From an optimization exercise on the open Yosys and OpenROAD flow, aimed at a short achievable clock period and few clock cycles; shortcuts taken in it are not production practice. In this exercise RTL edits were held to simulation tests only and were not proved equivalent to the original. Not every run is shown, and edits may drop behaviour that the tests do not exercise. Power and IR drop assume default switching activity.

==> design/flow/design.v <==
`timescale 1ns / 1ps
module immgen(
  input [2:0] imm_sel,
  input [31:7] inst,
  output [31:0] imm
);
assign imm = (imm_sel == 3'b000) ? {{21{inst[31]}}, inst[30:20]} :  
             (imm_sel == 3'b001) ? {{21{inst[31]}}, inst[30:25], inst[11:7]} :  
             (imm_sel == 3'b010) ? {{20{inst[31]}}, inst[7], inst[30:25],inst[11:8], 1'b0}  :  
             (imm_sel == 3'b011) ? {inst[31], inst[30:12], 12'b0} :  
             {{12{inst[31]}}, inst[19:12], inst[20], inst[30:21], 1'b0};  
endmodule
`timescale 1ns / 1ps
module regfile(
    input [4:0] a_rs1,
	output [31:0] rs1,
	input [4:0] a_rs2,
	output [31:0] rs2,
	input [4:0] a_rd,
	input [31:0] rd,
	input we, 
	input clk 
);
reg [31:0] regfile [31:0];  
assign rs1 = a_rs1!=0 ? regfile[a_rs1] : 0;
assign rs2 = a_rs2!=0 ? regfile[a_rs2] : 0;
always @(posedge clk) begin
	if (we)
		regfile[a_rd] <= rd;
end
endmodule
`timescale 1ns / 1ps
module branchcomp (
    input [31:0] a, 
    input [31:0] b,
    input br_un,
    output br_eq,
	output br_lt
);
wire [31:0] b_n;
wire [31:0] addout;
wire cout;
assign br_eq = a == b;
assign b_n = ~b;
assign addout = a + b_n + 1;
assign br_lt = (a[31] == b[31]) ? addout[31] :
                (br_un) ? b[31] : 
                a[31];
endmodule
`timescale 1ns / 1ps
module alu (
    input [31:0] a, b,
    input [3:0] aluop,
    output [31:0] result
);    
    wire [31:0] logicout;  
    wire [31:0] addout;  
    wire [31:0] arithout;  
    wire [31:0] n_b;  
    wire [31:0] sel_b;  
    wire [31:0] sltu_slt;  
    wire [31:0] sll;  
    wire [32:0] shift_right;  
    wire cout;  
assign shift_right = $signed({(aluop[3]) ? a[31] : 1'b0, a[31:0]}) >>> b[4:0];
assign logicout = (aluop[1:0] == 2'b00) ? a ^ b :
                  (aluop[1:0] == 2'b10) ? a | b :
                  (aluop[1:0] == 2'b11) ? a & b :
                  shift_right[31:0];
assign n_b = ~b;
assign sel_b = (aluop[3] | aluop[1]) ? n_b : b;
assign addout = a + sel_b + {31'b0, (aluop[3] | aluop[1])};
assign sltu_slt = (a[31] == b[31]) ? {31'b0, addout[31]} :
                  (aluop[0]) ? {31'b0, b[31]} : 
                  {31'b0, a[31]};
assign sll = a << b[4:0];
assign arithout = (aluop[1:0] == 2'b00) ? addout :
                  (aluop[1:0] == 2'b01) ? sll :
                  sltu_slt;
assign result = (aluop[2]) ? logicout : arithout;
endmodule
`timescale 1ns / 1ps
module loadstoreunit(
    input [2:0] funct3,
    input [31:0] data_w, addr, data_rdata,
    input mem_rw,
    output [31:0] data_r, data_addr, data_wdata,
    output [3:0] data_we
);
localparam [1:0] LB_LBU = 2'b00;
localparam [1:0] LH_LHU = 2'b01;
localparam [1:0] LW = 2'b10;
localparam [1:0] SB = 2'b00;
localparam [1:0] SH = 2'b01;
localparam [1:0] SW = 2'b10;
localparam [1:0] BYTE_0 = 2'b00;
localparam [1:0] BYTE_1 = 2'b01;
localparam [1:0] BYTE_2 = 2'b10;
localparam [1:0] BYTE_3 = 2'b11;
wire [7:0] lb_sel;
wire [31:0] lb_s_u; 
wire [15:0] lh_sel;
wire [31:0] lh_s_u;
wire [3:0] we_sb_sel, we_sh_sel, we_sel;
assign data_addr = {addr[31:2], 2'b0};
assign lb_sel = (addr[1:0] == BYTE_0) ? data_rdata[7:0] :
                (addr[1:0] == BYTE_1) ? data_rdata[15:8] :
                (addr[1:0] == BYTE_2) ? data_rdata[23:16] :
                data_rdata[31:24];  
assign lb_s_u = funct3[2] ? {24'b0, lb_sel} : {{24{lb_sel[7]}}, lb_sel};
assign lh_sel = addr[1] ? data_rdata[31:16] : data_rdata[15:0];
assign lh_s_u = funct3[2] ? {16'b0, lh_sel} : {{16{lh_sel[15]}}, lh_sel};
assign data_r = (funct3[1:0] == LB_LBU) ? lb_s_u :
             (funct3[1:0] == LH_LHU) ? lh_s_u :
             data_rdata;  
assign data_wdata = (funct3[1:0] == SB) ? {4{data_w[7:0]}} :
                    (funct3[1:0] == SH) ? {2{data_w[15:0]}} :
                    data_w;  
assign we_sb_sel = (addr[1:0] == BYTE_0) ? 4'b0001 :
                   (addr[1:0] == BYTE_1) ? 4'b0010 :
                   (addr[1:0] == BYTE_2) ? 4'b0100 :
                   4'b1000;  
assign we_sh_sel = addr[1] ? 4'b1100 : 4'b0011;
assign we_sel = (funct3[1:0] == SB) ? we_sb_sel :
                (funct3[1:0] == SH) ? we_sh_sel :
                4'b1111;  
assign data_we = mem_rw ? we_sel : 4'b0000;
endmodule
`timescale 1ns / 1ps
module controlunit(
	input [4:0] opcode,
	input [2:0] funct3,
	input funct7,
	input br_eq,
	input br_lt,
	output pc_sel,
	output [2:0] imm_sel,
	output reg_wen,
	output br_un,
	output [1:0] a_sel,
	output b_sel,
	output [3:0] alu_sel,
	output mem_rw,
	output [1:0] wb_sel,
	output trap
);
localparam [4:0] LOAD = 5'b00000;
localparam [4:0] OP_IMM = 5'b00100;
localparam [4:0] AUIPC = 5'b00101;
localparam [4:0] STORE = 5'b01000;
localparam [4:0] OP = 5'b01100;
localparam [4:0] LUI = 5'b01101;
localparam [4:0] BRANCH = 5'b11000;
localparam [4:0] JALR = 5'b11001;
localparam [4:0] JAL = 5'b11011;
localparam [4:0] SYSTEM = 5'b11100;
localparam [2:0] BEQ = 3'b000;
localparam [2:0] BNE = 3'b001;
localparam [2:0] BLT = 3'b100;
localparam [2:0] BGE = 3'b101;
localparam [2:0] BLTU = 3'b110;
localparam [2:0] BGEU = 3'b111;
localparam [2:0] SRAI_SRLI = 3'b101;
wire branch_taken;
wire alu4_imm;  
assign pc_sel = ((opcode == JALR) | (opcode == JAL) | branch_taken);
assign branch_taken = ((opcode == BRANCH) & (funct3 == BEQ) & br_eq) |
					  ((opcode == BRANCH) & (funct3 == BNE) & ~br_eq) | 
					  ((opcode == BRANCH) & (funct3 == BLT) & br_lt) |
					  ((opcode == BRANCH) & (funct3 == BLTU) & br_lt) |
					  ((opcode == BRANCH) & (funct3 == BGE) & ~br_lt) |
					  ((opcode == BRANCH) & (funct3 == BGEU) & ~br_lt);
assign imm_sel = (opcode == STORE) ? 3'b001 :  
				 (opcode == BRANCH) ? 3'b010 :  
				 ((opcode == AUIPC) | (opcode == LUI)) ? 3'b011 :  
				 (opcode == JAL) ? 3'b101 :  
				 3'b000;  
assign reg_wen = ~((opcode == STORE) | (opcode == BRANCH));
assign br_un = (opcode == BRANCH) & funct3[1];
assign a_sel = (opcode == LUI) ? 2'b10 :
			   (opcode == AUIPC) | (opcode == BRANCH) | (opcode == JAL) ? 2'b01 :
			   2'b00;
assign b_sel = (opcode == OP);
assign alu4_imm = (funct3[2:0] == SRAI_SRLI) ? funct7 : 1'b0;
assign alu_sel = (opcode == OP) ? {funct7, funct3[2:0]} : 
				 (opcode == OP_IMM) ? {alu4_imm, funct3[2:0]} : 
				 4'b0000;  
assign mem_rw = (opcode == STORE);
assign wb_sel = (opcode == LOAD) ? 2'b00 :  
				((opcode == JALR) | (opcode == JAL)) ? 2'b10 : 
				2'b01;  
assign trap = (opcode == SYSTEM);  
endmodule
`timescale 1ns / 1ps
module rv32i(
   input clk,
	input reset,
   input  [31:0] inst_rdata,
   output [31:0] inst_addr,
   input [31:0] data_rdata,
   output [31:0] data_addr,
   output [31:0] data_wdata,
   output [3:0] data_we,
   output trap
);
wire [31:0] inst;  
reg [31:0] pc;  
wire [31:0] pc_next;  
wire [31:0] pc_plus_4;  
wire [31:0] wb;
wire [31:0] rs1;
wire [31:0] rs2;
wire [4:0] a_rs1;
wire [31:0] imm; 
wire [31:0] a;  
wire [31:0] b;  
wire [31:0] alu;  
wire [31:0] mem;  
wire pc_sel;  
wire [2:0] imm_sel;
wire reg_wen;
wire br_un;
wire br_eq;
wire br_lt;
wire [1:0] a_sel;  
wire b_sel;  
wire [3:0] alu_sel;
wire mem_rw;
wire [1:0] wb_sel;  
always @ (posedge clk) begin
	if (reset) pc <= 32'b0;  
	else pc <= pc_next;  
end
assign pc_plus_4 = pc + 4; 
assign pc_next = pc_sel ? alu : pc_plus_4;
assign inst = inst_rdata;
assign inst_addr = pc;
immgen i_imm (
   .imm_sel(imm_sel),
   .inst(inst[31:7]),
   .imm(imm));
regfile i_regf (
   .a_rs1(inst[19:15]),
   .a_rs2(inst[24:20]),
   .a_rd(inst[11:7]),
   .rs1(rs1),
   .rs2(rs2),
   .rd(wb),
   .we(reg_wen),
   .clk(clk));
branchcomp i_branchcomp(
   .a(rs1),
   .b(rs2),
   .br_un(br_un),
   .br_eq(br_eq),
   .br_lt(br_lt));
assign a = (a_sel == 2'b00) ? rs1 : 
           (a_sel == 2'b01) ? pc :
           32'b0;
assign b = b_sel ? rs2 : imm;
alu i_alu (
   .a(a),
   .b(b),
   .result(alu),
   .aluop(alu_sel));	
loadstoreunit i_lsu(
   .funct3(inst[14:12]),
   .data_r(mem),
   .addr(alu),
   .mem_rw(mem_rw),
   .data_w(rs2),
   .data_rdata(data_rdata),
   .data_addr(data_addr),
   .data_we(data_we),
   .data_wdata(data_wdata));
assign wb = (wb_sel == 2'b00) ? mem :
            (wb_sel == 2'b01) ? alu :
            pc_plus_4;
controlunit i_cont (
   .opcode(inst[6:2]),
	.funct3(inst[14:12]),
	.funct7(inst[30]),
	.br_eq(br_eq),
	.br_lt(br_lt),
	.pc_sel(pc_sel),
	.imm_sel(imm_sel),
	.reg_wen(reg_wen),
	.br_un(br_un),
	.a_sel(a_sel),
	.b_sel(b_sel),
	.alu_sel(alu_sel),
	.mem_rw(mem_rw),
	.wb_sel(wb_sel),
   .trap(trap));
endmodule
==> design/flow/run.sh <==
#!/bin/bash
# synth_recipe.tcl (not shown) runs the flow's synth.tcl, then flattens the netlist and writes it again
# the make line also repeats each setting of config.mk as NAME=value (left out here)
make -C /OpenROAD-flow-scripts/flow DESIGN_CONFIG=/design/flow/config.mk WORK_HOME=/design/flow/orfs CLKGATE_MAP_FILE= SYNTH_SCRIPT=/design/flow/synth_recipe.tcl finish
==> design/flow/config.mk <==
export PLATFORM = sky130hd
export DESIGN_NAME = rv32i
export DESIGN_NICKNAME = rv32i
export VERILOG_FILES = /design/flow/design.v
export SDC_FILE = /design/flow/constraint.sdc
export NUM_CORES = 4
export LEC_CHECK = 0
export CAP_MARGIN = 20
export CORE_MARGIN = 2
export CORE_UTILIZATION = 40
export SETUP_SLACK_MARGIN = 0.3
export SLEW_MARGIN = 20
==> design/flow/constraint.sdc <==
create_clock -name core_clock -period 11.0 [get_ports {clk}]
set_input_delay 2.2000 -clock core_clock [delete_from_list [all_inputs] [get_ports {clk}]]
set_output_delay 2.2000 -clock core_clock [all_outputs]
set_load 0.01 [all_outputs]
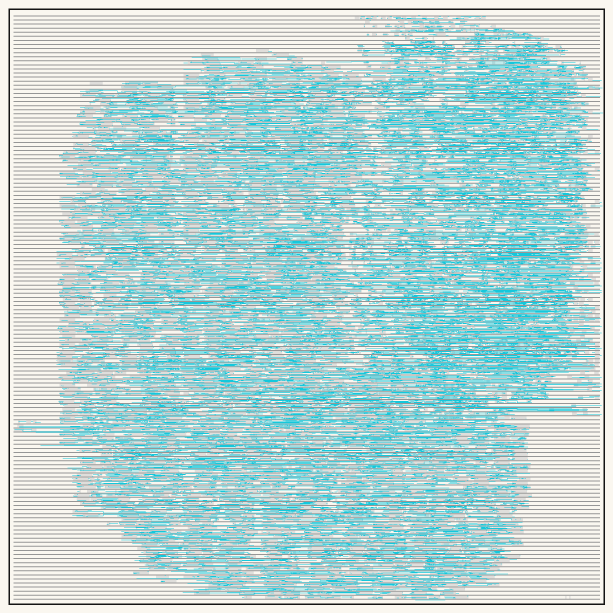
Fig. 1. M1 wires (run 1).
Scale: 1.5 px per um. Supply wires on this layer in grey. Cells faint in the background.
nets with wire on the layer: 4,745
share of all routed wire: 37%
Via Count: 46,733
drt total wl: 256,000 um
grt met1 use: 41.4%

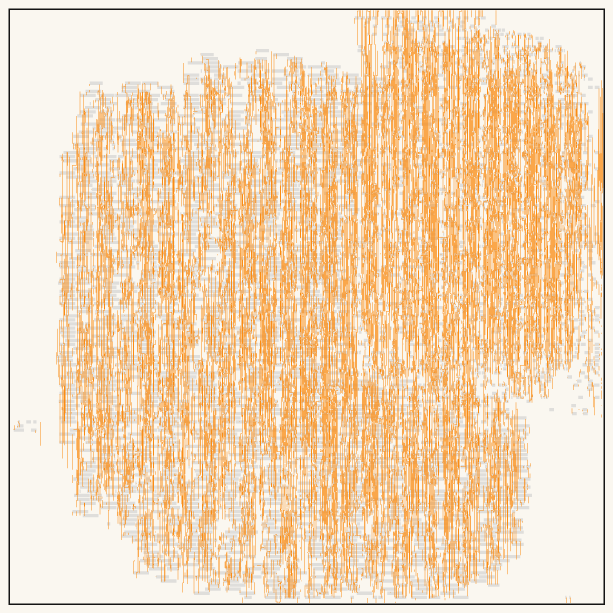
Fig. 2. Signal wires on met2 (run 1).
Scale: 1.5 px per um. Cells faint in the background.
nets with wire on the layer: 4,358
longest straight run: 116 um
grt met2 use: 48.8%

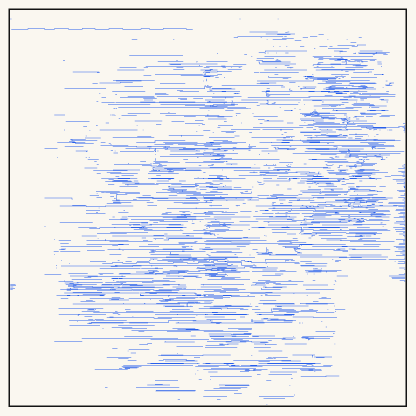
Fig. 3. The metal 3 layer (run 1).
Scale: 1 px per um.
share of all routed wire: 11%
nets with wire on the layer: 825
longest straight run: 143 um
wire length on this layer: 28.7 mm
M3 GR Usage: 7.42%

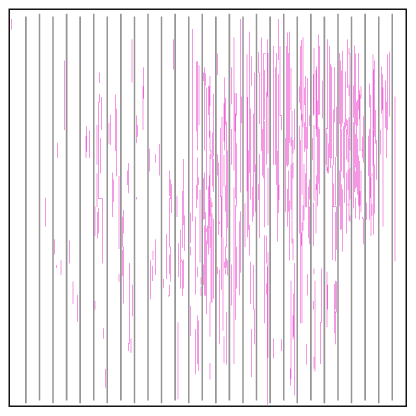
Fig. 4. Signal wires on met4 (run 1).
Scale: 1 px per um. Supply wires on this layer in grey.
nets with wire on the layer: 240
longest straight run: 192 um

==> impl_metrics.py, run 1 <==
metrics = {
    "clock_network": {
        "cts_buffers": 107,
        "holdBufCountCts": 0,
        "cts.sinks": 1056,
        "clkTransAtPathRegs_ns": 0.09,
        "cts_tree": "yes",
        "htree_levels": 3,
        "root_buffer": "clkbuf_16",
        "clock_latency_ns": 0.76,
        "clk_path_buf_depth": 3,
    },
    "logic_synthesis": {
        "synth_top_family_by_area": "multiplexers",
        "synthSimpleGateAreaFrac_pct": 6.11,
        "ys_seq_elements": 1056,
        "synthMuxAreaShare_pct": 23.0,
        "synth_top_cell_area_share_pct": 50.1,
        "synth_area_leader_cell": "edfxtp_1",
        "synth_ff_type": "edfxtp_1",
        "yosys_warnings": 2,
        "synthTopCellsByArea": "edfxtp_1, mux4_2, mux2i_1",
        "yosys.area_share.adder_pct": 2.64,
        "synth_xor_area_share_pct": 1.25,
        "synthDistinctLibCells": 112,
        "syn_inst": 4502,
        "synth-compound-area-share_pct": 11.9,
        "avgSynthCellArea_um2": 13.6,
        "synth_area_um2": 61300,
        "synth_edf_count": 1024,
        "async_reset_ff_share_pct": 0,
        "ys_seq_area_share_pct": 51.2,
    },
    "global_route": {
        "grtUsageTotal_pct": 32.0,
        "grt_antenna_before_repair": 14,
        "grt_pass1_wl_um": 353000,
        "grt_max_degree": 76,
        "grt_pass1_vias": 45194,
        "gr-total-overflow": 0,
        "busiest_layer": "met2",
    },
    "floorplanning": {
        "std_cell_rows": 143,
        "core-area_um2": 152000,
        "die_y_um": 396,
        "die_w_um": 396,
        "initial_utilization_pct": 40.3,
        "die-area_um2": 157000,
        "num_io_pins": 167,
    },
    "sta": {
        "finClkSkew_ns": 0.0425,
        "rsz0062_at_grt": "yes",
        "timing_hold_violations_final": 0,
        "fin_setup_tns_ns": 0,
        "maxSlewViolCount": 0,
        "worst_slew_pin_slew_ns": 1.12,
        "max_freq_mhz": 94.7,
        "setup_viol": 0,
        "slew_headroom_pct": 25.0,
        "min_period_ns": 10.56,
        "post-route-period-util_pct": 96.0,
    },
    "cells_and_area": {
        "drive_gt1_share_pct": 23.5,
        "area_growth_pct": 15.3,
        "nets": 5020,
        "fin_util_pct": 46.5,
    },
    "critical_path": {
        "cp-startpoint": "inst_rdata[21]",
        "slowest_stage": "a21oi_1",
        "cp.required_ns": 8.80,
        "arrival_ns": 8.36,
        "ff2ff_setup_slack_ns": 4.10,
        "reg2regPathDepth": 25,
        "critical_path_class": "in2out",
        "cpPeakStageDelay_ns": 0.88,
        "critPathBufInv": 4,
        "path_depth": 20,
        "end_kind": "output pin",
        "crit_chain": "buf_8, buf_12, mux4_2, mux4_2, nand2_1, a21oi_1, o221ai_1, buf_4, xnor2_1, ha_1, a21o_1, a21o_1, a221oi_1, or2_2, nand3_1, a21oi_2, xnor2_1, a32oi_1, a21oi_1, clkdlybuf4s50_1",
        "regToRegStartpoint": "i_regf.regfile[27][7]$_DFFE_PP_",
        "cp_max_fo": 75,
        "endpoint": "data_addr[27]",
        "crit_family": "compound AO/OA/AOI/OAI gates",
        "r2r_end": "i_regf.regfile[19][21]$_DFFE_PP_",
        "start_kind": "input port",
    },
    "place": {
        "gp_congestion": 1.09,
        "hpwl_um": 173000,
        "portBuffers": 162,
    },
    "power_and_ir_drop": {
        "p_per_area_nw_per_um2": 173,
        "p_leak_nw": 24.9,
        "vdd_ir_drop_max_uv": 134,
    },
    "route": {
        "drt_iter0_markers": 6777,
        "vias_per_cell": 6.72,
        "post_drt_wl_per_cell_um": 36.9,
        "ant_nets": 0,
        "firstDrtPassIters": 8,
        "route.detailed.drc": 0,
    },
    "hold_path": {
        "hold_class": "reg2reg",
        "hold_depth": 2,
    },
    "outcome": {
        "outcome": "finished clean",
    },
    "job": {
        "cap_violations": 0,
    },
}
Testbench counts for the RTL of run 1, summed over its fixed seeds: cycles 126,595.
## run 1: cell families (layout without fill, tap and decap cells)
group           count (synthesis)  count (layout)
flops                        1056            1056
fa+ha+maj                     129             129
simple gates                  787             787
mux                           934             934
buf+inv                       472             882
xor+xnor                       87              87
other cells                     1               9
compound gates               1036            1036
## run 1: flip-flops by register name, summed over array words and instances (netlist names)
name            cells
i_regf.regfile   1024
pc                 32
## run 1: cell type report
class | instances | area (um^2)
fillers | 13472 | 81300
inverters | 118 | 445
clock buffers | 122 | 2760
flip-flops and latches | 1056 | 31400
diodes | 7 | 17.5
clock inverters | 75 | 659
well taps | 2030 | 2540
multi-input cells | 2975 | 28000
repair buffers | 567 | 4950
## run 1: per-stage QoR
stage	instances	power [mW]	hold slack (ns)	setup WS [ns]	cell area, um^2
CTS	6941	12.2	0.735	0.347	70600
floorplan	4503	6.99	0.555	0.963	61400
global placement	6743	8.58	0.719	0.304	67200
detailed placement	6744	8.62	0.723	0.362	67200
finish	6950	12.3	0.732	0.439	70800
global route	6944	12.6	0.752	0.274	70700
## run 1: per-layer routing
layer / wire length, um / part of all wire, %
met4: 18500 / 7.2
met1: 94900 / 37
met2: 114000 / 45
met3: 28700 / 11
met5: 25 / 0.0098
## run 1: cells in the final DEF (no fill, tap or decap), drive strengths merged, types with 99 or more instances in the layout
master	Yosys	final
mux4	371	371
o21ai	171	171
nand2	226	226
mux2i	495	495
a22oi	182	182
a21oi	185	185
clkdlybuf4s50	0	150
buf	199	415
nand3	99	99
clkbuf	155	122
nor2	236	236
inv	112	117
ha	128	128
edfxtp	1024	1024
## run 1: worst min path at each step
stage / slack (ns) / start / endpoint
global route: 0.75 / pc[1]$_SDFFE_PP0P_ / pc[1]$_SDFFE_PP0P_
floorplan: 0.56 / pc[0]$_SDFFE_PP0P_ / pc[0]$_SDFFE_PP0P_
CTS: 0.73 / pc[1]$_SDFFE_PP0P_ / pc[1]$_SDFFE_PP0P_
global placement: 0.72 / pc[1]$_SDFFE_PP0P_ / pc[1]$_SDFFE_PP0P_
detailed placement: 0.72 / pc[1]$_SDFFE_PP0P_ / pc[1]$_SDFFE_PP0P_
finish: 0.73 / pc[1]$_SDFFE_PP0P_ / pc[1]$_SDFFE_PP0P_
## run 1: cell usage after synthesis (33+ instances only)
cell type / n
buf_6: 44
ha_1: 128
o21ai_0: 148
a221oi_1: 41
mux2_2: 63
o211ai_1: 78
inv_1: 92
nor2_1: 233
a22oi_1: 176
nand3_1: 99
a21oi_1: 184
edfxtp_1: 1024
mux4_2: 371
nand2_1: 222
mux2i_1: 495
o22ai_1: 49
o221ai_1: 37
buf_2: 91
a211oi_1: 58
xnor2_1: 53
xor2_1: 33
clkbuf_1: 155
a21o_1: 38
## run 1: power by group
group          internal (mW)  total, mW  switching [mW]  leakage, nW
sequential              5.07       5.14          0.0655         9.54
combinational           1.18       3.52            2.34         13.7
clock                   1.99       3.61            1.62         1.67
total                   8.25       12.3            4.03         24.9
## run 1: tightest hold or removal path, delay by kind of cell (launching register included)
kind | cells | cell delay, ns
and+or+nand+nor | 1 | 0.05
DFF | 1 | 0.46
muxes | 1 | 0.19
## run 1: timing repair
item,in CTS,in global routing
setup endpoints to repair,0,18
hold endpoints to repair,0,0
gates resized for setup,0,20
setup buffers,0,2
## Run 2: files that changed since run 1, shown whole
==> design/flow/design.v <==
`timescale 1ns / 1ps
module immgen(
  input i_type, s_type, b_type, u_type, j_type,
  input [31:7] inst,
  output [31:0] imm
);
assign imm = ({32{i_type}} & {{21{inst[31]}}, inst[30:20]}) |
             ({32{s_type}} & {{21{inst[31]}}, inst[30:25], inst[11:7]}) |
             ({32{b_type}} & {{20{inst[31]}}, inst[7], inst[30:25], inst[11:8], 1'b0}) |
             ({32{u_type}} & {inst[31:12], 12'b0}) |
             ({32{j_type}} & {{12{inst[31]}}, inst[19:12], inst[20], inst[30:21], 1'b0});
endmodule
`timescale 1ns / 1ps
module regfile(
    input [4:0] a_rs1,
	output [31:0] rs1,
	input [4:0] a_rs2,
	output [31:0] rs2,
	input [4:0] a_rd,
	input [31:0] rd,
	input we,
	input clk
);
reg [31:0] regfile [31:0];
assign rs1 = a_rs1!=0 ? regfile[a_rs1] : 0;
assign rs2 = a_rs2!=0 ? regfile[a_rs2] : 0;
always @(posedge clk) begin
	if (we)
		regfile[a_rd] <= rd;
end
endmodule
`timescale 1ns / 1ps
module branchcomp (
    input [31:0] a,
    input [31:0] b,
    input br_un,
    output br_eq,
	output br_lt
);
wire [32:0] as = {~br_un & a[31], a};
wire [32:0] bs = {~br_un & b[31], b};
assign br_eq = a == b;
assign br_lt = $signed(as) < $signed(bs);
endmodule
`timescale 1ns / 1ps
module alu (
    input [31:0] a, b,
    input sub,           
    input arith,         
    input sel_add, sel_sll, sel_sr, sel_slt, sel_xor, sel_or, sel_and,
    input lt,            
    output [31:0] sum,
    output [31:0] result
);
wire [31:0] bb = sub ? ~b : b;
assign sum = a + bb + {31'b0, sub};
wire [31:0] sll = a << b[4:0];
wire [32:0] sr = $signed({arith & a[31], a}) >>> b[4:0];
assign result = ({32{sel_add}} & sum) |
                ({32{sel_sll}} & sll) |
                ({32{sel_sr}}  & sr[31:0]) |
                ({32{sel_slt}} & {31'b0, lt}) |
                ({32{sel_xor}} & (a ^ b)) |
                ({32{sel_or}}  & (a | b)) |
                ({32{sel_and}} & (a & b));
endmodule
`timescale 1ns / 1ps
module loadstoreunit(
    input [2:0] st_funct3,
    input [1:0] st_addr,
    input [31:0] st_data,
    input st_en,
    output [31:0] st_wdata,
    output [3:0] st_we,
    input [2:0] ld_funct3,
    input [1:0] ld_addr,
    input [31:0] data_rdata,
    output [31:0] ld_data
);
assign st_wdata = (st_funct3[1:0] == 2'b00) ? {4{st_data[7:0]}} :
                  (st_funct3[1:0] == 2'b01) ? {2{st_data[15:0]}} :
                  st_data;
wire [3:0] we_b = 4'b0001 << st_addr;
wire [3:0] we_h = st_addr[1] ? 4'b1100 : 4'b0011;
assign st_we = ~st_en ? 4'b0000 :
               (st_funct3[1:0] == 2'b00) ? we_b :
               (st_funct3[1:0] == 2'b01) ? we_h :
               4'b1111;
wire [7:0] lb = (ld_addr == 2'd0) ? data_rdata[7:0] :
                (ld_addr == 2'd1) ? data_rdata[15:8] :
                (ld_addr == 2'd2) ? data_rdata[23:16] :
                data_rdata[31:24];
wire [15:0] lh = ld_addr[1] ? data_rdata[31:16] : data_rdata[15:0];
assign ld_data = (ld_funct3[1:0] == 2'b00) ? {{24{~ld_funct3[2] & lb[7]}}, lb} :
                 (ld_funct3[1:0] == 2'b01) ? {{16{~ld_funct3[2] & lh[15]}}, lh} :
                 data_rdata;
endmodule
`timescale 1ns / 1ps
module controlunit(
	input [4:0] opcode,
	input [2:0] funct3,
	input funct7,
	input [4:0] rd,
	output is_load, is_store, is_branch, is_jal, is_jalr, is_sys,
	output uses_rs1, uses_rs2,
	output wen,
	output i_type, s_type, b_type, u_type, j_type,
	output a_pc, a_zero, b_imm,
	output sub, arith, cmp_un,
	output sel_add, sel_sll, sel_sr, sel_slt, sel_xor, sel_or, sel_and, sel_link
);
localparam [4:0] LOAD = 5'b00000;
localparam [4:0] OP_IMM = 5'b00100;
localparam [4:0] AUIPC = 5'b00101;
localparam [4:0] STORE = 5'b01000;
localparam [4:0] OP = 5'b01100;
localparam [4:0] LUI = 5'b01101;
localparam [4:0] BRANCH = 5'b11000;
localparam [4:0] JALR = 5'b11001;
localparam [4:0] JAL = 5'b11011;
localparam [4:0] SYSTEM = 5'b11100;
wire op     = opcode == OP;
wire op_imm = opcode == OP_IMM;
wire lui    = opcode == LUI;
wire auipc  = opcode == AUIPC;
wire alu_op = op | op_imm;
assign is_load   = opcode == LOAD;
assign is_store  = opcode == STORE;
assign is_branch = opcode == BRANCH;
assign is_jal    = opcode == JAL;
assign is_jalr   = opcode == JALR;
assign is_sys    = opcode == SYSTEM;
assign uses_rs1 = alu_op | is_load | is_store | is_branch | is_jalr;
assign uses_rs2 = op | is_store | is_branch;
assign wen = (alu_op | lui | auipc | is_load | is_jal | is_jalr) & (rd != 5'd0);
assign i_type = op_imm | is_load | is_jalr;
assign s_type = is_store;
assign b_type = is_branch;
assign u_type = lui | auipc;
assign j_type = is_jal;
assign a_pc   = auipc;
assign a_zero = lui;
assign b_imm  = ~(op | is_branch);
assign sub    = op & funct7 & (funct3 == 3'b000);
assign arith  = funct7;
assign cmp_un = is_branch ? funct3[1] : funct3[0];
assign sel_add  = (alu_op & (funct3 == 3'b000)) | is_load | is_store | lui | auipc;
assign sel_sll  = alu_op & (funct3 == 3'b001);
assign sel_slt  = alu_op & (funct3[2:1] == 2'b01);
assign sel_xor  = alu_op & (funct3 == 3'b100);
assign sel_sr   = alu_op & (funct3 == 3'b101);
assign sel_or   = alu_op & (funct3 == 3'b110);
assign sel_and  = alu_op & (funct3 == 3'b111);
assign sel_link = is_jal | is_jalr;
endmodule
`timescale 1ns / 1ps
module rv32i(
   input clk,
	input reset,
   input  [31:0] inst_rdata,
   output [31:0] inst_addr,
   input [31:0] data_rdata,
   output [31:0] data_addr,
   output [31:0] data_wdata,
   output [3:0] data_we,
   output trap
);
reg [31:0] pc_f;
reg [15:0] btb_v;
reg [25:0] btb_tag [0:15];
reg [29:0] btb_tgt [0:15];
reg valid_d;
reg [31:0] ir_d;
reg [31:0] pc_d;
reg pred_d;
reg [31:0] opa_e, opb_e, sd_e;
reg fa_m_e, fa_w_e, fb_m_e, fb_w_e, fs_m_e, fs_w_e;
reg [4:0] rd_e;
reg wen_e, is_load_e, is_store_e, is_branch_e, is_jal_e, is_jalr_e;
reg pred_e, pred_btb_e;
reg [2:0] funct3_e;
reg sub_e, arith_e, cmp_un_e;
reg sel_add_e, sel_sll_e, sel_sr_e, sel_slt_e, sel_xor_e, sel_or_e, sel_and_e, sel_link_e;
reg [31:0] pc_e, link_e, alt_e, target_e;
reg trap_e;
reg wen_m, is_load_m;
reg [4:0] rd_m;
reg [31:0] result_m;
reg [2:0] funct3_m;
reg [1:0] addr_lo_m;
reg [29:0] daddr_m;
reg [3:0] dwe_m;
reg [31:0] dwdata_m;
reg wen_w;
reg [4:0] rd_w;
reg [31:0] value_w;
assign inst_addr = pc_f;
wire [3:0] f_idx = pc_f[5:2];
wire btb_hit = btb_v[f_idx] & (btb_tag[f_idx] == pc_f[31:6]);
wire [31:0] btb_target = {btb_tgt[f_idx], 2'b00};
wire [4:0] rs1_d = ir_d[19:15];
wire [4:0] rs2_d = ir_d[24:20];
wire [4:0] rd_d  = ir_d[11:7];
wire [2:0] funct3_d = ir_d[14:12];
wire is_load_d, is_store_d, is_branch_d, is_jal_d, is_jalr_d, is_sys_d;
wire uses_rs1_d, uses_rs2_d, wen_d;
wire i_type_d, s_type_d, b_type_d, u_type_d, j_type_d;
wire a_pc_d, a_zero_d, b_imm_d;
wire sub_d, arith_d, cmp_un_d;
wire sel_add_d, sel_sll_d, sel_sr_d, sel_slt_d, sel_xor_d, sel_or_d, sel_and_d, sel_link_d;
controlunit i_cont (
	.opcode(ir_d[6:2]), .funct3(funct3_d), .funct7(ir_d[30]), .rd(rd_d),
	.is_load(is_load_d), .is_store(is_store_d), .is_branch(is_branch_d),
	.is_jal(is_jal_d), .is_jalr(is_jalr_d), .is_sys(is_sys_d),
	.uses_rs1(uses_rs1_d), .uses_rs2(uses_rs2_d), .wen(wen_d),
	.i_type(i_type_d), .s_type(s_type_d), .b_type(b_type_d), .u_type(u_type_d), .j_type(j_type_d),
	.a_pc(a_pc_d), .a_zero(a_zero_d), .b_imm(b_imm_d),
	.sub(sub_d), .arith(arith_d), .cmp_un(cmp_un_d),
	.sel_add(sel_add_d), .sel_sll(sel_sll_d), .sel_sr(sel_sr_d), .sel_slt(sel_slt_d),
	.sel_xor(sel_xor_d), .sel_or(sel_or_d), .sel_and(sel_and_d), .sel_link(sel_link_d));
wire [31:0] imm_d;
immgen i_imm (
   .i_type(i_type_d), .s_type(s_type_d), .b_type(b_type_d), .u_type(u_type_d), .j_type(j_type_d),
   .inst(ir_d[31:7]),
   .imm(imm_d));
wire [31:0] target_d = pc_d + imm_d;
wire [31:0] link_d = pc_d + 32'd4;
wire [31:0] rf1, rf2;
regfile i_regf (
   .a_rs1(rs1_d), .a_rs2(rs2_d),
   .rs1(rf1), .rs2(rf2),
   .a_rd(rd_w), .rd(value_w), .we(wen_w),
   .clk(clk));
wire m_hit1 = wen_m & ~is_load_m & (rd_m == rs1_d);
wire m_hit2 = wen_m & ~is_load_m & (rd_m == rs2_d);
wire w_hit1 = wen_w & (rd_w == rs1_d);
wire w_hit2 = wen_w & (rd_w == rs2_d);
wire [31:0] rs1_val = m_hit1 ? result_m : w_hit1 ? value_w : rf1;
wire [31:0] rs2_val = m_hit2 ? result_m : w_hit2 ? value_w : rf2;
wire e_dep1 = wen_e & (rd_e == rs1_d);
wire e_dep2 = wen_e & (rd_e == rs2_d);
wire ml_dep1 = wen_m & is_load_m & (rd_m == rs1_d);
wire ml_dep2 = wen_m & is_load_m & (rd_m == rs2_d);
wire stall = valid_d & is_load_e & ((uses_rs1_d & e_dep1) | (uses_rs2_d & e_dep2));
wire redirect_d = valid_d & ~pred_d & ~stall & (is_jal_d | (is_branch_d & ir_d[31]));
wire pred_taken_d = pred_d | redirect_d;
wire [31:0] a_e = fa_m_e ? result_m : fa_w_e ? value_w : opa_e;
wire [31:0] b_e = fb_m_e ? result_m : fb_w_e ? value_w : opb_e;
wire [31:0] s_e = fs_m_e ? result_m : fs_w_e ? value_w : sd_e;
wire br_eq, br_lt;
branchcomp i_branchcomp (
   .a(a_e), .b(b_e), .br_un(cmp_un_e),
   .br_eq(br_eq), .br_lt(br_lt));
wire [31:0] sum_e, alu_e;
alu i_alu (
   .a(a_e), .b(b_e), .sub(sub_e), .arith(arith_e),
   .sel_add(sel_add_e), .sel_sll(sel_sll_e), .sel_sr(sel_sr_e), .sel_slt(sel_slt_e),
   .sel_xor(sel_xor_e), .sel_or(sel_or_e), .sel_and(sel_and_e),
   .lt(br_lt),
   .sum(sum_e), .result(alu_e));
wire [31:0] result_e = alu_e | ({32{sel_link_e}} & link_e);
wire cond_e = funct3_e[2] ? (br_lt ^ funct3_e[0]) : (br_eq ^ funct3_e[0]);
wire taken_e = is_jal_e | (is_branch_e & cond_e);
wire mispredict = (is_branch_e & (cond_e ^ pred_e)) | is_jalr_e;
wire [31:0] mp_pc = is_jalr_e ? {sum_e[31:1], 1'b0} : alt_e;
wire [31:0] st_wdata;
wire [3:0] st_we;
wire [31:0] ld_data;
loadstoreunit i_lsu (
   .st_funct3(funct3_e), .st_addr(sum_e[1:0]), .st_data(s_e), .st_en(is_store_e),
   .st_wdata(st_wdata), .st_we(st_we),
   .ld_funct3(funct3_m), .ld_addr(addr_lo_m), .data_rdata(data_rdata),
   .ld_data(ld_data));
assign data_addr = {daddr_m, 2'b00};
assign data_we = dwe_m;
assign data_wdata = dwdata_m;
assign trap = trap_e;
wire go_d = valid_d & ~stall & ~mispredict;
wire [3:0] e_idx = pc_e[5:2];
always @(posedge clk) begin
	if (reset) pc_f <= 32'b0;
	else if (mispredict) pc_f <= mp_pc;
	else if (stall) pc_f <= pc_f;
	else if (redirect_d) pc_f <= target_d;
	else if (btb_hit) pc_f <= btb_target;
	else pc_f <= pc_f + 32'd4;
	if (reset) btb_v <= 16'b0;
	else if ((is_branch_e | is_jal_e) & taken_e) btb_v[e_idx] <= 1'b1;
	else if (is_branch_e & ~cond_e & pred_btb_e) btb_v[e_idx] <= 1'b0;
	if ((is_branch_e | is_jal_e) & taken_e) begin
		btb_tag[e_idx] <= pc_e[31:6];
		btb_tgt[e_idx] <= target_e[31:2];
	end
	if (reset | mispredict) valid_d <= 1'b0;
	else if (~stall) valid_d <= ~redirect_d;
	if (~stall) begin
		ir_d <= inst_rdata;
		pc_d <= pc_f;
		pred_d <= btb_hit;
	end
	if (reset | ~go_d) begin
		wen_e <= 1'b0;
		is_load_e <= 1'b0;
		is_store_e <= 1'b0;
		is_branch_e <= 1'b0;
		is_jal_e <= 1'b0;
		is_jalr_e <= 1'b0;
		trap_e <= 1'b0;
	end else begin
		wen_e <= wen_d;
		is_load_e <= is_load_d;
		is_store_e <= is_store_d;
		is_branch_e <= is_branch_d;
		is_jal_e <= is_jal_d;
		is_jalr_e <= is_jalr_d;
		trap_e <= is_sys_d;
	end
	if (~stall) begin
		opa_e <= a_zero_d ? 32'b0 : a_pc_d ? pc_d : rs1_val;
		opb_e <= b_imm_d ? imm_d : rs2_val;
		sd_e <= rs2_val;
		fa_m_e <= uses_rs1_d & e_dep1;
		fa_w_e <= uses_rs1_d & ~e_dep1 & ml_dep1;
		fb_m_e <= ~b_imm_d & e_dep2;
		fb_w_e <= ~b_imm_d & ~e_dep2 & ml_dep2;
		fs_m_e <= e_dep2;
		fs_w_e <= ~e_dep2 & ml_dep2;
		rd_e <= rd_d;
		pred_e <= pred_taken_d;
		pred_btb_e <= pred_d;
		funct3_e <= funct3_d;
		sub_e <= sub_d;
		arith_e <= arith_d;
		cmp_un_e <= cmp_un_d;
		sel_add_e <= sel_add_d;
		sel_sll_e <= sel_sll_d;
		sel_sr_e <= sel_sr_d;
		sel_slt_e <= sel_slt_d;
		sel_xor_e <= sel_xor_d;
		sel_or_e <= sel_or_d;
		sel_and_e <= sel_and_d;
		sel_link_e <= sel_link_d;
		pc_e <= pc_d;
		link_e <= link_d;
		alt_e <= pred_taken_d ? link_d : target_d;
		target_e <= target_d;
	end
	if (reset) begin
		wen_m <= 1'b0;
		is_load_m <= 1'b0;
		dwe_m <= 4'b0;
	end else begin
		wen_m <= wen_e;
		is_load_m <= is_load_e;
		dwe_m <= st_we;
	end
	rd_m <= rd_e;
	result_m <= result_e;
	funct3_m <= funct3_e;
	addr_lo_m <= sum_e[1:0];
	daddr_m <= sum_e[31:2];
	dwdata_m <= st_wdata;
	if (reset) wen_w <= 1'b0;
	else wen_w <= wen_m;
	rd_w <= rd_m;
	value_w <= is_load_m ? ld_data : result_m;
end
endmodule
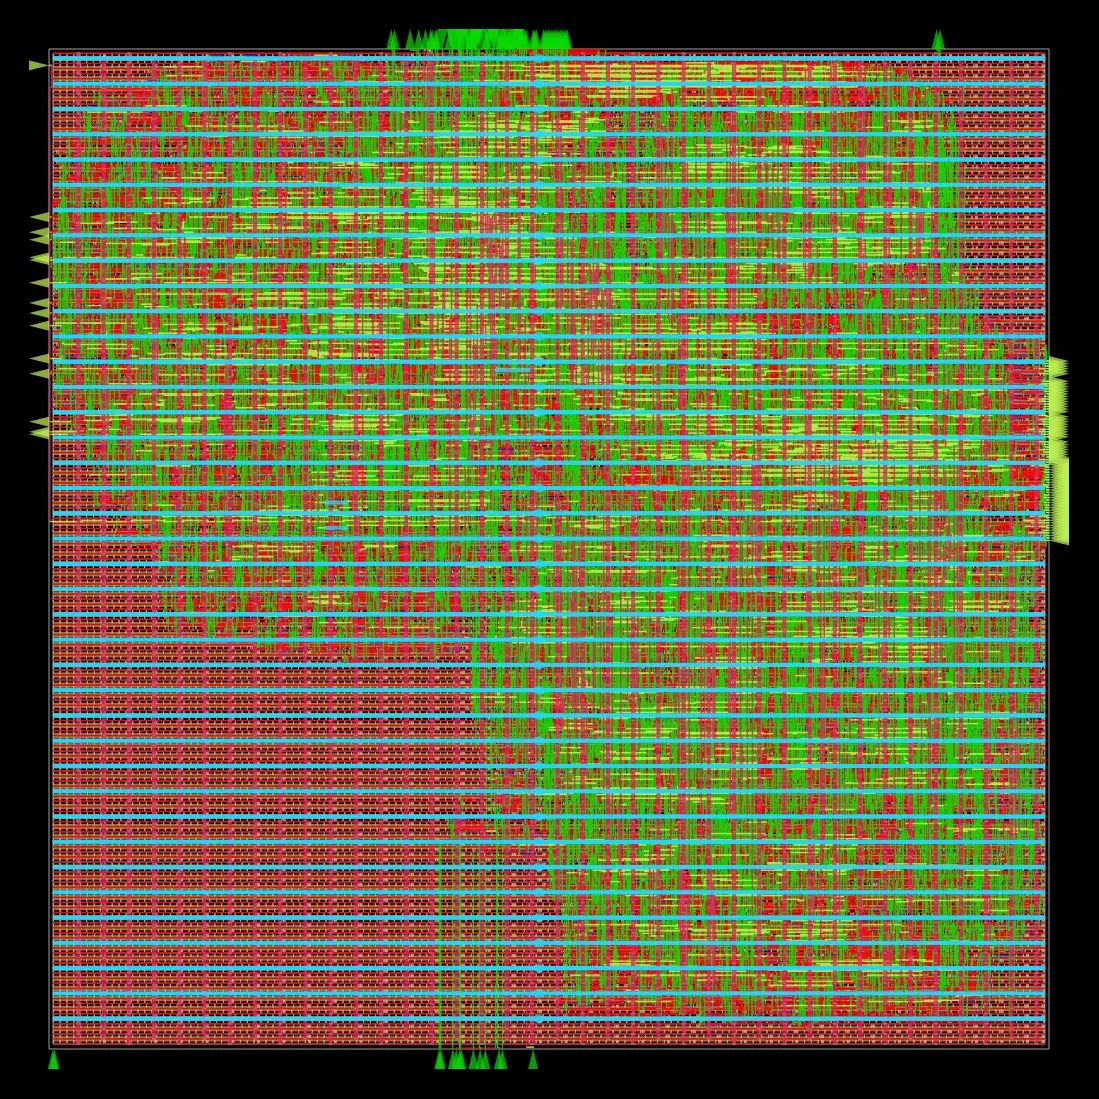
Fig. 5. The whole layout, all layers (run 2).
final non-filler cell total: 11,231
final instance area: 129,000 um^2
# IOs: 167

==> impl_metrics.py, run 2 <==
metrics = {
    "clock_network": {
        "htree_levels": 5,
        "clkTransAtPathRegs_ns": 0.06,
        "root_buffer": "clkbuf_16",
        "cts.sinks": 2448,
        "cts_buffers": 267,
        "clk_path_buf_depth": 4,
        "clock_latency_ns": 0.90,
        "holdBufCountCts": 0,
    },
    "power_and_ir_drop": {
        "vdd_ir_drop_max_uv": 134,
        "p_int_mw": 16.3,
        "p_switching_mw": 5.59,
        "power.share.sequential_pct": 48.6,
        "power.share.clock_pct": 39.7,
    },
    "floorplanning": {
        "std_cell_rows": 196,
        "initial_utilization_pct": 40.1,
    },
    "cells_and_area": {
        "drive_gt1_share_pct": 22.7,
        "nets": 7487,
        "reg_top3": "i_regf.regfile x1024, btb_tgt x480, btb_tag x416",
        "area.sequential_um2": 71400,
    },
    "critical_path": {
        "arrival_ns": 7.84,
        "start_kind": "flop",
        "critical_path_class": "reg2reg",
    },
    "outcome": {
        "outcome": "finished clean",
    },
    "place": {
        "gp_congestion": 0.976,
        "placed_area_um2": 121000,
    },
    "logic_synthesis": {
        "synth.most_common_cell": "edfxtp_1",
        "yosys_warnings": 2,
        "synth_ff_type": "edfxtp_1",
        "synth_area_um2": 114000,
        "synthTopCellsByCount": "edfxtp_1, mux4_2, nor2_1, nand2_1, a21oi_1",
        "ys_seq_area_share_pct": 62.5,
    },
    "sta": {
        "hold_slack_ns": 0.395,
        "setup_viol": 0,
        "finClkSkew_ns": 0.0675,
        "rsz0062_at_grt": "no",
        "min_period_ns": 7.37,
    },
    "route": {
        "firstDrtPassIters": 6,
        "dr_wl_met3_um": 36000,
        "post_drt_wl_per_cell_um": 33.5,
    },
    "job": {
        "cap_violations": 0,
    },
    "global_route": {
        "grt_pass1_wl_um": 528000,
        "grt_antenna_before_repair": 30,
    },
}
Testbench counts for the RTL of run 2, summed over its fixed seeds: cycles 140,210.
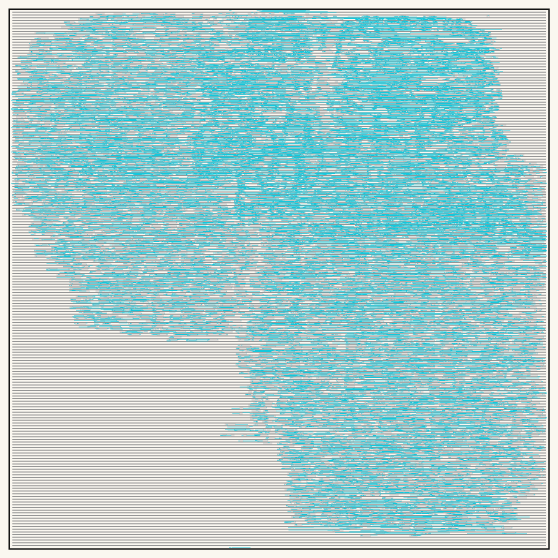
Fig. 6. M1 wires (run 2).
Scale: 1 px per um. Supply wires on this layer in grey. Cells faint in the background.
share of all routed wire: 40%
longest straight run: 120 um
drt total wl: 377,000 um
Via Count: 70,028

==> run 2: worst paths after layout <==
check              startpoint                        to  slack, ns  cells past startpoint
max reg2reg  fb_w_e$_DFFE_PN_  btb_tgt[1][24]$_DFFE_PP_       3.63                     17
min reg2reg   rd_m[3]$_DFF_P_           rd_w[3]$_DFF_P_       0.39                      0
min           rd_m[3]$_DFF_P_           rd_w[3]$_DFF_P_       0.39                      0
max          fb_w_e$_DFFE_PN_  btb_tgt[1][24]$_DFFE_PP_       3.63                     17
==> run 2: through the flow <==
step	worst slack (ns)	std cells	util (%)	power, mW
2_1_floorplan	0.748	7068	-	12.2
3_3_place_gp	3.80	10744	42.5	13.3
3_5_place_dp	3.91	10746	42.5	13.3
4_1_cts	3.86	11220	45.4	22.0
5_1_grt	3.32	11224	45.5	22.5
6_report	3.63	11231	45.5	21.9
==> run 2: power groups by stage <==
stage / logic (mW) / registers, mW / clock network, mW
5_1_grt: 2.66 / 10.7 / 9.16
3_3_place_gp: 2.49 / 10.8 / 0
3_5_place_dp: 2.50 / 10.8 / 0
4_1_cts: 2.51 / 10.6 / 8.80
2_1_floorplan: 1.41 / 10.8 / 0
6_report: 2.55 / 10.6 / 8.69
==> run 2: final cells by class <==
cell class / count / share of cell area (%)
repair buffers: 399 / 2.74
diodes: 10 / 0.0193
inverters: 135 / 0.393
flip-flops and latches: 2448 / 55.2
multi-input cells: 4003 / 31.6
well taps: 3762 / 3.64
clock buffers: 331 / 5.47
clock inverters: 143 / 0.949
==> run 2: worst max-delay path, stage by stage, from the launching register on <==
cell and delay, ns:
edfxtp_1 0.32, buf_4 0.51, mux2i_1 0.26, o21a_2 0.57
buf_4 0.59, ha_1 0.37, nor4_1 0.24, nand4_1 0.37
nor3_1 0.29, a211oi_1 0.08, o211ai_1 0.35, mux2i_1 0.33
or2_2 0.23, a21o_1 0.36, nor2b_1 0.42, nor2b_1 0.29
and2_4 0.51, buf_4 0.69
==> run 2: metal layers <==
metal  vias to the layer above  track usage [%]
li1                      28699                -
met2                      3795             40.1
met3                       699             4.76
met1                     36829             35.1
met5                         -                0
met4                         6             10.2
==> run 2: kinds of logic (layout without fill, tap and decap cells) <==
group / after synthesis / in the layout / share of synthesized area [%]
AOI/OAI and AO/OA: 1062 / 1062 / 5.84
xor gates and xnor gates: 216 / 216 / 1.66
adders and majority gates: 167 / 167 / 1.84
buffers and inverters: 617 / 1008 / 2.11
DFF: 2448 / 2448 / 62.5
muxes: 1259 / 1259 / 20.9
other: 1 / 12 / 0.00329
and+or+nand+nor: 1297 / 1297 / 5.15
Fig. 7: run 2, signal wires on met4
Scale: 1 px per um. Supply wires on this layer in grey.
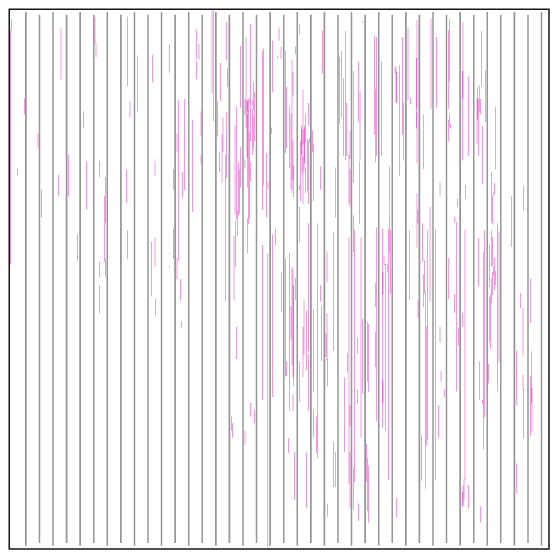

==> inputs of run 3 (changes only) <==
--- a/design/flow/design.v
+++ b/design/flow/design.v
@@ -168,5 +168,9 @@
 reg [31:0] pc_f;
-reg [15:0] btb_v;
-reg [25:0] btb_tag [0:15];
-reg [29:0] btb_tgt [0:15];
+reg [7:0] btb_v;
+reg [26:0] btb_tag [0:7];
+reg [29:0] btb_tgt [0:7];
+reg upd_set, upd_clr;
+reg [2:0] upd_idx;
+reg [26:0] upd_tag;
+reg [29:0] upd_tgt;
 reg valid_d;
@@ -185,2 +189,3 @@
 reg trap_e;
+reg kill_e;
 reg wen_m, is_load_m;
@@ -197,5 +202,11 @@
 assign inst_addr = pc_f;
-wire [3:0] f_idx = pc_f[5:2];
-wire btb_hit = btb_v[f_idx] & (btb_tag[f_idx] == pc_f[31:6]);
+wire [2:0] f_idx = pc_f[4:2];
+wire btb_hit = btb_v[f_idx] & (btb_tag[f_idx] == pc_f[31:5]);
 wire [31:0] btb_target = {btb_tgt[f_idx], 2'b00};
+wire wen_x = wen_e & ~kill_e;
+wire is_load_x = is_load_e & ~kill_e;
+wire is_store_x = is_store_e & ~kill_e;
+wire is_branch_x = is_branch_e & ~kill_e;
+wire is_jal_x = is_jal_e & ~kill_e;
+wire is_jalr_x = is_jalr_e & ~kill_e;
 wire [4:0] rs1_d = ir_d[19:15];
@@ -239,7 +250,7 @@
 wire [31:0] rs2_val = m_hit2 ? result_m : w_hit2 ? value_w : rf2;
-wire e_dep1 = wen_e & (rd_e == rs1_d);
-wire e_dep2 = wen_e & (rd_e == rs2_d);
+wire e_dep1 = wen_x & (rd_e == rs1_d);
+wire e_dep2 = wen_x & (rd_e == rs2_d);
 wire ml_dep1 = wen_m & is_load_m & (rd_m == rs1_d);
 wire ml_dep2 = wen_m & is_load_m & (rd_m == rs2_d);
-wire stall = valid_d & is_load_e & ((uses_rs1_d & e_dep1) | (uses_rs2_d & e_dep2));
+wire stall = valid_d & is_load_x & ((uses_rs1_d & e_dep1) | (uses_rs2_d & e_dep2));
 wire redirect_d = valid_d & ~pred_d & ~stall & (is_jal_d | (is_branch_d & ir_d[31]));
@@ -262,4 +273,4 @@
 wire cond_e = funct3_e[2] ? (br_lt ^ funct3_e[0]) : (br_eq ^ funct3_e[0]);
-wire taken_e = is_jal_e | (is_branch_e & cond_e);
-wire mispredict = (is_branch_e & (cond_e ^ pred_e)) | is_jalr_e;
+wire taken_e = is_jal_x | (is_branch_x & cond_e);
+wire mispredict = (is_branch_x & (cond_e ^ pred_e)) | is_jalr_x;
 wire [31:0] mp_pc = is_jalr_e ? {sum_e[31:1], 1'b0} : alt_e;
@@ -269,3 +280,3 @@
 loadstoreunit i_lsu (
-   .st_funct3(funct3_e), .st_addr(sum_e[1:0]), .st_data(s_e), .st_en(is_store_e),
+   .st_funct3(funct3_e), .st_addr(sum_e[1:0]), .st_data(s_e), .st_en(is_store_x),
    .st_wdata(st_wdata), .st_we(st_we),
@@ -277,4 +288,3 @@
 assign trap = trap_e;
-wire go_d = valid_d & ~stall & ~mispredict;
-wire [3:0] e_idx = pc_e[5:2];
+wire go_d = valid_d & ~stall;
 always @(posedge clk) begin
@@ -286,8 +296,18 @@
 	else pc_f <= pc_f + 32'd4;
-	if (reset) btb_v <= 16'b0;
-	else if ((is_branch_e | is_jal_e) & taken_e) btb_v[e_idx] <= 1'b1;
-	else if (is_branch_e & ~cond_e & pred_btb_e) btb_v[e_idx] <= 1'b0;
-	if ((is_branch_e | is_jal_e) & taken_e) begin
-		btb_tag[e_idx] <= pc_e[31:6];
-		btb_tgt[e_idx] <= target_e[31:2];
+	if (reset) begin
+		upd_set <= 1'b0;
+		upd_clr <= 1'b0;
+	end else begin
+		upd_set <= taken_e;
+		upd_clr <= is_branch_x & ~cond_e & pred_btb_e;
+	end
+	upd_idx <= pc_e[4:2];
+	upd_tag <= pc_e[31:5];
+	upd_tgt <= target_e[31:2];
+	if (reset) btb_v <= 8'b0;
+	else if (upd_set) btb_v[upd_idx] <= 1'b1;
+	else if (upd_clr) btb_v[upd_idx] <= 1'b0;
+	if (upd_set) begin
+		btb_tag[upd_idx] <= upd_tag;
+		btb_tgt[upd_idx] <= upd_tgt;
 	end
@@ -308,3 +328,5 @@
 		trap_e <= 1'b0;
+		kill_e <= 1'b0;
 	end else begin
+		kill_e <= mispredict;
 		wen_e <= wen_d;
@@ -315,5 +337,5 @@
 		is_jalr_e <= is_jalr_d;
-		trap_e <= is_sys_d;
+		trap_e <= is_sys_d & ~mispredict;
 	end
-	if (~stall) begin
+	begin
 		opa_e <= a_zero_d ? 32'b0 : a_pc_d ? pc_d : rs1_val;
@@ -352,4 +374,4 @@
 	end else begin
-		wen_m <= wen_e;
-		is_load_m <= is_load_e;
+		wen_m <= wen_x;
+		is_load_m <= is_load_x;
 		dwe_m <= st_we;
==> design/flow/flow/run.sh (new file) <==
#!/bin/bash
set -euo pipefail
MARGIN=7.6

# 1. standard synthesis, unchanged
bash standard.sh synth > synth.log 2>&1

# 2. floorplan to final layout, with the setup-repair margin
sed "s|\"\${@:-finish}\"|SETUP_SLACK_MARGIN=$MARGIN \"\${@:-finish}\"|" standard.sh > standard_margin.sh
grep -q "SETUP_SLACK_MARGIN=$MARGIN" standard_margin.sh
bash standard_margin.sh finish > layout.log 2>&1
test -f out/final.def
==> design/flow/standard.sh (new file) <==
#!/bin/bash
# synth_recipe.tcl (not shown) runs the flow's synth.tcl, then flattens the netlist and writes it again
# the make line also repeats each setting of config.mk as NAME=value (left out here)
make -C /OpenROAD-flow-scripts/flow DESIGN_CONFIG=/design/flow/config.mk WORK_HOME=/design/flow/orfs CLKGATE_MAP_FILE= SYNTH_SCRIPT=/design/flow/synth_recipe.tcl "${@:-finish}"
removed: design/flow/run.sh
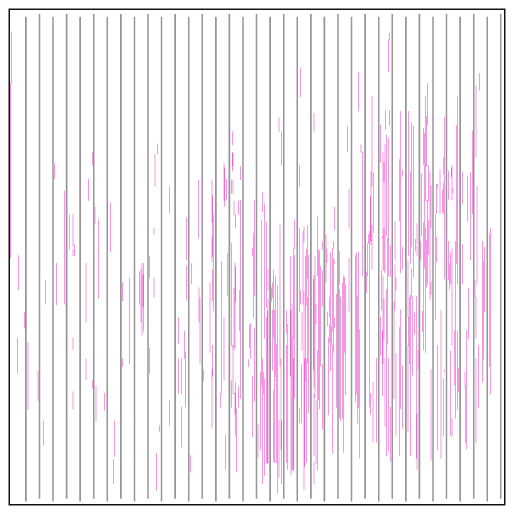
Fig. 8. Signal wires on met4 (run 3).
Scale: 1 px per um. Supply wires on this layer in grey.
wire length on this layer: 21.8 mm
share of all routed wire: 6.1%
main direction: vertical
nets with wire on the layer: 246
longest straight run: 208 um
Via Count: 64,066
drt total wl: 356,000 um

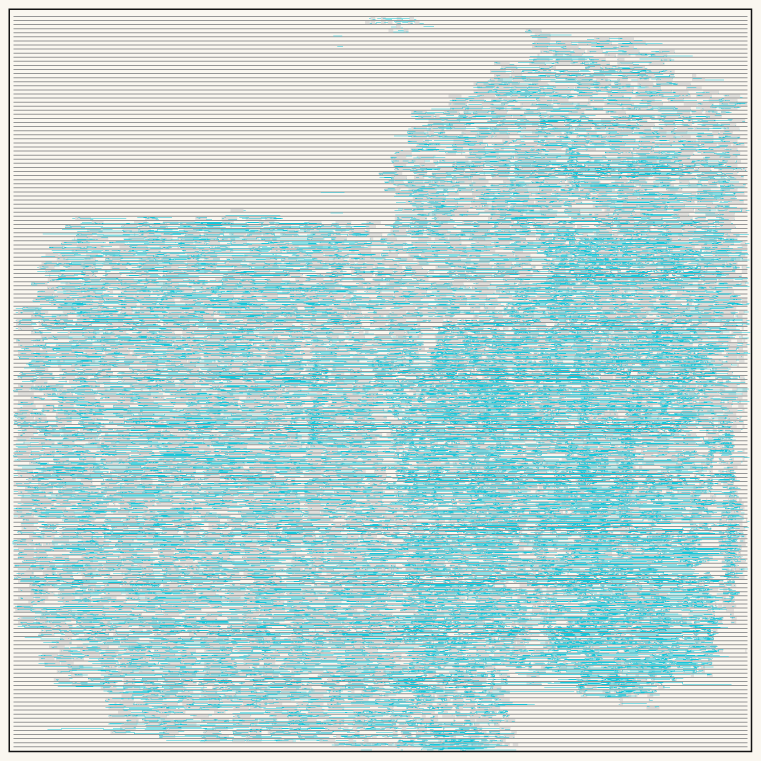
Fig. 9. M1 wires (run 3).
Scale: 1.5 px per um. Supply wires on this layer in grey. Cells faint in the background.
share of all routed wire: 38%
main direction: horizontal
longest straight run: 129 um
nets with wire on the layer: 6,760
wire length on this layer: 137 mm
grt met1 use: 37.9%

==> impl_metrics.py, run 3 <==
metrics = {
    "outcome": {
        "outcome": "finished clean",
    },
    "floorplanning": {
        "num_io_pins": 167,
        "core-area_um2": 238000,
        "initial_utilization_pct": 40.3,
        "die_y_um": 494,
        "die_w_um": 494,
        "std_cell_rows": 179,
        "die-area_um2": 244000,
    },
    "route": {
        "ant_nets": 0,
        "route.detailed.drc": 0,
        "post_drt_wl_per_cell_um": 34.9,
    },
    "logic_synthesis": {
        "synthDistinctLibCells": 92,
        "avgSynthCellArea_um2": 15.2,
        "synthTopCellsByArea": "edfxtp_1, mux4_2, dfxtp_1",
        "syn_inst": 6301,
        "yosys_warnings": 2,
        "synth_top_cell_area_share_pct": 48.3,
        "synth_ff_type": "edfxtp_1",
        "async_reset_ff_share_pct": 0,
        "synthTopCellsByCount": "edfxtp_1, mux4_2, dfxtp_1, nor2_1, mux2i_1",
        "ys_seq_elements": 2062,
        "synth_area_um2": 96000,
    },
    "critical_path": {
        "critical_path_class": "reg2reg",
        "arrival_ns": 4.78,
        "slowest_stage": "fa_2",
        "cp.required_ns": 11.72,
        "end_kind": "flop",
        "crit_chain": "buf_12, mux2_4, mux2i_4, buf_12, o21ai_4, fa_2, a211oi_2, o211ai_1, buf_4, nand3_4, o21ai_4, a311oi_4, a211oi_4, or2_1, a211o_1, a221o_1",
    },
    "sta": {
        "layout_setup_ws_ns": 6.94,
        "min_period_ns": 4.06,
        "setup_viol": 0,
        "maxSlewViolCount": 0,
        "slew_headroom_pct": 19.4,
        "post-route-period-util_pct": 36.9,
    },
    "cells_and_area": {
        "layout_common_cells": "edfxtp_1, mux4_2, dfxtp_1",
        "largest_reg_flops": 1024,
        "regMostFlops": "i_regf.regfile",
        "area_growth_pct": 23.8,
    },
    "clock_network": {
        "cts.sinks": 2062,
        "cts_buffers": 212,
        "clock_latency_ns": 0.92,
        "root_buffer": "clkbuf_16",
        "cts_tree": "yes",
    },
    "power_and_ir_drop": {
        "p_leak_nw": 41.5,
    },
    "global_route": {
        "grt_pass1_wl_um": 488000,
        "grtUsageTotal_pct": 28.4,
        "grt_pass1_vias": 62490,
        "grt_antenna_before_repair": 37,
        "gr-total-overflow": 0,
    },
    "place": {
        "dp_slack_ns": 5.43,
        "hpwl_um": 216000,
        "gp_congestion": 0.964,
    },
    "job": {
        "cap_violations": 0,
    },
}
Testbench counts for the RTL of run 3, summed over its fixed seeds: cycles 140,756.
run 3: changes by cell type in the layout (fill, tap and decap cells not counted), sizes merged, moves of 57 or more:
cell | previous run | this run
clkbuf | 331 | 274
clkdlybuf4s50 | 161 | 62
nor2 | 517 | 440
o21ai | 266 | 184
buf | 238 | 670
mux2i | 283 | 378
dfxtp | 218 | 519
edfxtp | 2230 | 1543
mux4 | 892 | 754
run 3: layout make-up:
cell class | count | area (um^2)
sequential | 2062 | 57000
multi-input combinational | 3694 | 41500
inverter | 120 | 498
fill | 19868 | 119000
tap | 3167 | 3960
clock buffer | 259 | 5630
timing repair buffer | 763 | 8510
clock inverter | 140 | 1710
antenna | 11 | 27.5
run 3: repair_timing:
| action | 4_1_cts | 5_1_grt |
|---|---|---|
| buffers inserted | 290 | 103 |
| endpoints found under the setup margin | 388 | 281 |
| pin swaps | 141 | 158 |
| cloned | 29 | 17 |
| hold buffers | 0 | 0 |
| gates resized for setup | 1261 | 269 |
run 3: power breakdown:
group	leakage (nW)	internal (mW)	switching, mW
sequential	18.7	8.61	0.262
combinational	19.2	1.33	1.78
clock	3.56	4.27	3.23
run 3: stage by stage:
step / hold slack (ns) / cells / total power [mW] / instance area (um^2)
after floorplan: 0.310 / 6302 / 10.4 / 97000
after global placement: 0.311 / 9366 / 11.4 / 102000
after detailed placement: 0.312 / 9367 / 11.4 / 102000
after CTS: 0.212 / 10085 / 19.3 / 116000
after global routing: 0.227 / 10207 / 20.0 / 119000
final: 0.234 / 10216 / 19.5 / 119000
run 3: cell families (layout without fill, tap and decap cells):
group,after synthesis,in the layout,share of synthesized area (%)
AND/OR/NAND/NOR,1160,1161,5.58
other,1,13,0.00391
AO/OA/AOI/OAI,949,952,6.43
XOR/XNOR,193,193,1.76
flip-flops,2062,2062,59.1
multiplexers,1220,1220,22.7
buffers and inverters,550,1282,2.30
adder cells (fa/ha/maj),166,166,2.18
run 3: final timing paths:
kind                     from              endpoint  slack [ns]  cells after the start
min          pc_e[10]$_DFF_P_    upd_tag[5]$_DFF_P_        0.23                      0
max            fb_w_e$_DFF_P_  result_m[30]$_DFF_P_        6.94                     16
min reg2reg  pc_e[10]$_DFF_P_    upd_tag[5]$_DFF_P_        0.23                      0
max reg2reg    fb_w_e$_DFF_P_  result_m[30]$_DFF_P_        6.94                     16
run 3: worst max-delay path, delay by kind of cell, from the launching register on:
family | cells | cell delay [ns]
muxes | 2 | 0.52
and+or+nand+nor | 2 | 0.35
adders and majority gates | 1 | 0.41
AOI/OAI and AO/OA | 8 | 1.75
buffers and inverters | 3 | 0.47
DFF | 1 | 0.40
run 3: per-layer routing:
metal	share of wire, %	vias up	wire (um)	track usage (%)
li1	-	26102	-	-
met1	38	33508	137000	37.9
met2	46	3690	164000	44.3
met3	9.4	762	33400	5.42
met4	6.1	4	21800	14.4
met5	0.0095	-	34	0
==> inputs of run 4 (changes only) <==
--- a/design/flow/design.v
+++ b/design/flow/design.v
@@ -179,3 +179,9 @@
 reg pred_d;
-reg [31:0] opa_e, opb_e, sd_e;
+reg is_load_d, is_store_d, is_branch_d, is_jal_d, is_jalr_d, is_sys_d;
+reg uses_rs1_d, uses_rs2_d, wen_d;
+reg a_pc_d, a_zero_d, b_imm_d;
+reg sub_d, arith_d, cmp_un_d;
+reg sel_add_d, sel_sll_d, sel_sr_d, sel_slt_d, sel_xor_d, sel_or_d, sel_and_d, sel_link_d;
+reg [31:0] imm_d;
+reg [31:0] opa_e, opb_e, sd_e, imm_e;
 reg fa_m_e, fa_w_e, fb_m_e, fb_w_e, fs_m_e, fs_w_e;
@@ -189,2 +195,3 @@
 reg trap_e;
+reg br_inv_e;
 reg kill_e;
@@ -205,2 +212,23 @@
 wire [31:0] btb_target = {btb_tgt[f_idx], 2'b00};
+wire is_load_f, is_store_f, is_branch_f, is_jal_f, is_jalr_f, is_sys_f;
+wire uses_rs1_f, uses_rs2_f, wen_f;
+wire i_type_f, s_type_f, b_type_f, u_type_f, j_type_f;
+wire a_pc_f, a_zero_f, b_imm_f;
+wire sub_f, arith_f, cmp_un_f;
+wire sel_add_f, sel_sll_f, sel_sr_f, sel_slt_f, sel_xor_f, sel_or_f, sel_and_f, sel_link_f;
+controlunit i_cont (
+	.opcode(inst_rdata[6:2]), .funct3(inst_rdata[14:12]), .funct7(inst_rdata[30]), .rd(inst_rdata[11:7]),
+	.is_load(is_load_f), .is_store(is_store_f), .is_branch(is_branch_f),
+	.is_jal(is_jal_f), .is_jalr(is_jalr_f), .is_sys(is_sys_f),
+	.uses_rs1(uses_rs1_f), .uses_rs2(uses_rs2_f), .wen(wen_f),
+	.i_type(i_type_f), .s_type(s_type_f), .b_type(b_type_f), .u_type(u_type_f), .j_type(j_type_f),
+	.a_pc(a_pc_f), .a_zero(a_zero_f), .b_imm(b_imm_f),
+	.sub(sub_f), .arith(arith_f), .cmp_un(cmp_un_f),
+	.sel_add(sel_add_f), .sel_sll(sel_sll_f), .sel_sr(sel_sr_f), .sel_slt(sel_slt_f),
+	.sel_xor(sel_xor_f), .sel_or(sel_or_f), .sel_and(sel_and_f), .sel_link(sel_link_f));
+wire [31:0] imm_f;
+immgen i_imm (
+   .i_type(i_type_f), .s_type(s_type_f), .b_type(b_type_f), .u_type(u_type_f), .j_type(j_type_f),
+   .inst(inst_rdata[31:7]),
+   .imm(imm_f));
 wire wen_x = wen_e & ~kill_e;
@@ -215,23 +243,2 @@
 wire [2:0] funct3_d = ir_d[14:12];
-wire is_load_d, is_store_d, is_branch_d, is_jal_d, is_jalr_d, is_sys_d;
-wire uses_rs1_d, uses_rs2_d, wen_d;
-wire i_type_d, s_type_d, b_type_d, u_type_d, j_type_d;
-wire a_pc_d, a_zero_d, b_imm_d;
-wire sub_d, arith_d, cmp_un_d;
-wire sel_add_d, sel_sll_d, sel_sr_d, sel_slt_d, sel_xor_d, sel_or_d, sel_and_d, sel_link_d;
-controlunit i_cont (
-	.opcode(ir_d[6:2]), .funct3(funct3_d), .funct7(ir_d[30]), .rd(rd_d),
-	.is_load(is_load_d), .is_store(is_store_d), .is_branch(is_branch_d),
-	.is_jal(is_jal_d), .is_jalr(is_jalr_d), .is_sys(is_sys_d),
-	.uses_rs1(uses_rs1_d), .uses_rs2(uses_rs2_d), .wen(wen_d),
-	.i_type(i_type_d), .s_type(s_type_d), .b_type(b_type_d), .u_type(u_type_d), .j_type(j_type_d),
-	.a_pc(a_pc_d), .a_zero(a_zero_d), .b_imm(b_imm_d),
-	.sub(sub_d), .arith(arith_d), .cmp_un(cmp_un_d),
-	.sel_add(sel_add_d), .sel_sll(sel_sll_d), .sel_sr(sel_sr_d), .sel_slt(sel_slt_d),
-	.sel_xor(sel_xor_d), .sel_or(sel_or_d), .sel_and(sel_and_d), .sel_link(sel_link_d));
-wire [31:0] imm_d;
-immgen i_imm (
-   .i_type(i_type_d), .s_type(s_type_d), .b_type(b_type_d), .u_type(u_type_d), .j_type(j_type_d),
-   .inst(ir_d[31:7]),
-   .imm(imm_d));
 wire [31:0] target_d = pc_d + imm_d;
@@ -271,7 +278,9 @@
    .sum(sum_e), .result(alu_e));
+wire [31:0] addr_e = a_e + imm_e;
 wire [31:0] result_e = alu_e | ({32{sel_link_e}} & link_e);
-wire cond_e = funct3_e[2] ? (br_lt ^ funct3_e[0]) : (br_eq ^ funct3_e[0]);
+wire cmp_e = funct3_e[2] ? br_lt : br_eq;
+wire cond_e = cmp_e ^ funct3_e[0];
 wire taken_e = is_jal_x | (is_branch_x & cond_e);
-wire mispredict = (is_branch_x & (cond_e ^ pred_e)) | is_jalr_x;
-wire [31:0] mp_pc = is_jalr_e ? {sum_e[31:1], 1'b0} : alt_e;
+wire mispredict = (is_branch_x & (cmp_e ^ br_inv_e)) | is_jalr_x;
+wire [31:0] mp_pc = is_jalr_e ? {addr_e[31:1], 1'b0} : alt_e;
 wire [31:0] st_wdata;
@@ -280,3 +289,3 @@
 loadstoreunit i_lsu (
-   .st_funct3(funct3_e), .st_addr(sum_e[1:0]), .st_data(s_e), .st_en(is_store_x),
+   .st_funct3(funct3_e), .st_addr(addr_e[1:0]), .st_data(s_e), .st_en(is_store_x),
    .st_wdata(st_wdata), .st_we(st_we),
@@ -319,2 +328,26 @@
 		pred_d <= btb_hit;
+		is_load_d <= is_load_f;
+		is_store_d <= is_store_f;
+		is_branch_d <= is_branch_f;
+		is_jal_d <= is_jal_f;
+		is_jalr_d <= is_jalr_f;
+		is_sys_d <= is_sys_f;
+		uses_rs1_d <= uses_rs1_f;
+		uses_rs2_d <= uses_rs2_f;
+		wen_d <= wen_f;
+		a_pc_d <= a_pc_f;
+		a_zero_d <= a_zero_f;
+		b_imm_d <= b_imm_f;
+		sub_d <= sub_f;
+		arith_d <= arith_f;
+		cmp_un_d <= cmp_un_f;
+		sel_add_d <= sel_add_f;
+		sel_sll_d <= sel_sll_f;
+		sel_sr_d <= sel_sr_f;
+		sel_slt_d <= sel_slt_f;
+		sel_xor_d <= sel_xor_f;
+		sel_or_d <= sel_or_f;
+		sel_and_d <= sel_and_f;
+		sel_link_d <= sel_link_f;
+		imm_d <= imm_f;
 	end
@@ -343,2 +376,3 @@
 		sd_e <= rs2_val;
+		imm_e <= imm_d;
 		fa_m_e <= uses_rs1_d & e_dep1;
@@ -351,2 +385,3 @@
 		pred_e <= pred_taken_d;
+		br_inv_e <= funct3_d[0] ^ pred_taken_d;
 		pred_btb_e <= pred_d;
@@ -381,4 +416,4 @@
 	funct3_m <= funct3_e;
-	addr_lo_m <= sum_e[1:0];
-	daddr_m <= sum_e[31:2];
+	addr_lo_m <= addr_e[1:0];
+	daddr_m <= addr_e[31:2];
 	dwdata_m <= st_wdata;
--- a/design/flow/config.mk
+++ b/design/flow/config.mk
@@ -9,4 +9,4 @@
 export CORE_MARGIN = 2
-export CORE_UTILIZATION = 40
-export SETUP_SLACK_MARGIN = 0.3
+export CORE_UTILIZATION = 55
+export PLACE_DENSITY = 0.68
 export SLEW_MARGIN = 20
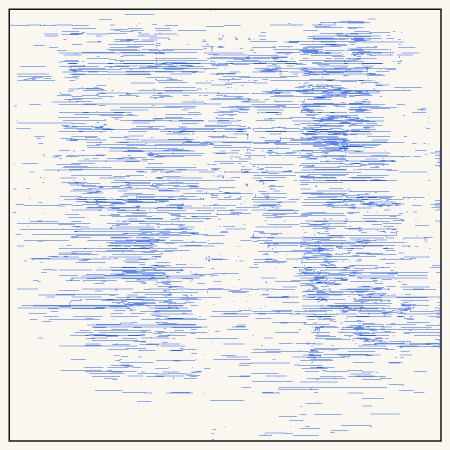
Fig. 10. The metal 3 layer (run 4).
Scale: 1 px per um.
longest straight run: 150 um
nets with wire on the layer: 1,167
main direction: horizontal
Via Count: 66,693
drt total wl: 345,000 um
M3 GR Usage: 9.06%

==> impl_metrics.py, run 4 <==
metrics = {
    "outcome": {
        "outcome": "finished clean",
    },
    "route": {
        "dr_wl_met3_um": 39100,
        "wl_met2_um": 157000,
        "vias_per_cell": 6.89,
        "drt_iter0_markers": 9229,
        "route.detailed.drc": 0,
        "firstDrtPassIters": 6,
        "ant_nets": 0,
        "wl_met1_um": 123000,
        "post_drt_wl_per_cell_um": 35.7,
        "top_layer": "met5",
    },
    "sta": {
        "slew_headroom_pct": 14.6,
        "timing_hold_violations_final": 0,
        "finClkSkew_ns": 0.0550,
        "post-route-period-util_pct": 41.1,
        "rsz0062_at_grt": "yes",
        "worst_slew_pin_slew_ns": 1.27,
        "setup_viol": 0,
        "maxSlewViolCount": 0,
        "fin_setup_tns_ns": 0,
        "min_period_ns": 4.52,
        "hold_slack_ns": 0.322,
        "layout_setup_ws_ns": 6.48,
        "max_freq_mhz": 221,
    },
    "hold_path": {
        "holdPathEnd": "upd_tag[10]$_DFF_P_",
        "hp-start": "pc_e[15]$_DFF_P_",
        "hold_depth": 0,
        "hold_class": "reg2reg",
    },
    "logic_synthesis": {
        "async_reset_ff_share_pct": 0,
        "synthTopCellsByArea": "edfxtp_1, mux4_2, dfxtp_1",
        "synth_ff_type": "edfxtp_1",
        "syn_inst": 6679,
        "synth_edf_count": 1587,
        "ys_seq_area_share_pct": 58.7,
        "synthDistinctLibCells": 94,
        "synth.most_common_cell": "edfxtp_1",
        "synth_area_leader_cell": "edfxtp_1",
        "yosys_warnings": 2,
        "avgSynthCellArea_um2": 15.0,
        "synthTopCellsByCount": "edfxtp_1, mux4_2, dfxtp_1, nor2_1, mux2i_1",
        "synth_top_cell_area_share_pct": 47.7,
        "synth_area_um2": 99900,
        "ys_seq_elements": 2138,
    },
    "cells_and_area": {
        "nets": 7359,
        "layout_common_cells": "edfxtp_1, mux4_2, dfxtp_1",
        "fin_cells": 9681,
        "area_growth_pct": 18.7,
        "final_common_cell": "edfxtp_1",
        "drive_gt1_share_pct": 31.4,
        "largest_reg_flops": 1024,
        "regMostFlops": "i_regf.regfile",
        "reg_top3": "i_regf.regfile x1024, btb_tgt x240, btb_tag x216",
    },
    "global_route": {
        "grt_pass1_wl_um": 479000,
        "grt_antenna_before_repair": 42,
        "grtUsageTotal_pct": 36.8,
        "grt_pass1_vias": 64351,
        "grt_max_degree": 85,
        "gr-total-overflow": 0,
    },
    "clock_network": {
        "htree_levels": 4,
        "root_buffer": "clkbuf_16",
        "cts.sinks": 2138,
        "clock_latency_ns": 0.91,
        "clkTransAtPathRegs_ns": 0.06,
        "cts_buffers": 214,
        "clk_path_buf_depth": 3,
        "cts_tree": "yes",
    },
    "critical_path": {
        "start_kind": "flop",
        "critical_path_class": "reg2reg",
        "arrival_ns": 5.24,
        "regToRegStartpoint": "fb_w_e$_DFF_P_",
        "end_kind": "flop",
        "reg2regPathDepth": 14,
        "r2r_end": "upd_clr$_SDFF_PP0_",
        "ff2ff_setup_slack_ns": 6.48,
        "cp.required_ns": 11.72,
        "cp_max_fo": 5,
    },
    "floorplanning": {
        "std_cell_rows": 156,
        "die_y_um": 430,
        "num_io_pins": 167,
        "die_w_um": 430,
        "initial_utilization_pct": 55.3,
        "core-area_um2": 181000,
        "die-area_um2": 185000,
    },
    "place": {
        "gp_congestion": 1.03,
        "hpwl_um": 209000,
        "dp_cells": 8932,
        "dp_slack_ns": 5.07,
        "portBuffers": 162,
    },
    "power_and_ir_drop": {
        "p_leak_nw": 42.3,
        "p_per_area_nw_per_um2": 166,
        "vdd_ir_drop_max_uv": 178,
    },
    "job": {
        "cap_violations": 0,
    },
}
Testbench counts for the RTL of run 4, summed over its fixed seeds: cycles 140,756.
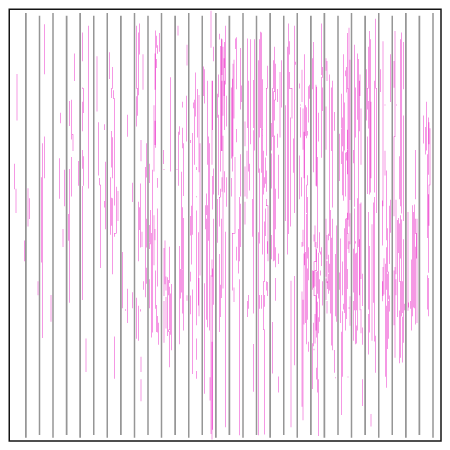
Fig. 11. Signal wires on met4 (run 4).
Scale: 1 px per um. Supply wires on this layer in grey.
share of all routed wire: 7.9%
nets with wire on the layer: 337
main direction: vertical
wire length on this layer: 27.1 mm

[run 4: how the worst max path moves through the flow]
stage	start	endpoint	slack, ns	cells past startpoint
6_report	fb_w_e$_DFF_P_	upd_clr$_SDFF_PP0_	6.48	14
3_5_place_dp	fb_w_e$_DFF_P_	pc_f[11]$_SDFFE_PP0P_	5.07	13
4_1_cts	fb_w_e$_DFF_P_	pc_f[7]$_SDFFE_PP0P_	6.62	19
3_3_place_gp	fb_w_e$_DFF_P_	pc_f[14]$_SDFFE_PP0P_	5.11	13
5_1_grt	fb_w_e$_DFF_P_	pc_f[3]$_SDFFE_PP0P_	6.42	18
2_1_floorplan	fb_w_e$_DFF_P_	pc_f[10]$_SDFFE_PP0P_	6.95	17
[run 4: layout make-up]
cell class                      instances  area [um^2]
Antenna cell                           29         72.6
Inverter                              130          512
Tap cell                             2370         2970
Multi-Input combinational cell       3980        41900
Sequential cell                      2138        59000
Clock inverter                        119         1340
Fill cell                           12354        61900
Clock buffer                          284         5980
Timing Repair Buffer                  631         6900
[run 4: cell families (layout without fill, tap and decap cells)]
family                     count (synthesis)  in the layout  share of synthesized area [%]
AOI/OAI and AO/OA                       1016           1017                           6.66
DFF                                     2138           2138                           58.7
other                                      1             31                        0.00375
adders and majority gates                198            198                           2.50
xor gates and xnor gates                 218            218                           1.91
muxes                                   1264           1264                           22.1
buffers and inverters                    566           1164                           2.23
and+or+nand+nor                         1278           1281                           5.83
[run 4: repair_timing]
action | CTS | global route
buffers inserted | 183 | 95
gates resized for setup | 956 | 240
hold buffers | 0 | 0
pin swaps | 92 | 108
setup endpoints to repair | 366 | 283
cloned | 29 | 9
[run 4: power by group]
group	internal [mW]	switching, mW	total (mW)
clock network	4.38	3.20	7.58
logic	1.21	1.72	2.93
registers	8.91	0.260	9.17
[run 4: layer usage]
| metal | vias up | global-route usage (%) |
|---|---|---|
| met5 | - | 0 |
| met4 | 26 | 24.4 |
| met3 | 1109 | 9.06 |
| met2 | 4604 | 55.4 |
| met1 | 33708 | 47.7 |
| li1 | 27246 | - |
[run 4: through the flow]
stage / power (mW) / area (um^2) / utilization [%]
6_report: 19.7 / 119000 / 65.7
5_1_grt: 20.2 / 119000 / 65.7
4_1_cts: 19.5 / 116000 / 64.5
3_5_place_dp: 11.8 / 105000 / 58.0
3_3_place_gp: 11.8 / 105000 / 58.0
2_1_floorplan: 10.8 / 101000 / -
[run 4: critical path: stages, from the launching register on]
cell and delay (ns):
dfxtp_4 0.37, buf_12 0.14, buf_4 0.12, mux2i_1 0.21, nor2_1 0.08, a21oi_2 0.24
ha_1 0.33, or4_4 0.48, nor4b_4 0.40, o311ai_2 0.19, buf_4 0.20, a41o_1 0.28
a21oi_1 0.37, xnor2_1 0.14, nor4bb_1 0.79
Fig. 12: run 4, routing view
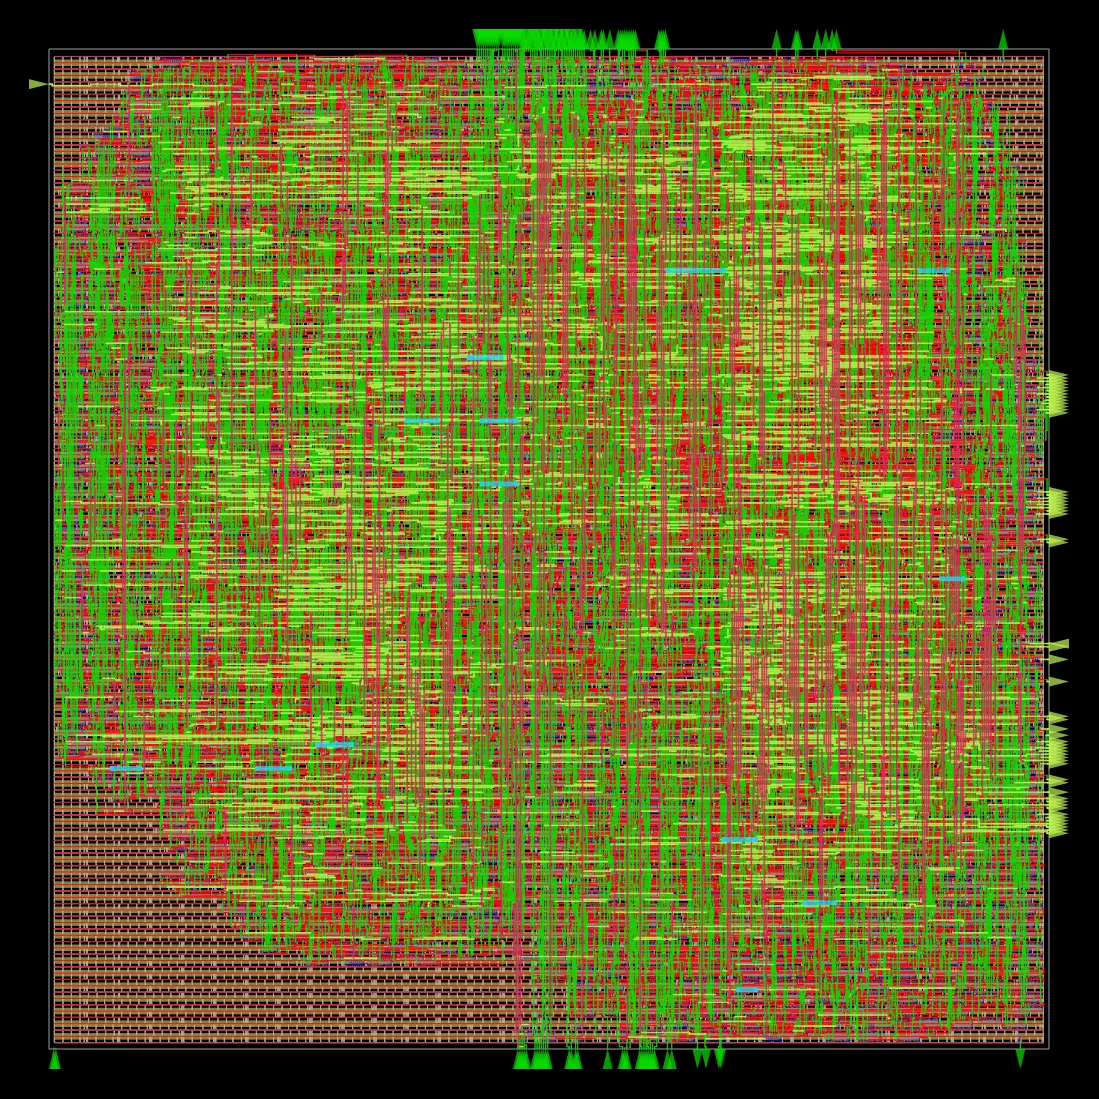

==> inputs of run 5 (changes only) <==
--- a/design/flow/design.v
+++ b/design/flow/design.v
@@ -169,3 +169,3 @@
 reg [7:0] btb_v;
-reg [26:0] btb_tag [0:7];
+reg [29:0] btb_tag [0:7];
 reg [29:0] btb_tgt [0:7];
@@ -173,3 +173,3 @@
 reg [2:0] upd_idx;
-reg [26:0] upd_tag;
+reg [29:0] upd_tag;
 reg [29:0] upd_tgt;
@@ -186,3 +186,2 @@
 reg [31:0] opa_e, opb_e, sd_e, imm_e;
-reg fa_m_e, fa_w_e, fb_m_e, fb_w_e, fs_m_e, fs_w_e;
 reg [4:0] rd_e;
@@ -199,3 +198,3 @@
 reg [4:0] rd_m;
-reg [31:0] result_m;
+reg [31:0] result_mb;   
 reg [2:0] funct3_m;
@@ -207,7 +206,16 @@
 reg [4:0] rd_w;
-reg [31:0] value_w;
+reg [31:0] value_w;     
 assign inst_addr = pc_f;
-wire [2:0] f_idx = pc_f[4:2];
-wire btb_hit = btb_v[f_idx] & (btb_tag[f_idx] == pc_f[31:5]);
-wire [31:0] btb_target = {btb_tgt[f_idx], 2'b00};
+wire [7:0] btb_hits;
+wire [29:0] btb_sel [0:8];
+assign btb_sel[0] = 30'b0;
+genvar bi;
+generate
+	for (bi = 0; bi < 8; bi = bi + 1) begin : btb_cmp
+		assign btb_hits[bi] = btb_v[bi] & (btb_tag[bi] == pc_f[31:2]);
+		assign btb_sel[bi+1] = btb_sel[bi] | ({30{btb_hits[bi]}} & btb_tgt[bi]);
+	end
+endgenerate
+wire btb_hit = |btb_hits;
+wire [31:0] btb_target = {btb_sel[8], 2'b00};
 wire is_load_f, is_store_f, is_branch_f, is_jal_f, is_jalr_f, is_sys_f;
@@ -251,12 +259,11 @@
    .clk(clk));
-wire m_hit1 = wen_m & ~is_load_m & (rd_m == rs1_d);
-wire m_hit2 = wen_m & ~is_load_m & (rd_m == rs2_d);
+wire m_hit1 = wen_m & (rd_m == rs1_d);
+wire m_hit2 = wen_m & (rd_m == rs2_d);
 wire w_hit1 = wen_w & (rd_w == rs1_d);
 wire w_hit2 = wen_w & (rd_w == rs2_d);
-wire [31:0] rs1_val = m_hit1 ? result_m : w_hit1 ? value_w : rf1;
-wire [31:0] rs2_val = m_hit2 ? result_m : w_hit2 ? value_w : rf2;
+wire [31:0] m_val = is_load_m ? ld_data : result_mb;
+wire [31:0] rs1_val = m_hit1 ? m_val : w_hit1 ? value_w : rf1;
+wire [31:0] rs2_val = m_hit2 ? m_val : w_hit2 ? value_w : rf2;
 wire e_dep1 = wen_x & (rd_e == rs1_d);
 wire e_dep2 = wen_x & (rd_e == rs2_d);
-wire ml_dep1 = wen_m & is_load_m & (rd_m == rs1_d);
-wire ml_dep2 = wen_m & is_load_m & (rd_m == rs2_d);
 wire stall = valid_d & is_load_x & ((uses_rs1_d & e_dep1) | (uses_rs2_d & e_dep2));
@@ -264,5 +271,5 @@
 wire pred_taken_d = pred_d | redirect_d;
-wire [31:0] a_e = fa_m_e ? result_m : fa_w_e ? value_w : opa_e;
-wire [31:0] b_e = fb_m_e ? result_m : fb_w_e ? value_w : opb_e;
-wire [31:0] s_e = fs_m_e ? result_m : fs_w_e ? value_w : sd_e;
+wire [31:0] a_e = opa_e;
+wire [31:0] b_e = opb_e;
+wire [31:0] s_e = sd_e;
 wire br_eq, br_lt;
@@ -313,3 +320,3 @@
 	upd_idx <= pc_e[4:2];
-	upd_tag <= pc_e[31:5];
+	upd_tag <= pc_e[31:2];
 	upd_tgt <= target_e[31:2];
@@ -373,12 +380,6 @@
 	begin
-		opa_e <= a_zero_d ? 32'b0 : a_pc_d ? pc_d : rs1_val;
-		opb_e <= b_imm_d ? imm_d : rs2_val;
-		sd_e <= rs2_val;
+		opa_e <= (uses_rs1_d & e_dep1) ? result_e : a_zero_d ? 32'b0 : a_pc_d ? pc_d : rs1_val;
+		opb_e <= (~b_imm_d & e_dep2) ? result_e : b_imm_d ? imm_d : rs2_val;
+		sd_e <= e_dep2 ? result_e : rs2_val;
 		imm_e <= imm_d;
-		fa_m_e <= uses_rs1_d & e_dep1;
-		fa_w_e <= uses_rs1_d & ~e_dep1 & ml_dep1;
-		fb_m_e <= ~b_imm_d & e_dep2;
-		fb_w_e <= ~b_imm_d & ~e_dep2 & ml_dep2;
-		fs_m_e <= e_dep2;
-		fs_w_e <= ~e_dep2 & ml_dep2;
 		rd_e <= rd_d;
@@ -414,3 +415,3 @@
 	rd_m <= rd_e;
-	result_m <= result_e;
+	if (wen_x) result_mb <= result_e;
 	funct3_m <= funct3_e;
@@ -422,3 +423,3 @@
 	rd_w <= rd_m;
-	value_w <= is_load_m ? ld_data : result_m;
+	if (wen_m) value_w <= is_load_m ? ld_data : result_mb;
 end
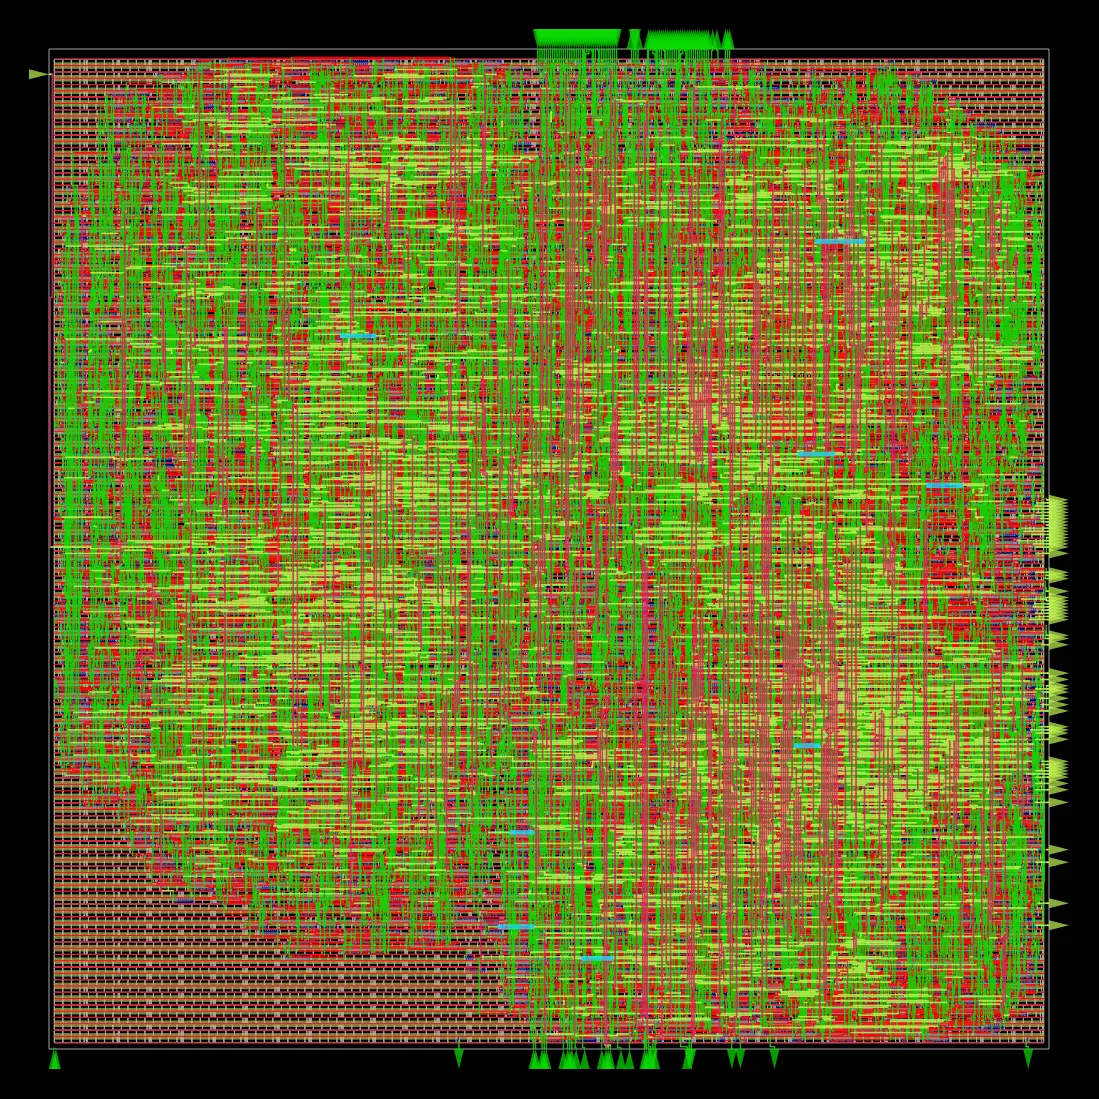
Fig. 13. Routing view (run 5).
WL/cell: 36.9 um
met3 wire len: 45,200 um
Top Layer Used: met5

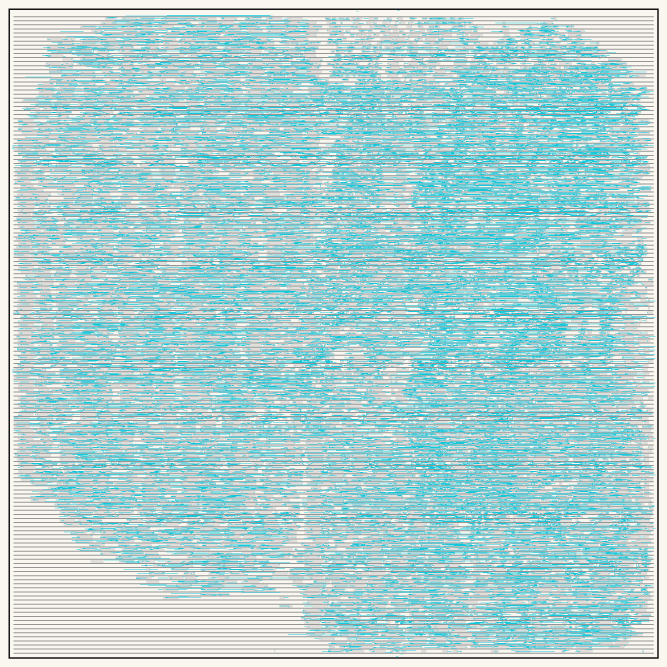
Fig. 14. M1 wires (run 5).
Scale: 1.5 px per um. Supply wires on this layer in grey. Cells faint in the background.
wire length on this layer: 123 mm
nets with wire on the layer: 7,086
main direction: horizontal
Via Count: 68,757
grt met1 use: 49.4%
drt total wl: 360,000 um

==> impl_metrics.py, run 5 <==
metrics = {
    "cells_and_area": {
        "design_area_um2": 122000,
        "final_common_cell": "edfxtp_1",
        "largest_reg_flops": 1024,
        "nets": 7437,
        "reg_top3": "i_regf.regfile x1024, btb_tag x240, btb_tgt x240",
        "layout_common_cells": "edfxtp_1, mux4_2, buf_4",
        "regMostFlops": "i_regf.regfile",
        "area_growth_pct": 21.3,
        "drive_gt1_share_pct": 34.4,
    },
    "outcome": {
        "outcome": "finished clean",
    },
    "logic_synthesis": {
        "synthTopCellsByArea": "edfxtp_1, mux4_2, dfxtp_1",
        "syn_inst": 6579,
        "synthDistinctLibCells": 102,
        "synth_edf_count": 1675,
        "async_reset_ff_share_pct": 0,
        "avgSynthCellArea_um2": 15.3,
        "ys_seq_elements": 2153,
        "synth_area_leader_cell": "edfxtp_1",
        "synth_ff_type": "edfxtp_1",
        "ys_seq_area_share_pct": 59.6,
        "synth_area_um2": 101000,
        "synth.most_common_cell": "edfxtp_1",
        "synthTopCellsByCount": "edfxtp_1, mux4_2, dfxtp_1, nor2_1, xnor2_1",
        "yosys_warnings": 2,
        "synth_top_cell_area_share_pct": 50.0,
    },
    "sta": {
        "fin_setup_tns_ns": 0,
        "post-route-period-util_pct": 35.2,
        "finClkSkew_ns": 0.0665,
        "min_period_ns": 3.87,
        "timing_hold_violations_final": 0,
        "rsz0062_at_grt": "yes",
        "layout_setup_ws_ns": 7.13,
        "max_freq_mhz": 258,
        "setup_viol": 0,
        "worst_slew_pin_slew_ns": 1.27,
        "maxSlewViolCount": 0,
        "slew_headroom_pct": 15.2,
    },
    "critical_path": {
        "slowest_stage": "or4b_4",
        "cp.required_ns": 11.75,
        "critPathBufInv": 3,
        "critical_path_class": "reg2reg",
        "cp_max_fo": 4,
        "path_depth": 13,
        "r2r_end": "pc_f[26]$_SDFFE_PP0P_",
        "cp-startpoint": "opb_e[30]$_DFF_P_",
        "end_kind": "flop",
        "regToRegStartpoint": "opb_e[30]$_DFF_P_",
        "cpPeakStageDelay_ns": 0.55,
        "ff2ff_setup_slack_ns": 7.13,
        "reg2regPathDepth": 13,
        "crit_family": "simple AND/OR/NAND/NOR gates",
        "endpoint": "pc_f[26]$_SDFFE_PP0P_",
        "start_kind": "flop",
        "crit_chain": "inv_1, ha_1, nor4_4, and2_4, and3_4, o311ai_2, buf_4, a31oi_4, mux2_4, a211o_4, buf_12, or4b_4, o2111a_1",
        "arrival_ns": 4.62,
    },
    "place": {
        "hpwl_um": 213000,
        "gp_congestion": 1.00,
        "portBuffers": 162,
        "placed_area_um2": 105000,
        "dp_slack_ns": 5.68,
    },
    "power_and_ir_drop": {
        "power.share.sequential_pct": 47.4,
        "p_int_mw": 14.3,
        "swShare_pct": 25.7,
        "power.share.clock_pct": 39.3,
        "combPwrFrac_pct": 13.2,
        "p_switching_mw": 4.93,
        "p_per_area_nw_per_um2": 158,
        "p_leak_nw": 42.7,
        "vdd_ir_drop_max_uv": 151,
    },
    "clock_network": {
        "clock_latency_ns": 0.88,
        "cts_buffers": 209,
        "clk_path_buf_depth": 3,
        "htree_levels": 4,
        "cts_tree": "yes",
        "clkTransAtPathRegs_ns": 0.07,
        "cts.sinks": 2153,
        "root_buffer": "clkbuf_16",
    },
    "route": {
        "wl_met2_um": 163000,
        "firstDrtPassIters": 8,
        "wl_met1_um": 123000,
        "route.detailed.drc": 0,
        "drt_iter0_markers": 10744,
        "vias_per_cell": 7.05,
        "ant_nets": 0,
    },
    "floorplanning": {
        "std_cell_rows": 156,
        "die-area_um2": 186000,
        "initial_utilization_pct": 55.5,
        "die_y_um": 431,
        "core-area_um2": 181000,
        "num_io_pins": 167,
        "die_w_um": 431,
    },
    "global_route": {
        "grt_max_degree": 85,
        "grt_antenna_before_repair": 42,
        "grt_pass1_vias": 64995,
        "gr-total-overflow": 0,
        "grtUsageTotal_pct": 37.9,
        "grt_pass1_wl_um": 494000,
    },
    "job": {
        "cap_violations": 0,
    },
    "hold_path": {
        "hold_class": "reg2reg",
    },
}
Testbench counts for the RTL of run 5, summed over its fixed seeds: cycles 140,756.
-- run 5: cell types whose count changed in the layout (fill, tap and decap cells not counted), sizes merged, moves of 88 or more --
| cell | change |
|---|---|
| edfxtp | +88 |
| a21oi | -123 |
| mux2i | -298 |
| xnor2 | +171 |
| nand4 | +108 |
| buf | +157 |
| nor2 | -117 |
-- run 5: cells by family after synthesis --
kind of cell    synth area share [%]
flops                           59.6
xor+xnor                        3.77
buf+inv                         2.71
fa+ha+maj                       2.56
compound gates                  7.12
other cells                  0.00373
simple gates                    6.15
mux                             18.1
-- run 5: metal layers --
metal	GRT usage, %	vias up
li1	-	27399
met5	0	-
met3	9.30	1239
met4	23.9	16
met2	57.5	5251
met1	49.4	34852
-- run 5: how the worst min path moves through the flow --
stage                         start             endpoint  cells after the start
2_1_floorplan       pc_e[2]$_DFF_P_   upd_tag[0]$_DFF_P_                      0
3_3_place_gp       pc_e[16]$_DFF_P_  upd_tag[14]$_DFF_P_                      0
3_5_place_dp       pc_e[16]$_DFF_P_  upd_tag[14]$_DFF_P_                      0
4_1_cts            pc_e[17]$_DFF_P_  upd_tag[15]$_DFF_P_                      0
5_1_grt            pc_e[22]$_DFF_P_  upd_tag[20]$_DFF_P_                      0
6_report       target_e[12]$_DFF_P_  upd_tgt[10]$_DFF_P_                      0
-- run 5: area by class of cell --
| type | instances | area, um^2 |
|---|---|---|
| Multi-Input combinational cell | 3830 | 41600 |
| Timing Repair Buffer | 791 | 9030 |
| Timing Repair inverter | 3 | 22.5 |
| Inverter | 179 | 734 |
| Clock buffer | 270 | 5700 |
| Tap cell | 2370 | 2970 |
| Sequential cell | 2153 | 60200 |
| Fill cell | 12191 | 59300 |
| Clock inverter | 127 | 1560 |
| Antenna cell | 28 | 70.1 |
-- run 5: per-stage QoR --
stage	hold WS, ns	cells	util, %	power (mW)
CTS	0.324	9582	65.6	18.9
finish	0.321	9751	67.3	19.2
global placement	0.310	8883	58.1	11.3
floorplan	0.310	6580	-	10.4
global route	0.329	9731	67.3	19.6
detailed placement	0.312	8884	58.1	11.3
-- run 5: what timing repair did --
| item | in CTS | in global routing |
|---|---|---|
| endpoints found under the setup margin | 433 | 345 |
| endpoints found under the hold margin | 0 | 0 |
| buffers inserted | 267 | 110 |
| gates cloned | 34 | 13 |
| hold buffers | 0 | 0 |
| resized for setup | 1232 | 357 |
| pin swaps | 144 | 149 |
-- run 5: power by group through the flow --
| stage | registers [mW] | clock network, mW | logic (mW) |
|---|---|---|---|
| after floorplan | 9.19 | 0 | 1.24 |
| after global placement | 9.31 | 0 | 1.97 |
| after detailed placement | 9.31 | 0 | 1.98 |
| after CTS | 9.09 | 7.57 | 2.29 |
| after global routing | 9.11 | 7.90 | 2.62 |
| final | 9.11 | 7.56 | 2.54 |
Fig. 15: run 5, the whole layout, all layers
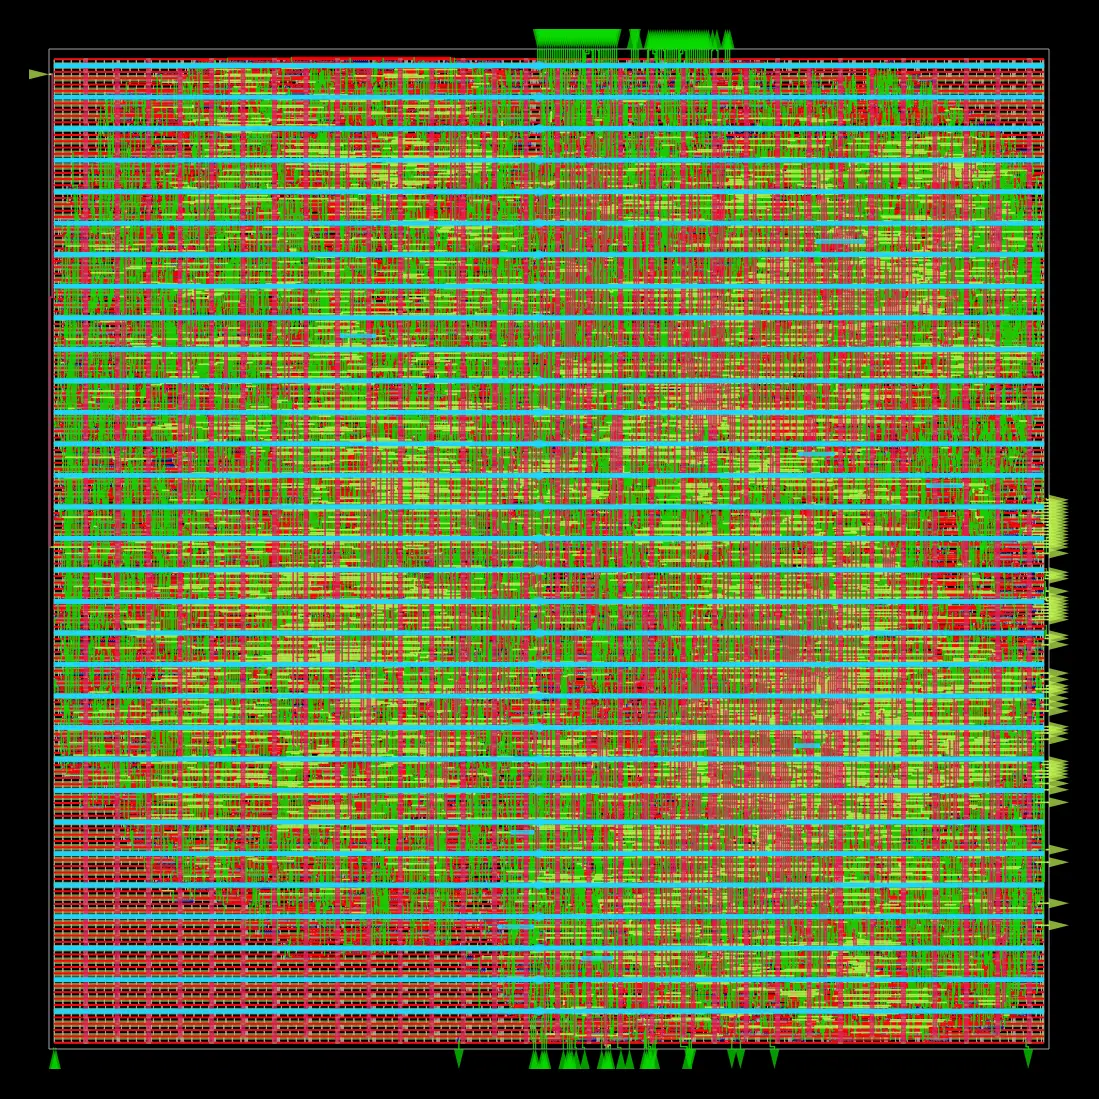

==> inputs of run 6 (changes only) <==
--- a/design/flow/design.v
+++ b/design/flow/design.v
@@ -76,2 +76,4 @@
     input [1:0] ld_addr,
+    output [11:0] ld_sel_next,
+    input [11:0] ld_sel,
     input [31:0] data_rdata,
@@ -88,10 +90,27 @@
                4'b1111;
-wire [7:0] lb = (ld_addr == 2'd0) ? data_rdata[7:0] :
-                (ld_addr == 2'd1) ? data_rdata[15:8] :
-                (ld_addr == 2'd2) ? data_rdata[23:16] :
-                data_rdata[31:24];
-wire [15:0] lh = ld_addr[1] ? data_rdata[31:16] : data_rdata[15:0];
-assign ld_data = (ld_funct3[1:0] == 2'b00) ? {{24{~ld_funct3[2] & lb[7]}}, lb} :
-                 (ld_funct3[1:0] == 2'b01) ? {{16{~ld_funct3[2] & lh[15]}}, lh} :
-                 data_rdata;
+wire ld_b = ld_funct3[1:0] == 2'b00;
+wire ld_h = ld_funct3[1:0] == 2'b01;
+wire ld_w = ~ld_b & ~ld_h;
+wire ld_s = ~ld_funct3[2];
+wire [3:0] lane_b = 4'b0001 << ld_addr;
+wire [3:0] lane_h = ld_addr[1] ? 4'b0100 : 4'b0001;
+wire [3:0] b0_n = ld_b ? lane_b : ld_h ? lane_h : 4'b0001;
+wire [1:0] b1_n = ld_w ? 2'b01 : ld_h ? (ld_addr[1] ? 2'b10 : 2'b01) : 2'b00;
+wire [3:0] e_n = ~ld_s ? 4'b0000 : ld_b ? lane_b : ld_h ? (ld_addr[1] ? 4'b1000 : 4'b0010) : 4'b0000;
+assign ld_sel_next = {ld_b, ld_w, e_n, b1_n, b0_n};
+wire [3:0] b0 = ld_sel[3:0];
+wire [1:0] b1 = ld_sel[5:4];
+wire [3:0] e  = ld_sel[9:6];
+wire sel_w = ld_sel[10];
+wire sel_b = ld_sel[11];
+wire [7:0] lane0 = data_rdata[7:0];
+wire [7:0] lane1 = data_rdata[15:8];
+wire [7:0] lane2 = data_rdata[23:16];
+wire [7:0] lane3 = data_rdata[31:24];
+wire ext = (e[0] & lane0[7]) | (e[1] & lane1[7]) | (e[2] & lane2[7]) | (e[3] & lane3[7]);
+wire [7:0] byte0 = ({8{b0[0]}} & lane0) | ({8{b0[1]}} & lane1) | ({8{b0[2]}} & lane2) | ({8{b0[3]}} & lane3);
+wire [7:0] byte1 = ({8{b1[0]}} & lane1) | ({8{b1[1]}} & lane3) | {8{ext & sel_b}};
+wire [7:0] byte2 = ({8{sel_w}} & lane2) | {8{ext}};
+wire [7:0] byte3 = ({8{sel_w}} & lane3) | {8{ext}};
+assign ld_data = {byte3, byte2, byte1, byte0};
 endmodule
@@ -168,2 +187,3 @@
 reg [31:0] pc_f;
+reg [29:0] pc_btb;   
 reg [7:0] btb_v;
@@ -171,3 +191,3 @@
 reg [29:0] btb_tgt [0:7];
-reg upd_set, upd_clr;
+reg upd_br, upd_jal, upd_eq, upd_lt, upd_f2, upd_f0, upd_pbtb;
 reg [2:0] upd_idx;
@@ -187,3 +207,3 @@
 reg [4:0] rd_e;
-reg wen_e, is_load_e, is_store_e, is_branch_e, is_jal_e, is_jalr_e;
+reg wen_e, is_load_e, is_store_e, is_branch_e, is_jal_e, is_jalr_e, auipc_e, fused_e;
 reg pred_e, pred_btb_e;
@@ -199,4 +219,3 @@
 reg [31:0] result_mb;   
-reg [2:0] funct3_m;
-reg [1:0] addr_lo_m;
+reg [11:0] ld_sel_m;
 reg [29:0] daddr_m;
@@ -214,3 +233,3 @@
 	for (bi = 0; bi < 8; bi = bi + 1) begin : btb_cmp
-		assign btb_hits[bi] = btb_v[bi] & (btb_tag[bi] == pc_f[31:2]);
+		assign btb_hits[bi] = btb_v[bi] & (btb_tag[bi] == pc_btb);
 		assign btb_sel[bi+1] = btb_sel[bi] | ({30{btb_hits[bi]}} & btb_tgt[bi]);
@@ -269,3 +288,5 @@
 wire stall = valid_d & is_load_x & ((uses_rs1_d & e_dep1) | (uses_rs2_d & e_dep2));
-wire redirect_d = valid_d & ~pred_d & ~stall & (is_jal_d | (is_branch_d & ir_d[31]));
+wire fuse_d = is_jalr_d & auipc_e & ~kill_e & e_dep1;
+wire [31:0] target_jr = target_e + imm_d;
+wire redirect_d = valid_d & ~pred_d & ~stall & (is_jal_d | (is_branch_d & ir_d[31]) | fuse_d);
 wire pred_taken_d = pred_d | redirect_d;
@@ -290,3 +311,3 @@
 wire taken_e = is_jal_x | (is_branch_x & cond_e);
-wire mispredict = (is_branch_x & (cmp_e ^ br_inv_e)) | is_jalr_x;
+wire mispredict = (is_branch_x & (cmp_e ^ br_inv_e)) | (is_jalr_x & ~fused_e);
 wire [31:0] mp_pc = is_jalr_e ? {addr_e[31:1], 1'b0} : alt_e;
@@ -295,2 +316,3 @@
 wire [31:0] ld_data;
+wire [11:0] ld_sel_e;
 loadstoreunit i_lsu (
@@ -298,3 +320,4 @@
    .st_wdata(st_wdata), .st_we(st_we),
-   .ld_funct3(funct3_m), .ld_addr(addr_lo_m), .data_rdata(data_rdata),
+   .ld_funct3(funct3_e), .ld_addr(addr_e[1:0]), .ld_sel_next(ld_sel_e),
+   .ld_sel(ld_sel_m), .data_rdata(data_rdata),
    .ld_data(ld_data));
@@ -305,16 +328,26 @@
 wire go_d = valid_d & ~stall;
+wire upd_cond = (upd_f2 ? upd_lt : upd_eq) ^ upd_f0;
+wire upd_set = upd_jal | (upd_br & upd_cond);
+wire upd_clr = upd_br & ~upd_cond & upd_pbtb;
+wire [31:0] pc_next = mispredict ? mp_pc :
+                      stall ? pc_f :
+                      redirect_d ? (fuse_d ? {target_jr[31:1], 1'b0} : target_d) :
+                      btb_hit ? btb_target :
+                      pc_f + 32'd4;
 always @(posedge clk) begin
 	if (reset) pc_f <= 32'b0;
-	else if (mispredict) pc_f <= mp_pc;
-	else if (stall) pc_f <= pc_f;
-	else if (redirect_d) pc_f <= target_d;
-	else if (btb_hit) pc_f <= btb_target;
-	else pc_f <= pc_f + 32'd4;
+	else pc_f <= pc_next;
+	pc_btb <= pc_next[31:2];
 	if (reset) begin
-		upd_set <= 1'b0;
-		upd_clr <= 1'b0;
+		upd_br <= 1'b0;
+		upd_jal <= 1'b0;
 	end else begin
-		upd_set <= taken_e;
-		upd_clr <= is_branch_x & ~cond_e & pred_btb_e;
+		upd_br <= is_branch_x;
+		upd_jal <= is_jal_x;
 	end
+	upd_eq <= br_eq;
+	upd_lt <= br_lt;
+	upd_f2 <= funct3_e[2];
+	upd_f0 <= funct3_e[0];
+	upd_pbtb <= pred_btb_e;
 	upd_idx <= pc_e[4:2];
@@ -367,2 +400,4 @@
 		is_jalr_e <= 1'b0;
+		auipc_e <= 1'b0;
+		fused_e <= 1'b0;
 		trap_e <= 1'b0;
@@ -377,2 +412,4 @@
 		is_jalr_e <= is_jalr_d;
+		auipc_e <= a_pc_d;
+		fused_e <= fuse_d;
 		trap_e <= is_sys_d & ~mispredict;
@@ -416,4 +453,3 @@
 	if (wen_x) result_mb <= result_e;
-	funct3_m <= funct3_e;
-	addr_lo_m <= addr_e[1:0];
+	ld_sel_m <= ld_sel_e;
 	daddr_m <= addr_e[31:2];
--- a/design/flow/config.mk
+++ b/design/flow/config.mk
@@ -9,4 +9,4 @@
 export CORE_MARGIN = 2
-export CORE_UTILIZATION = 55
-export PLACE_DENSITY = 0.68
+export CORE_UTILIZATION = 40
+export SETUP_SLACK_MARGIN = 0.3
 export SLEW_MARGIN = 20
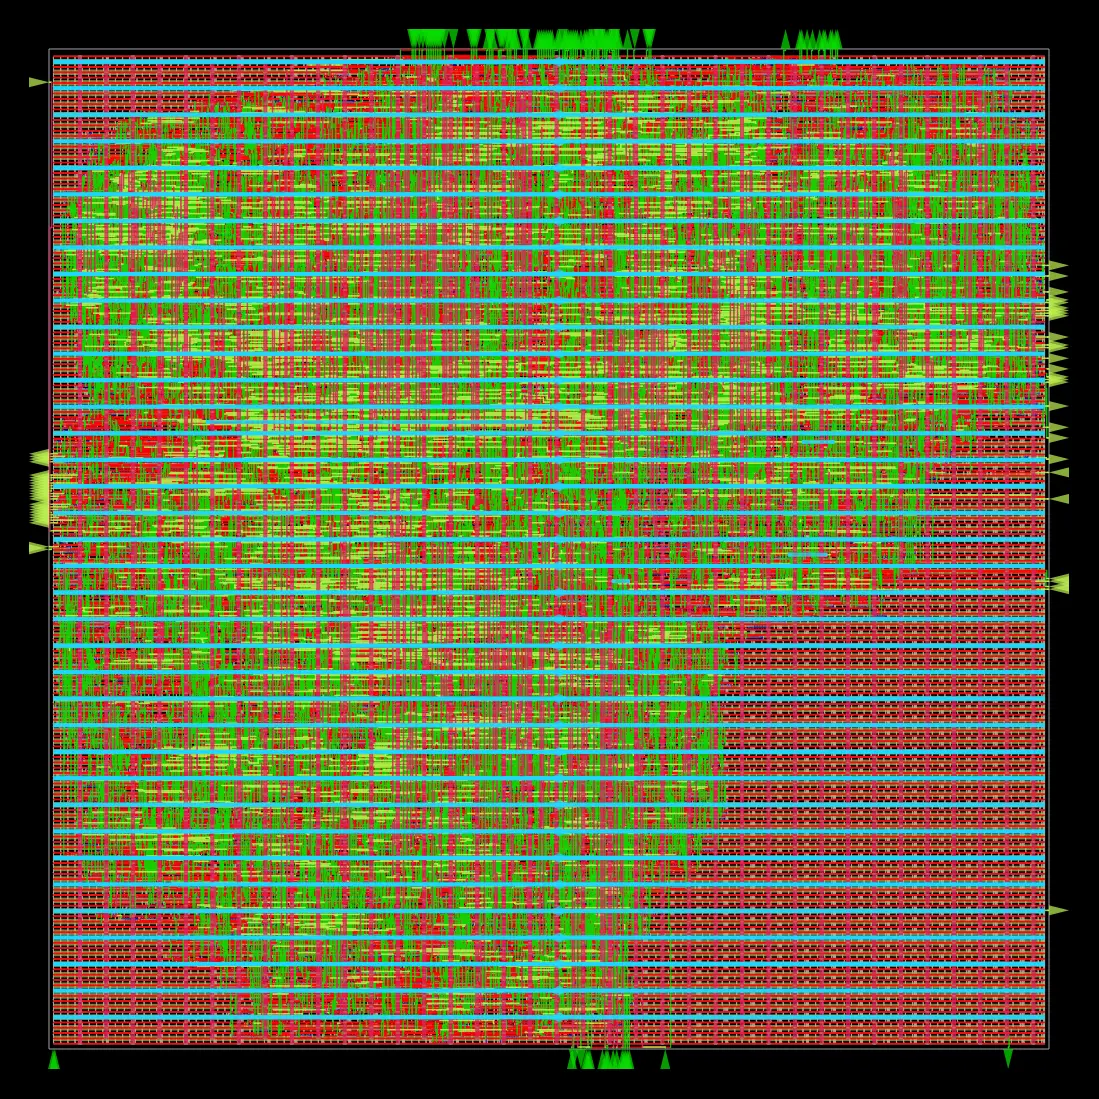
Fig. 16. The whole layout, all layers (run 6).
final non-filler cell total: 11,250
final instance area: 128,000 um^2
area of the die: 263,000 um^2
FP Rows: 186

==> impl_metrics.py, run 6 <==
metrics = {
    "floorplanning": {
        "die_w_um": 512,
        "die_y_um": 512,
        "num_io_pins": 167,
        "core-area_um2": 257000,
        "initial_utilization_pct": 40.2,
    },
    "cells_and_area": {
        "drive_gt1_share_pct": 34.3,
        "largest_reg_flops": 1024,
        "layout_common_cells": "edfxtp_1, mux4_2, buf_4",
        "final_common_cell": "edfxtp_1",
        "area_growth_pct": 23.7,
        "nets": 7913,
        "fill_cells": 21527,
        "reg_top3": "i_regf.regfile x1024, btb_tag x240, btb_tgt x240",
        "regMostFlops": "i_regf.regfile",
    },
    "critical_path": {
        "arrival_ns": 4.46,
        "critical_path_class": "reg2reg",
        "cp_max_fo": 7,
        "start_kind": "flop",
        "cp.required_ns": 11.76,
        "end_kind": "flop",
    },
    "global_route": {
        "gr-total-overflow": 0,
        "grt_max_degree": 76,
        "grt_pass1_wl_um": 550000,
        "grtUsageTotal_pct": 29.9,
        "grt_pass1_vias": 68665,
        "grt_antenna_before_repair": 56,
    },
    "route": {
        "vias_per_cell": 6.42,
        "drt_iter0_markers": 10381,
        "wl_met1_um": 155000,
        "firstDrtPassIters": 6,
        "route.detailed.drc": 0,
        "wl_met2_um": 178000,
        "ant_nets": 0,
        "top_layer": "met5",
        "dr_wl_met3_um": 44000,
        "post_drt_wl_per_cell_um": 36.0,
    },
    "logic_synthesis": {
        "async_reset_ff_share_pct": 0,
        "synth_ff_type": "edfxtp_1",
        "synth.most_common_cell": "edfxtp_1",
        "yosys_warnings": 2,
        "avgSynthCellArea_um2": 14.7,
        "syn_inst": 7030,
        "synth_top_cell_area_share_pct": 48.6,
        "synthDistinctLibCells": 95,
        "ys_seq_area_share_pct": 58.8,
        "synthTopCellsByArea": "edfxtp_1, mux4_2, dfxtp_1",
        "synth_edf_count": 1675,
        "ys_seq_elements": 2199,
        "synth_area_leader_cell": "edfxtp_1",
        "synthTopCellsByCount": "edfxtp_1, mux4_2, dfxtp_1, nor2_1, a21oi_1",
        "synth_area_um2": 103000,
    },
    "power_and_ir_drop": {
        "finalPower_mw": 20.3,
        "power.share.sequential_pct": 46.2,
        "swShare_pct": 26.4,
        "p_per_area_nw_per_um2": 158,
        "vdd_ir_drop_max_uv": 177,
        "p_leak_nw": 44.7,
        "p_int_mw": 14.9,
        "p_switching_mw": 5.36,
        "combPwrFrac_pct": 13.9,
        "power.share.clock_pct": 40.0,
    },
    "clock_network": {
        "root_buffer": "clkbuf_16",
        "clock_latency_ns": 0.94,
        "cts.sinks": 2199,
        "clk_path_buf_depth": 3,
        "cts_buffers": 227,
        "clkTransAtPathRegs_ns": 0.07,
        "cts_tree": "yes",
        "htree_levels": 4,
    },
    "sta": {
        "fin_setup_tns_ns": 0,
        "timing_hold_violations_final": 0,
        "finClkSkew_ns": 0.0848,
        "worst_slew_pin_slew_ns": 1.27,
        "rsz0062_at_grt": "yes",
        "setup_viol": 0,
        "layout_setup_ws_ns": 7.29,
        "maxSlewViolCount": 0,
        "max_freq_mhz": 270,
        "min_period_ns": 3.71,
        "slew_headroom_pct": 14.9,
        "post-route-period-util_pct": 33.7,
    },
    "place": {
        "portBuffers": 162,
        "hpwl_um": 251000,
        "dp_slack_ns": 5.67,
        "dp_cells": 10283,
        "gp_congestion": 1.03,
    },
    "hold_path": {
        "hold_class": "reg2reg",
    },
    "outcome": {
        "outcome": "finished clean",
    },
    "job": {
        "cap_violations": 0,
    },
}
Testbench counts for the RTL of run 6, summed over its fixed seeds: cycles 139,412.
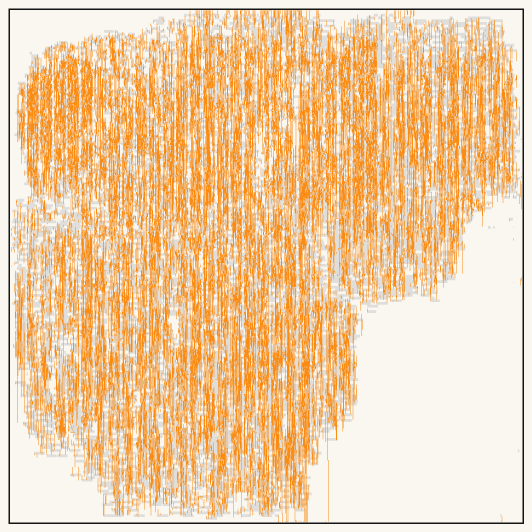
Fig. 17. Signal wires on met2 (run 6).
Scale: 1 px per um. Cells faint in the background.
longest straight run: 201 um
wire length on this layer: 178 mm
main direction: vertical
drt total wl: 405,000 um
Via Count: 72,219
grt met2 use: 44.8%

run 6: cell types whose count changed in the layout (fill, tap and decap cells not counted), moves of 22 or more:
| cell | change |
|---|---|
| a21oi_1 | +114 |
| nor2_1 | +77 |
| a222oi_1 | +58 |
| dfxtp_4 | +44 |
| nand2_1 | +43 |
| mux2_2 | +41 |
| a221oi_1 | -32 |
| a21oi_2 | +30 |
| mux2i_1 | -27 |
| diode_2 | +22 |
run 6: worst max-delay path, stage by stage, from the launching register on:
cell	delay, ns
dfxtp_4	0.38
buf_12	0.16
buf_4	0.15
xor2_4	0.21
ha_4	0.24
a21oi_4	0.16
a21oi_2	0.09
o2111ai_4	0.27
a21oi_4	0.14
o41a_1	0.47
buf_4	0.15
buf_6	0.11
a21boi_2	0.15
o211ai_1	0.20
buf_4	0.21
o21a_1	0.22
mux2_4	0.27
run 6: what timing repair did:
item                                     CTS  global route
cloned                                    51            12
hold buffers                               0             0
gates resized for setup                 1306           366
endpoints found under the setup margin   527           710
pin swaps                                106           115
buffers inserted                         251           153
run 6: final timing paths:
| path | start | to | slack [ns] | depth (start not counted) |
|---|---|---|---|---|
| worst max register to register | sub_e$_DFF_P_ | opb_e[24]$_DFF_P_ | 7.29 | 16 |
| worst max-delay path | sub_e$_DFF_P_ | opb_e[24]$_DFF_P_ | 7.29 | 16 |
| worst min register to register | pc_e[7]$_DFF_P_ | upd_tag[5]$_DFF_P_ | 0.29 | 0 |
| worst min-delay path | pc_e[7]$_DFF_P_ | upd_tag[5]$_DFF_P_ | 0.29 | 0 |
run 6: kinds of logic after synthesis:
family,count (synthesis),synth area share [%]
muxes,918,17.6
adders and majority gates,235,2.87
DFF,2199,58.8
and+or+nand+nor,1400,6.58
buffers and inverters,607,2.42
xor gates and xnor gates,446,3.78
AOI/OAI and AO/OA,1224,8.01
other,1,0.00363
run 6: layout make-up:
cell class                 instances  area (um^2)  share of cell area [%]
inverter                         166          661                   0.516
clock buffer                     297         6240                    4.88
timing repair inverter             1         11.3                 0.00880
timing repair buffer             787         9120                    7.13
clock inverter                   136         1650                    1.29
multi-input combinational       4230        44700                    34.9
antenna                           50          125                  0.0978
sequential                      2199        61200                    47.9
tap                             3384         4230                    3.31
run 6: power by group through the flow:
| stage | sequential (mW) | clock (mW) | combinational (mW) |
|---|---|---|---|
| after floorplan | 9.37 | 0 | 1.34 |
| after global placement | 9.59 | 0 | 2.12 |
| after detailed placement | 9.59 | 0 | 2.12 |
| after CTS | 9.35 | 8.16 | 2.56 |
| after global routing | 9.36 | 8.47 | 2.90 |
| final | 9.36 | 8.11 | 2.81 |
run 6: per-layer routing:
metal / GRT usage [%] / vias to the layer above
li1: - / 29150
met1: 40.7 / 37347
met2: 44.8 / 4769
met3: 6.01 / 945
met4: 16.9 / 8
met5: 0 / -
run 6: through the flow:
| stage | hold WS (ns) | area, um^2 | utilization [%] |
|---|---|---|---|
| floorplan | 0.310 | 104000 | - |
| global placement | 0.312 | 109000 | 42.5 |
| detailed placement | 0.312 | 109000 | 42.5 |
| CTS | 0.278 | 124000 | 48.3 |
| global route | 0.307 | 128000 | 49.8 |
| finish | 0.288 | 128000 | 49.8 |

==> screenshots <==
The metal 3 layer.
Scale: 1 px per um.
panel A
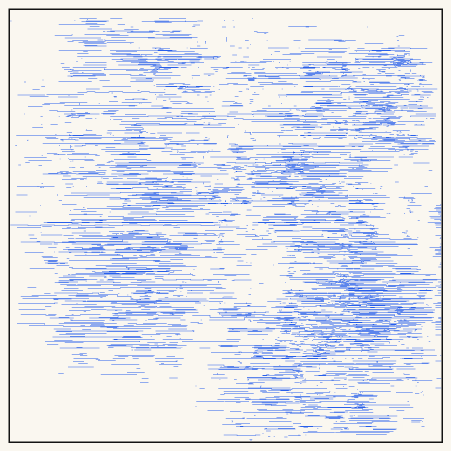
panel B
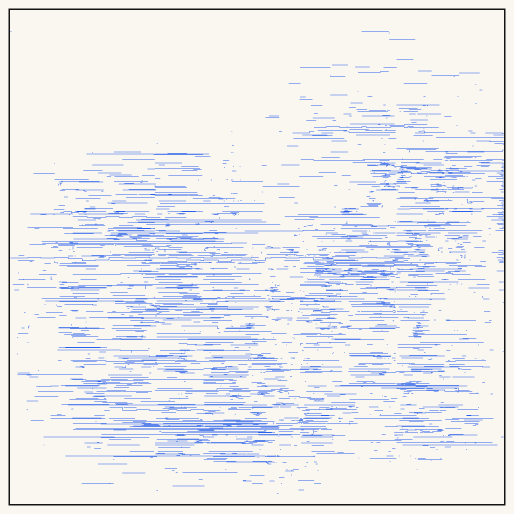
panel C
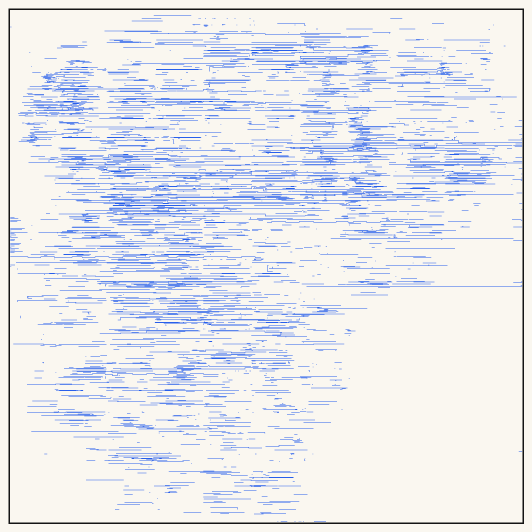
panel D
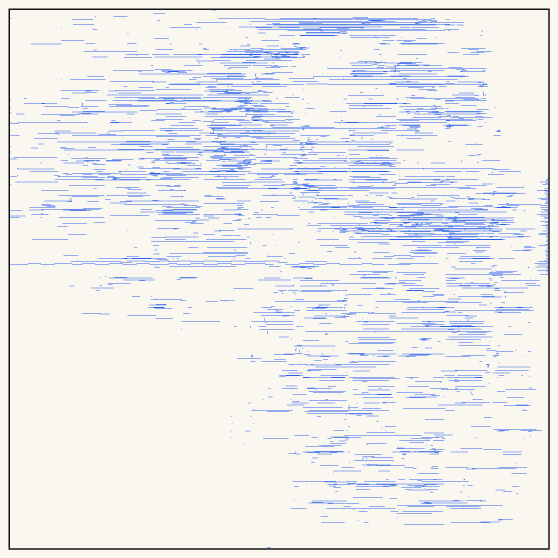
Of these, smallest die: panel A
| from | picture |
|---|---|
| run 2 | panel D |
| run 5 | panel A |
| run 6 | panel C |
| run 3 | panel B |


## Gallery

The whole layout, all layers.
image #1
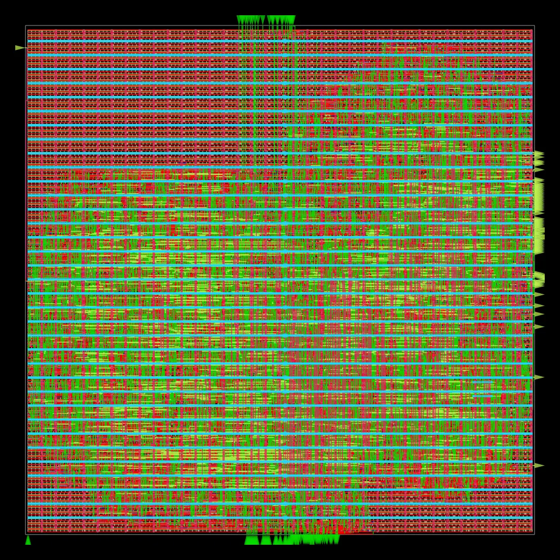
image #2
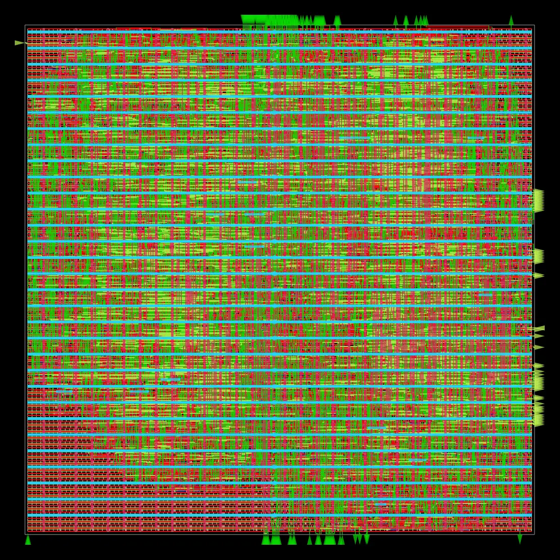
image #3
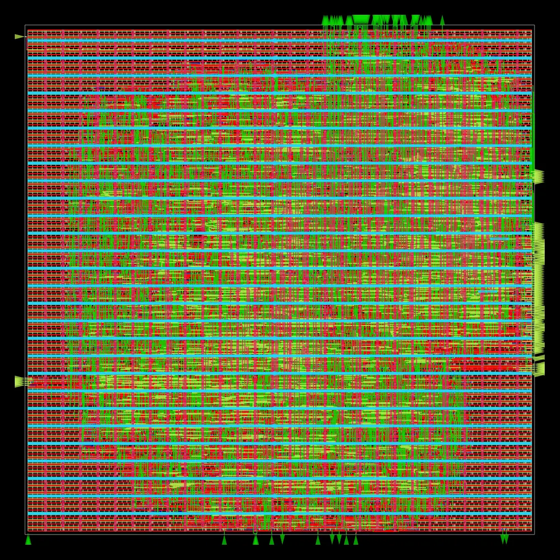
- image #1 = run 3
- image #2 = run 4
- image #3 = run 1
Of these, largest die: image #1
Of these, smallest die: image #3

==> static timing again, ports no longer ideal <==
How much do the figures lean on ideal ports? The routed layouts below were timed once more, with nothing changed but the port constraints. Step 1 (the two cells are an assumption about what drives the block):
set clk [get_ports {clk}]
set_driving_cell -lib_cell sky130_fd_sc_hd__clkbuf_16 $clk
set_driving_cell -lib_cell sky130_fd_sc_hd__buf_2 [delete_from_list [all_inputs] $clk]
Step 2 moves the port delays by t, midway between the first and last clock arrival at a register: inputs arrive t later, outputs are due t later. That takes back most of the time a late clock gives input paths. Slacks: no drivers / after step 1 / after step 2; pairs: no drivers / after step 1.
| run | t, ns | setup WS [ns] | hold slack, ns | slew at the worst register clock pin (ns) | worst data-port slew with drivers (ns) |
|---|---|---|---|---|---|
| run 1 | 0.815 | 0.439 / 0.389 / 0.389 | 0.732 / 0.732 / 0.732 | 0.09 / 0.09 | 0.15 |
| run 2 | 0.953 | 3.626 / 3.626 / 3.626 | 0.395 / 0.395 / 0.395 | 0.08 / 0.08 | 0.22 |
| run 3 | 0.960 | 6.936 / 6.936 / 6.662 | 0.234 / 0.234 / 0.234 | 0.07 / 0.07 | 0.16 |
| run 4 | 0.979 | 6.475 / 6.475 / 6.449 | 0.322 / 0.322 / 0.322 | 0.07 / 0.07 | 0.16 |
| run 5 | 0.932 | 7.130 / 7.130 / 6.451 | 0.321 / 0.321 / 0.321 | 0.07 / 0.07 | 0.16 |
| run 6 | 0.988 | 7.295 / 7.242 / 6.530 | 0.288 / 0.288 / 0.288 | 0.07 / 0.07 | 0.27 |
After both steps every run listed still meets setup and hold. For run 6, which loses most, drivers alone change the setup slack by -0.053 ns; drivers and shift together by -0.765 ns.
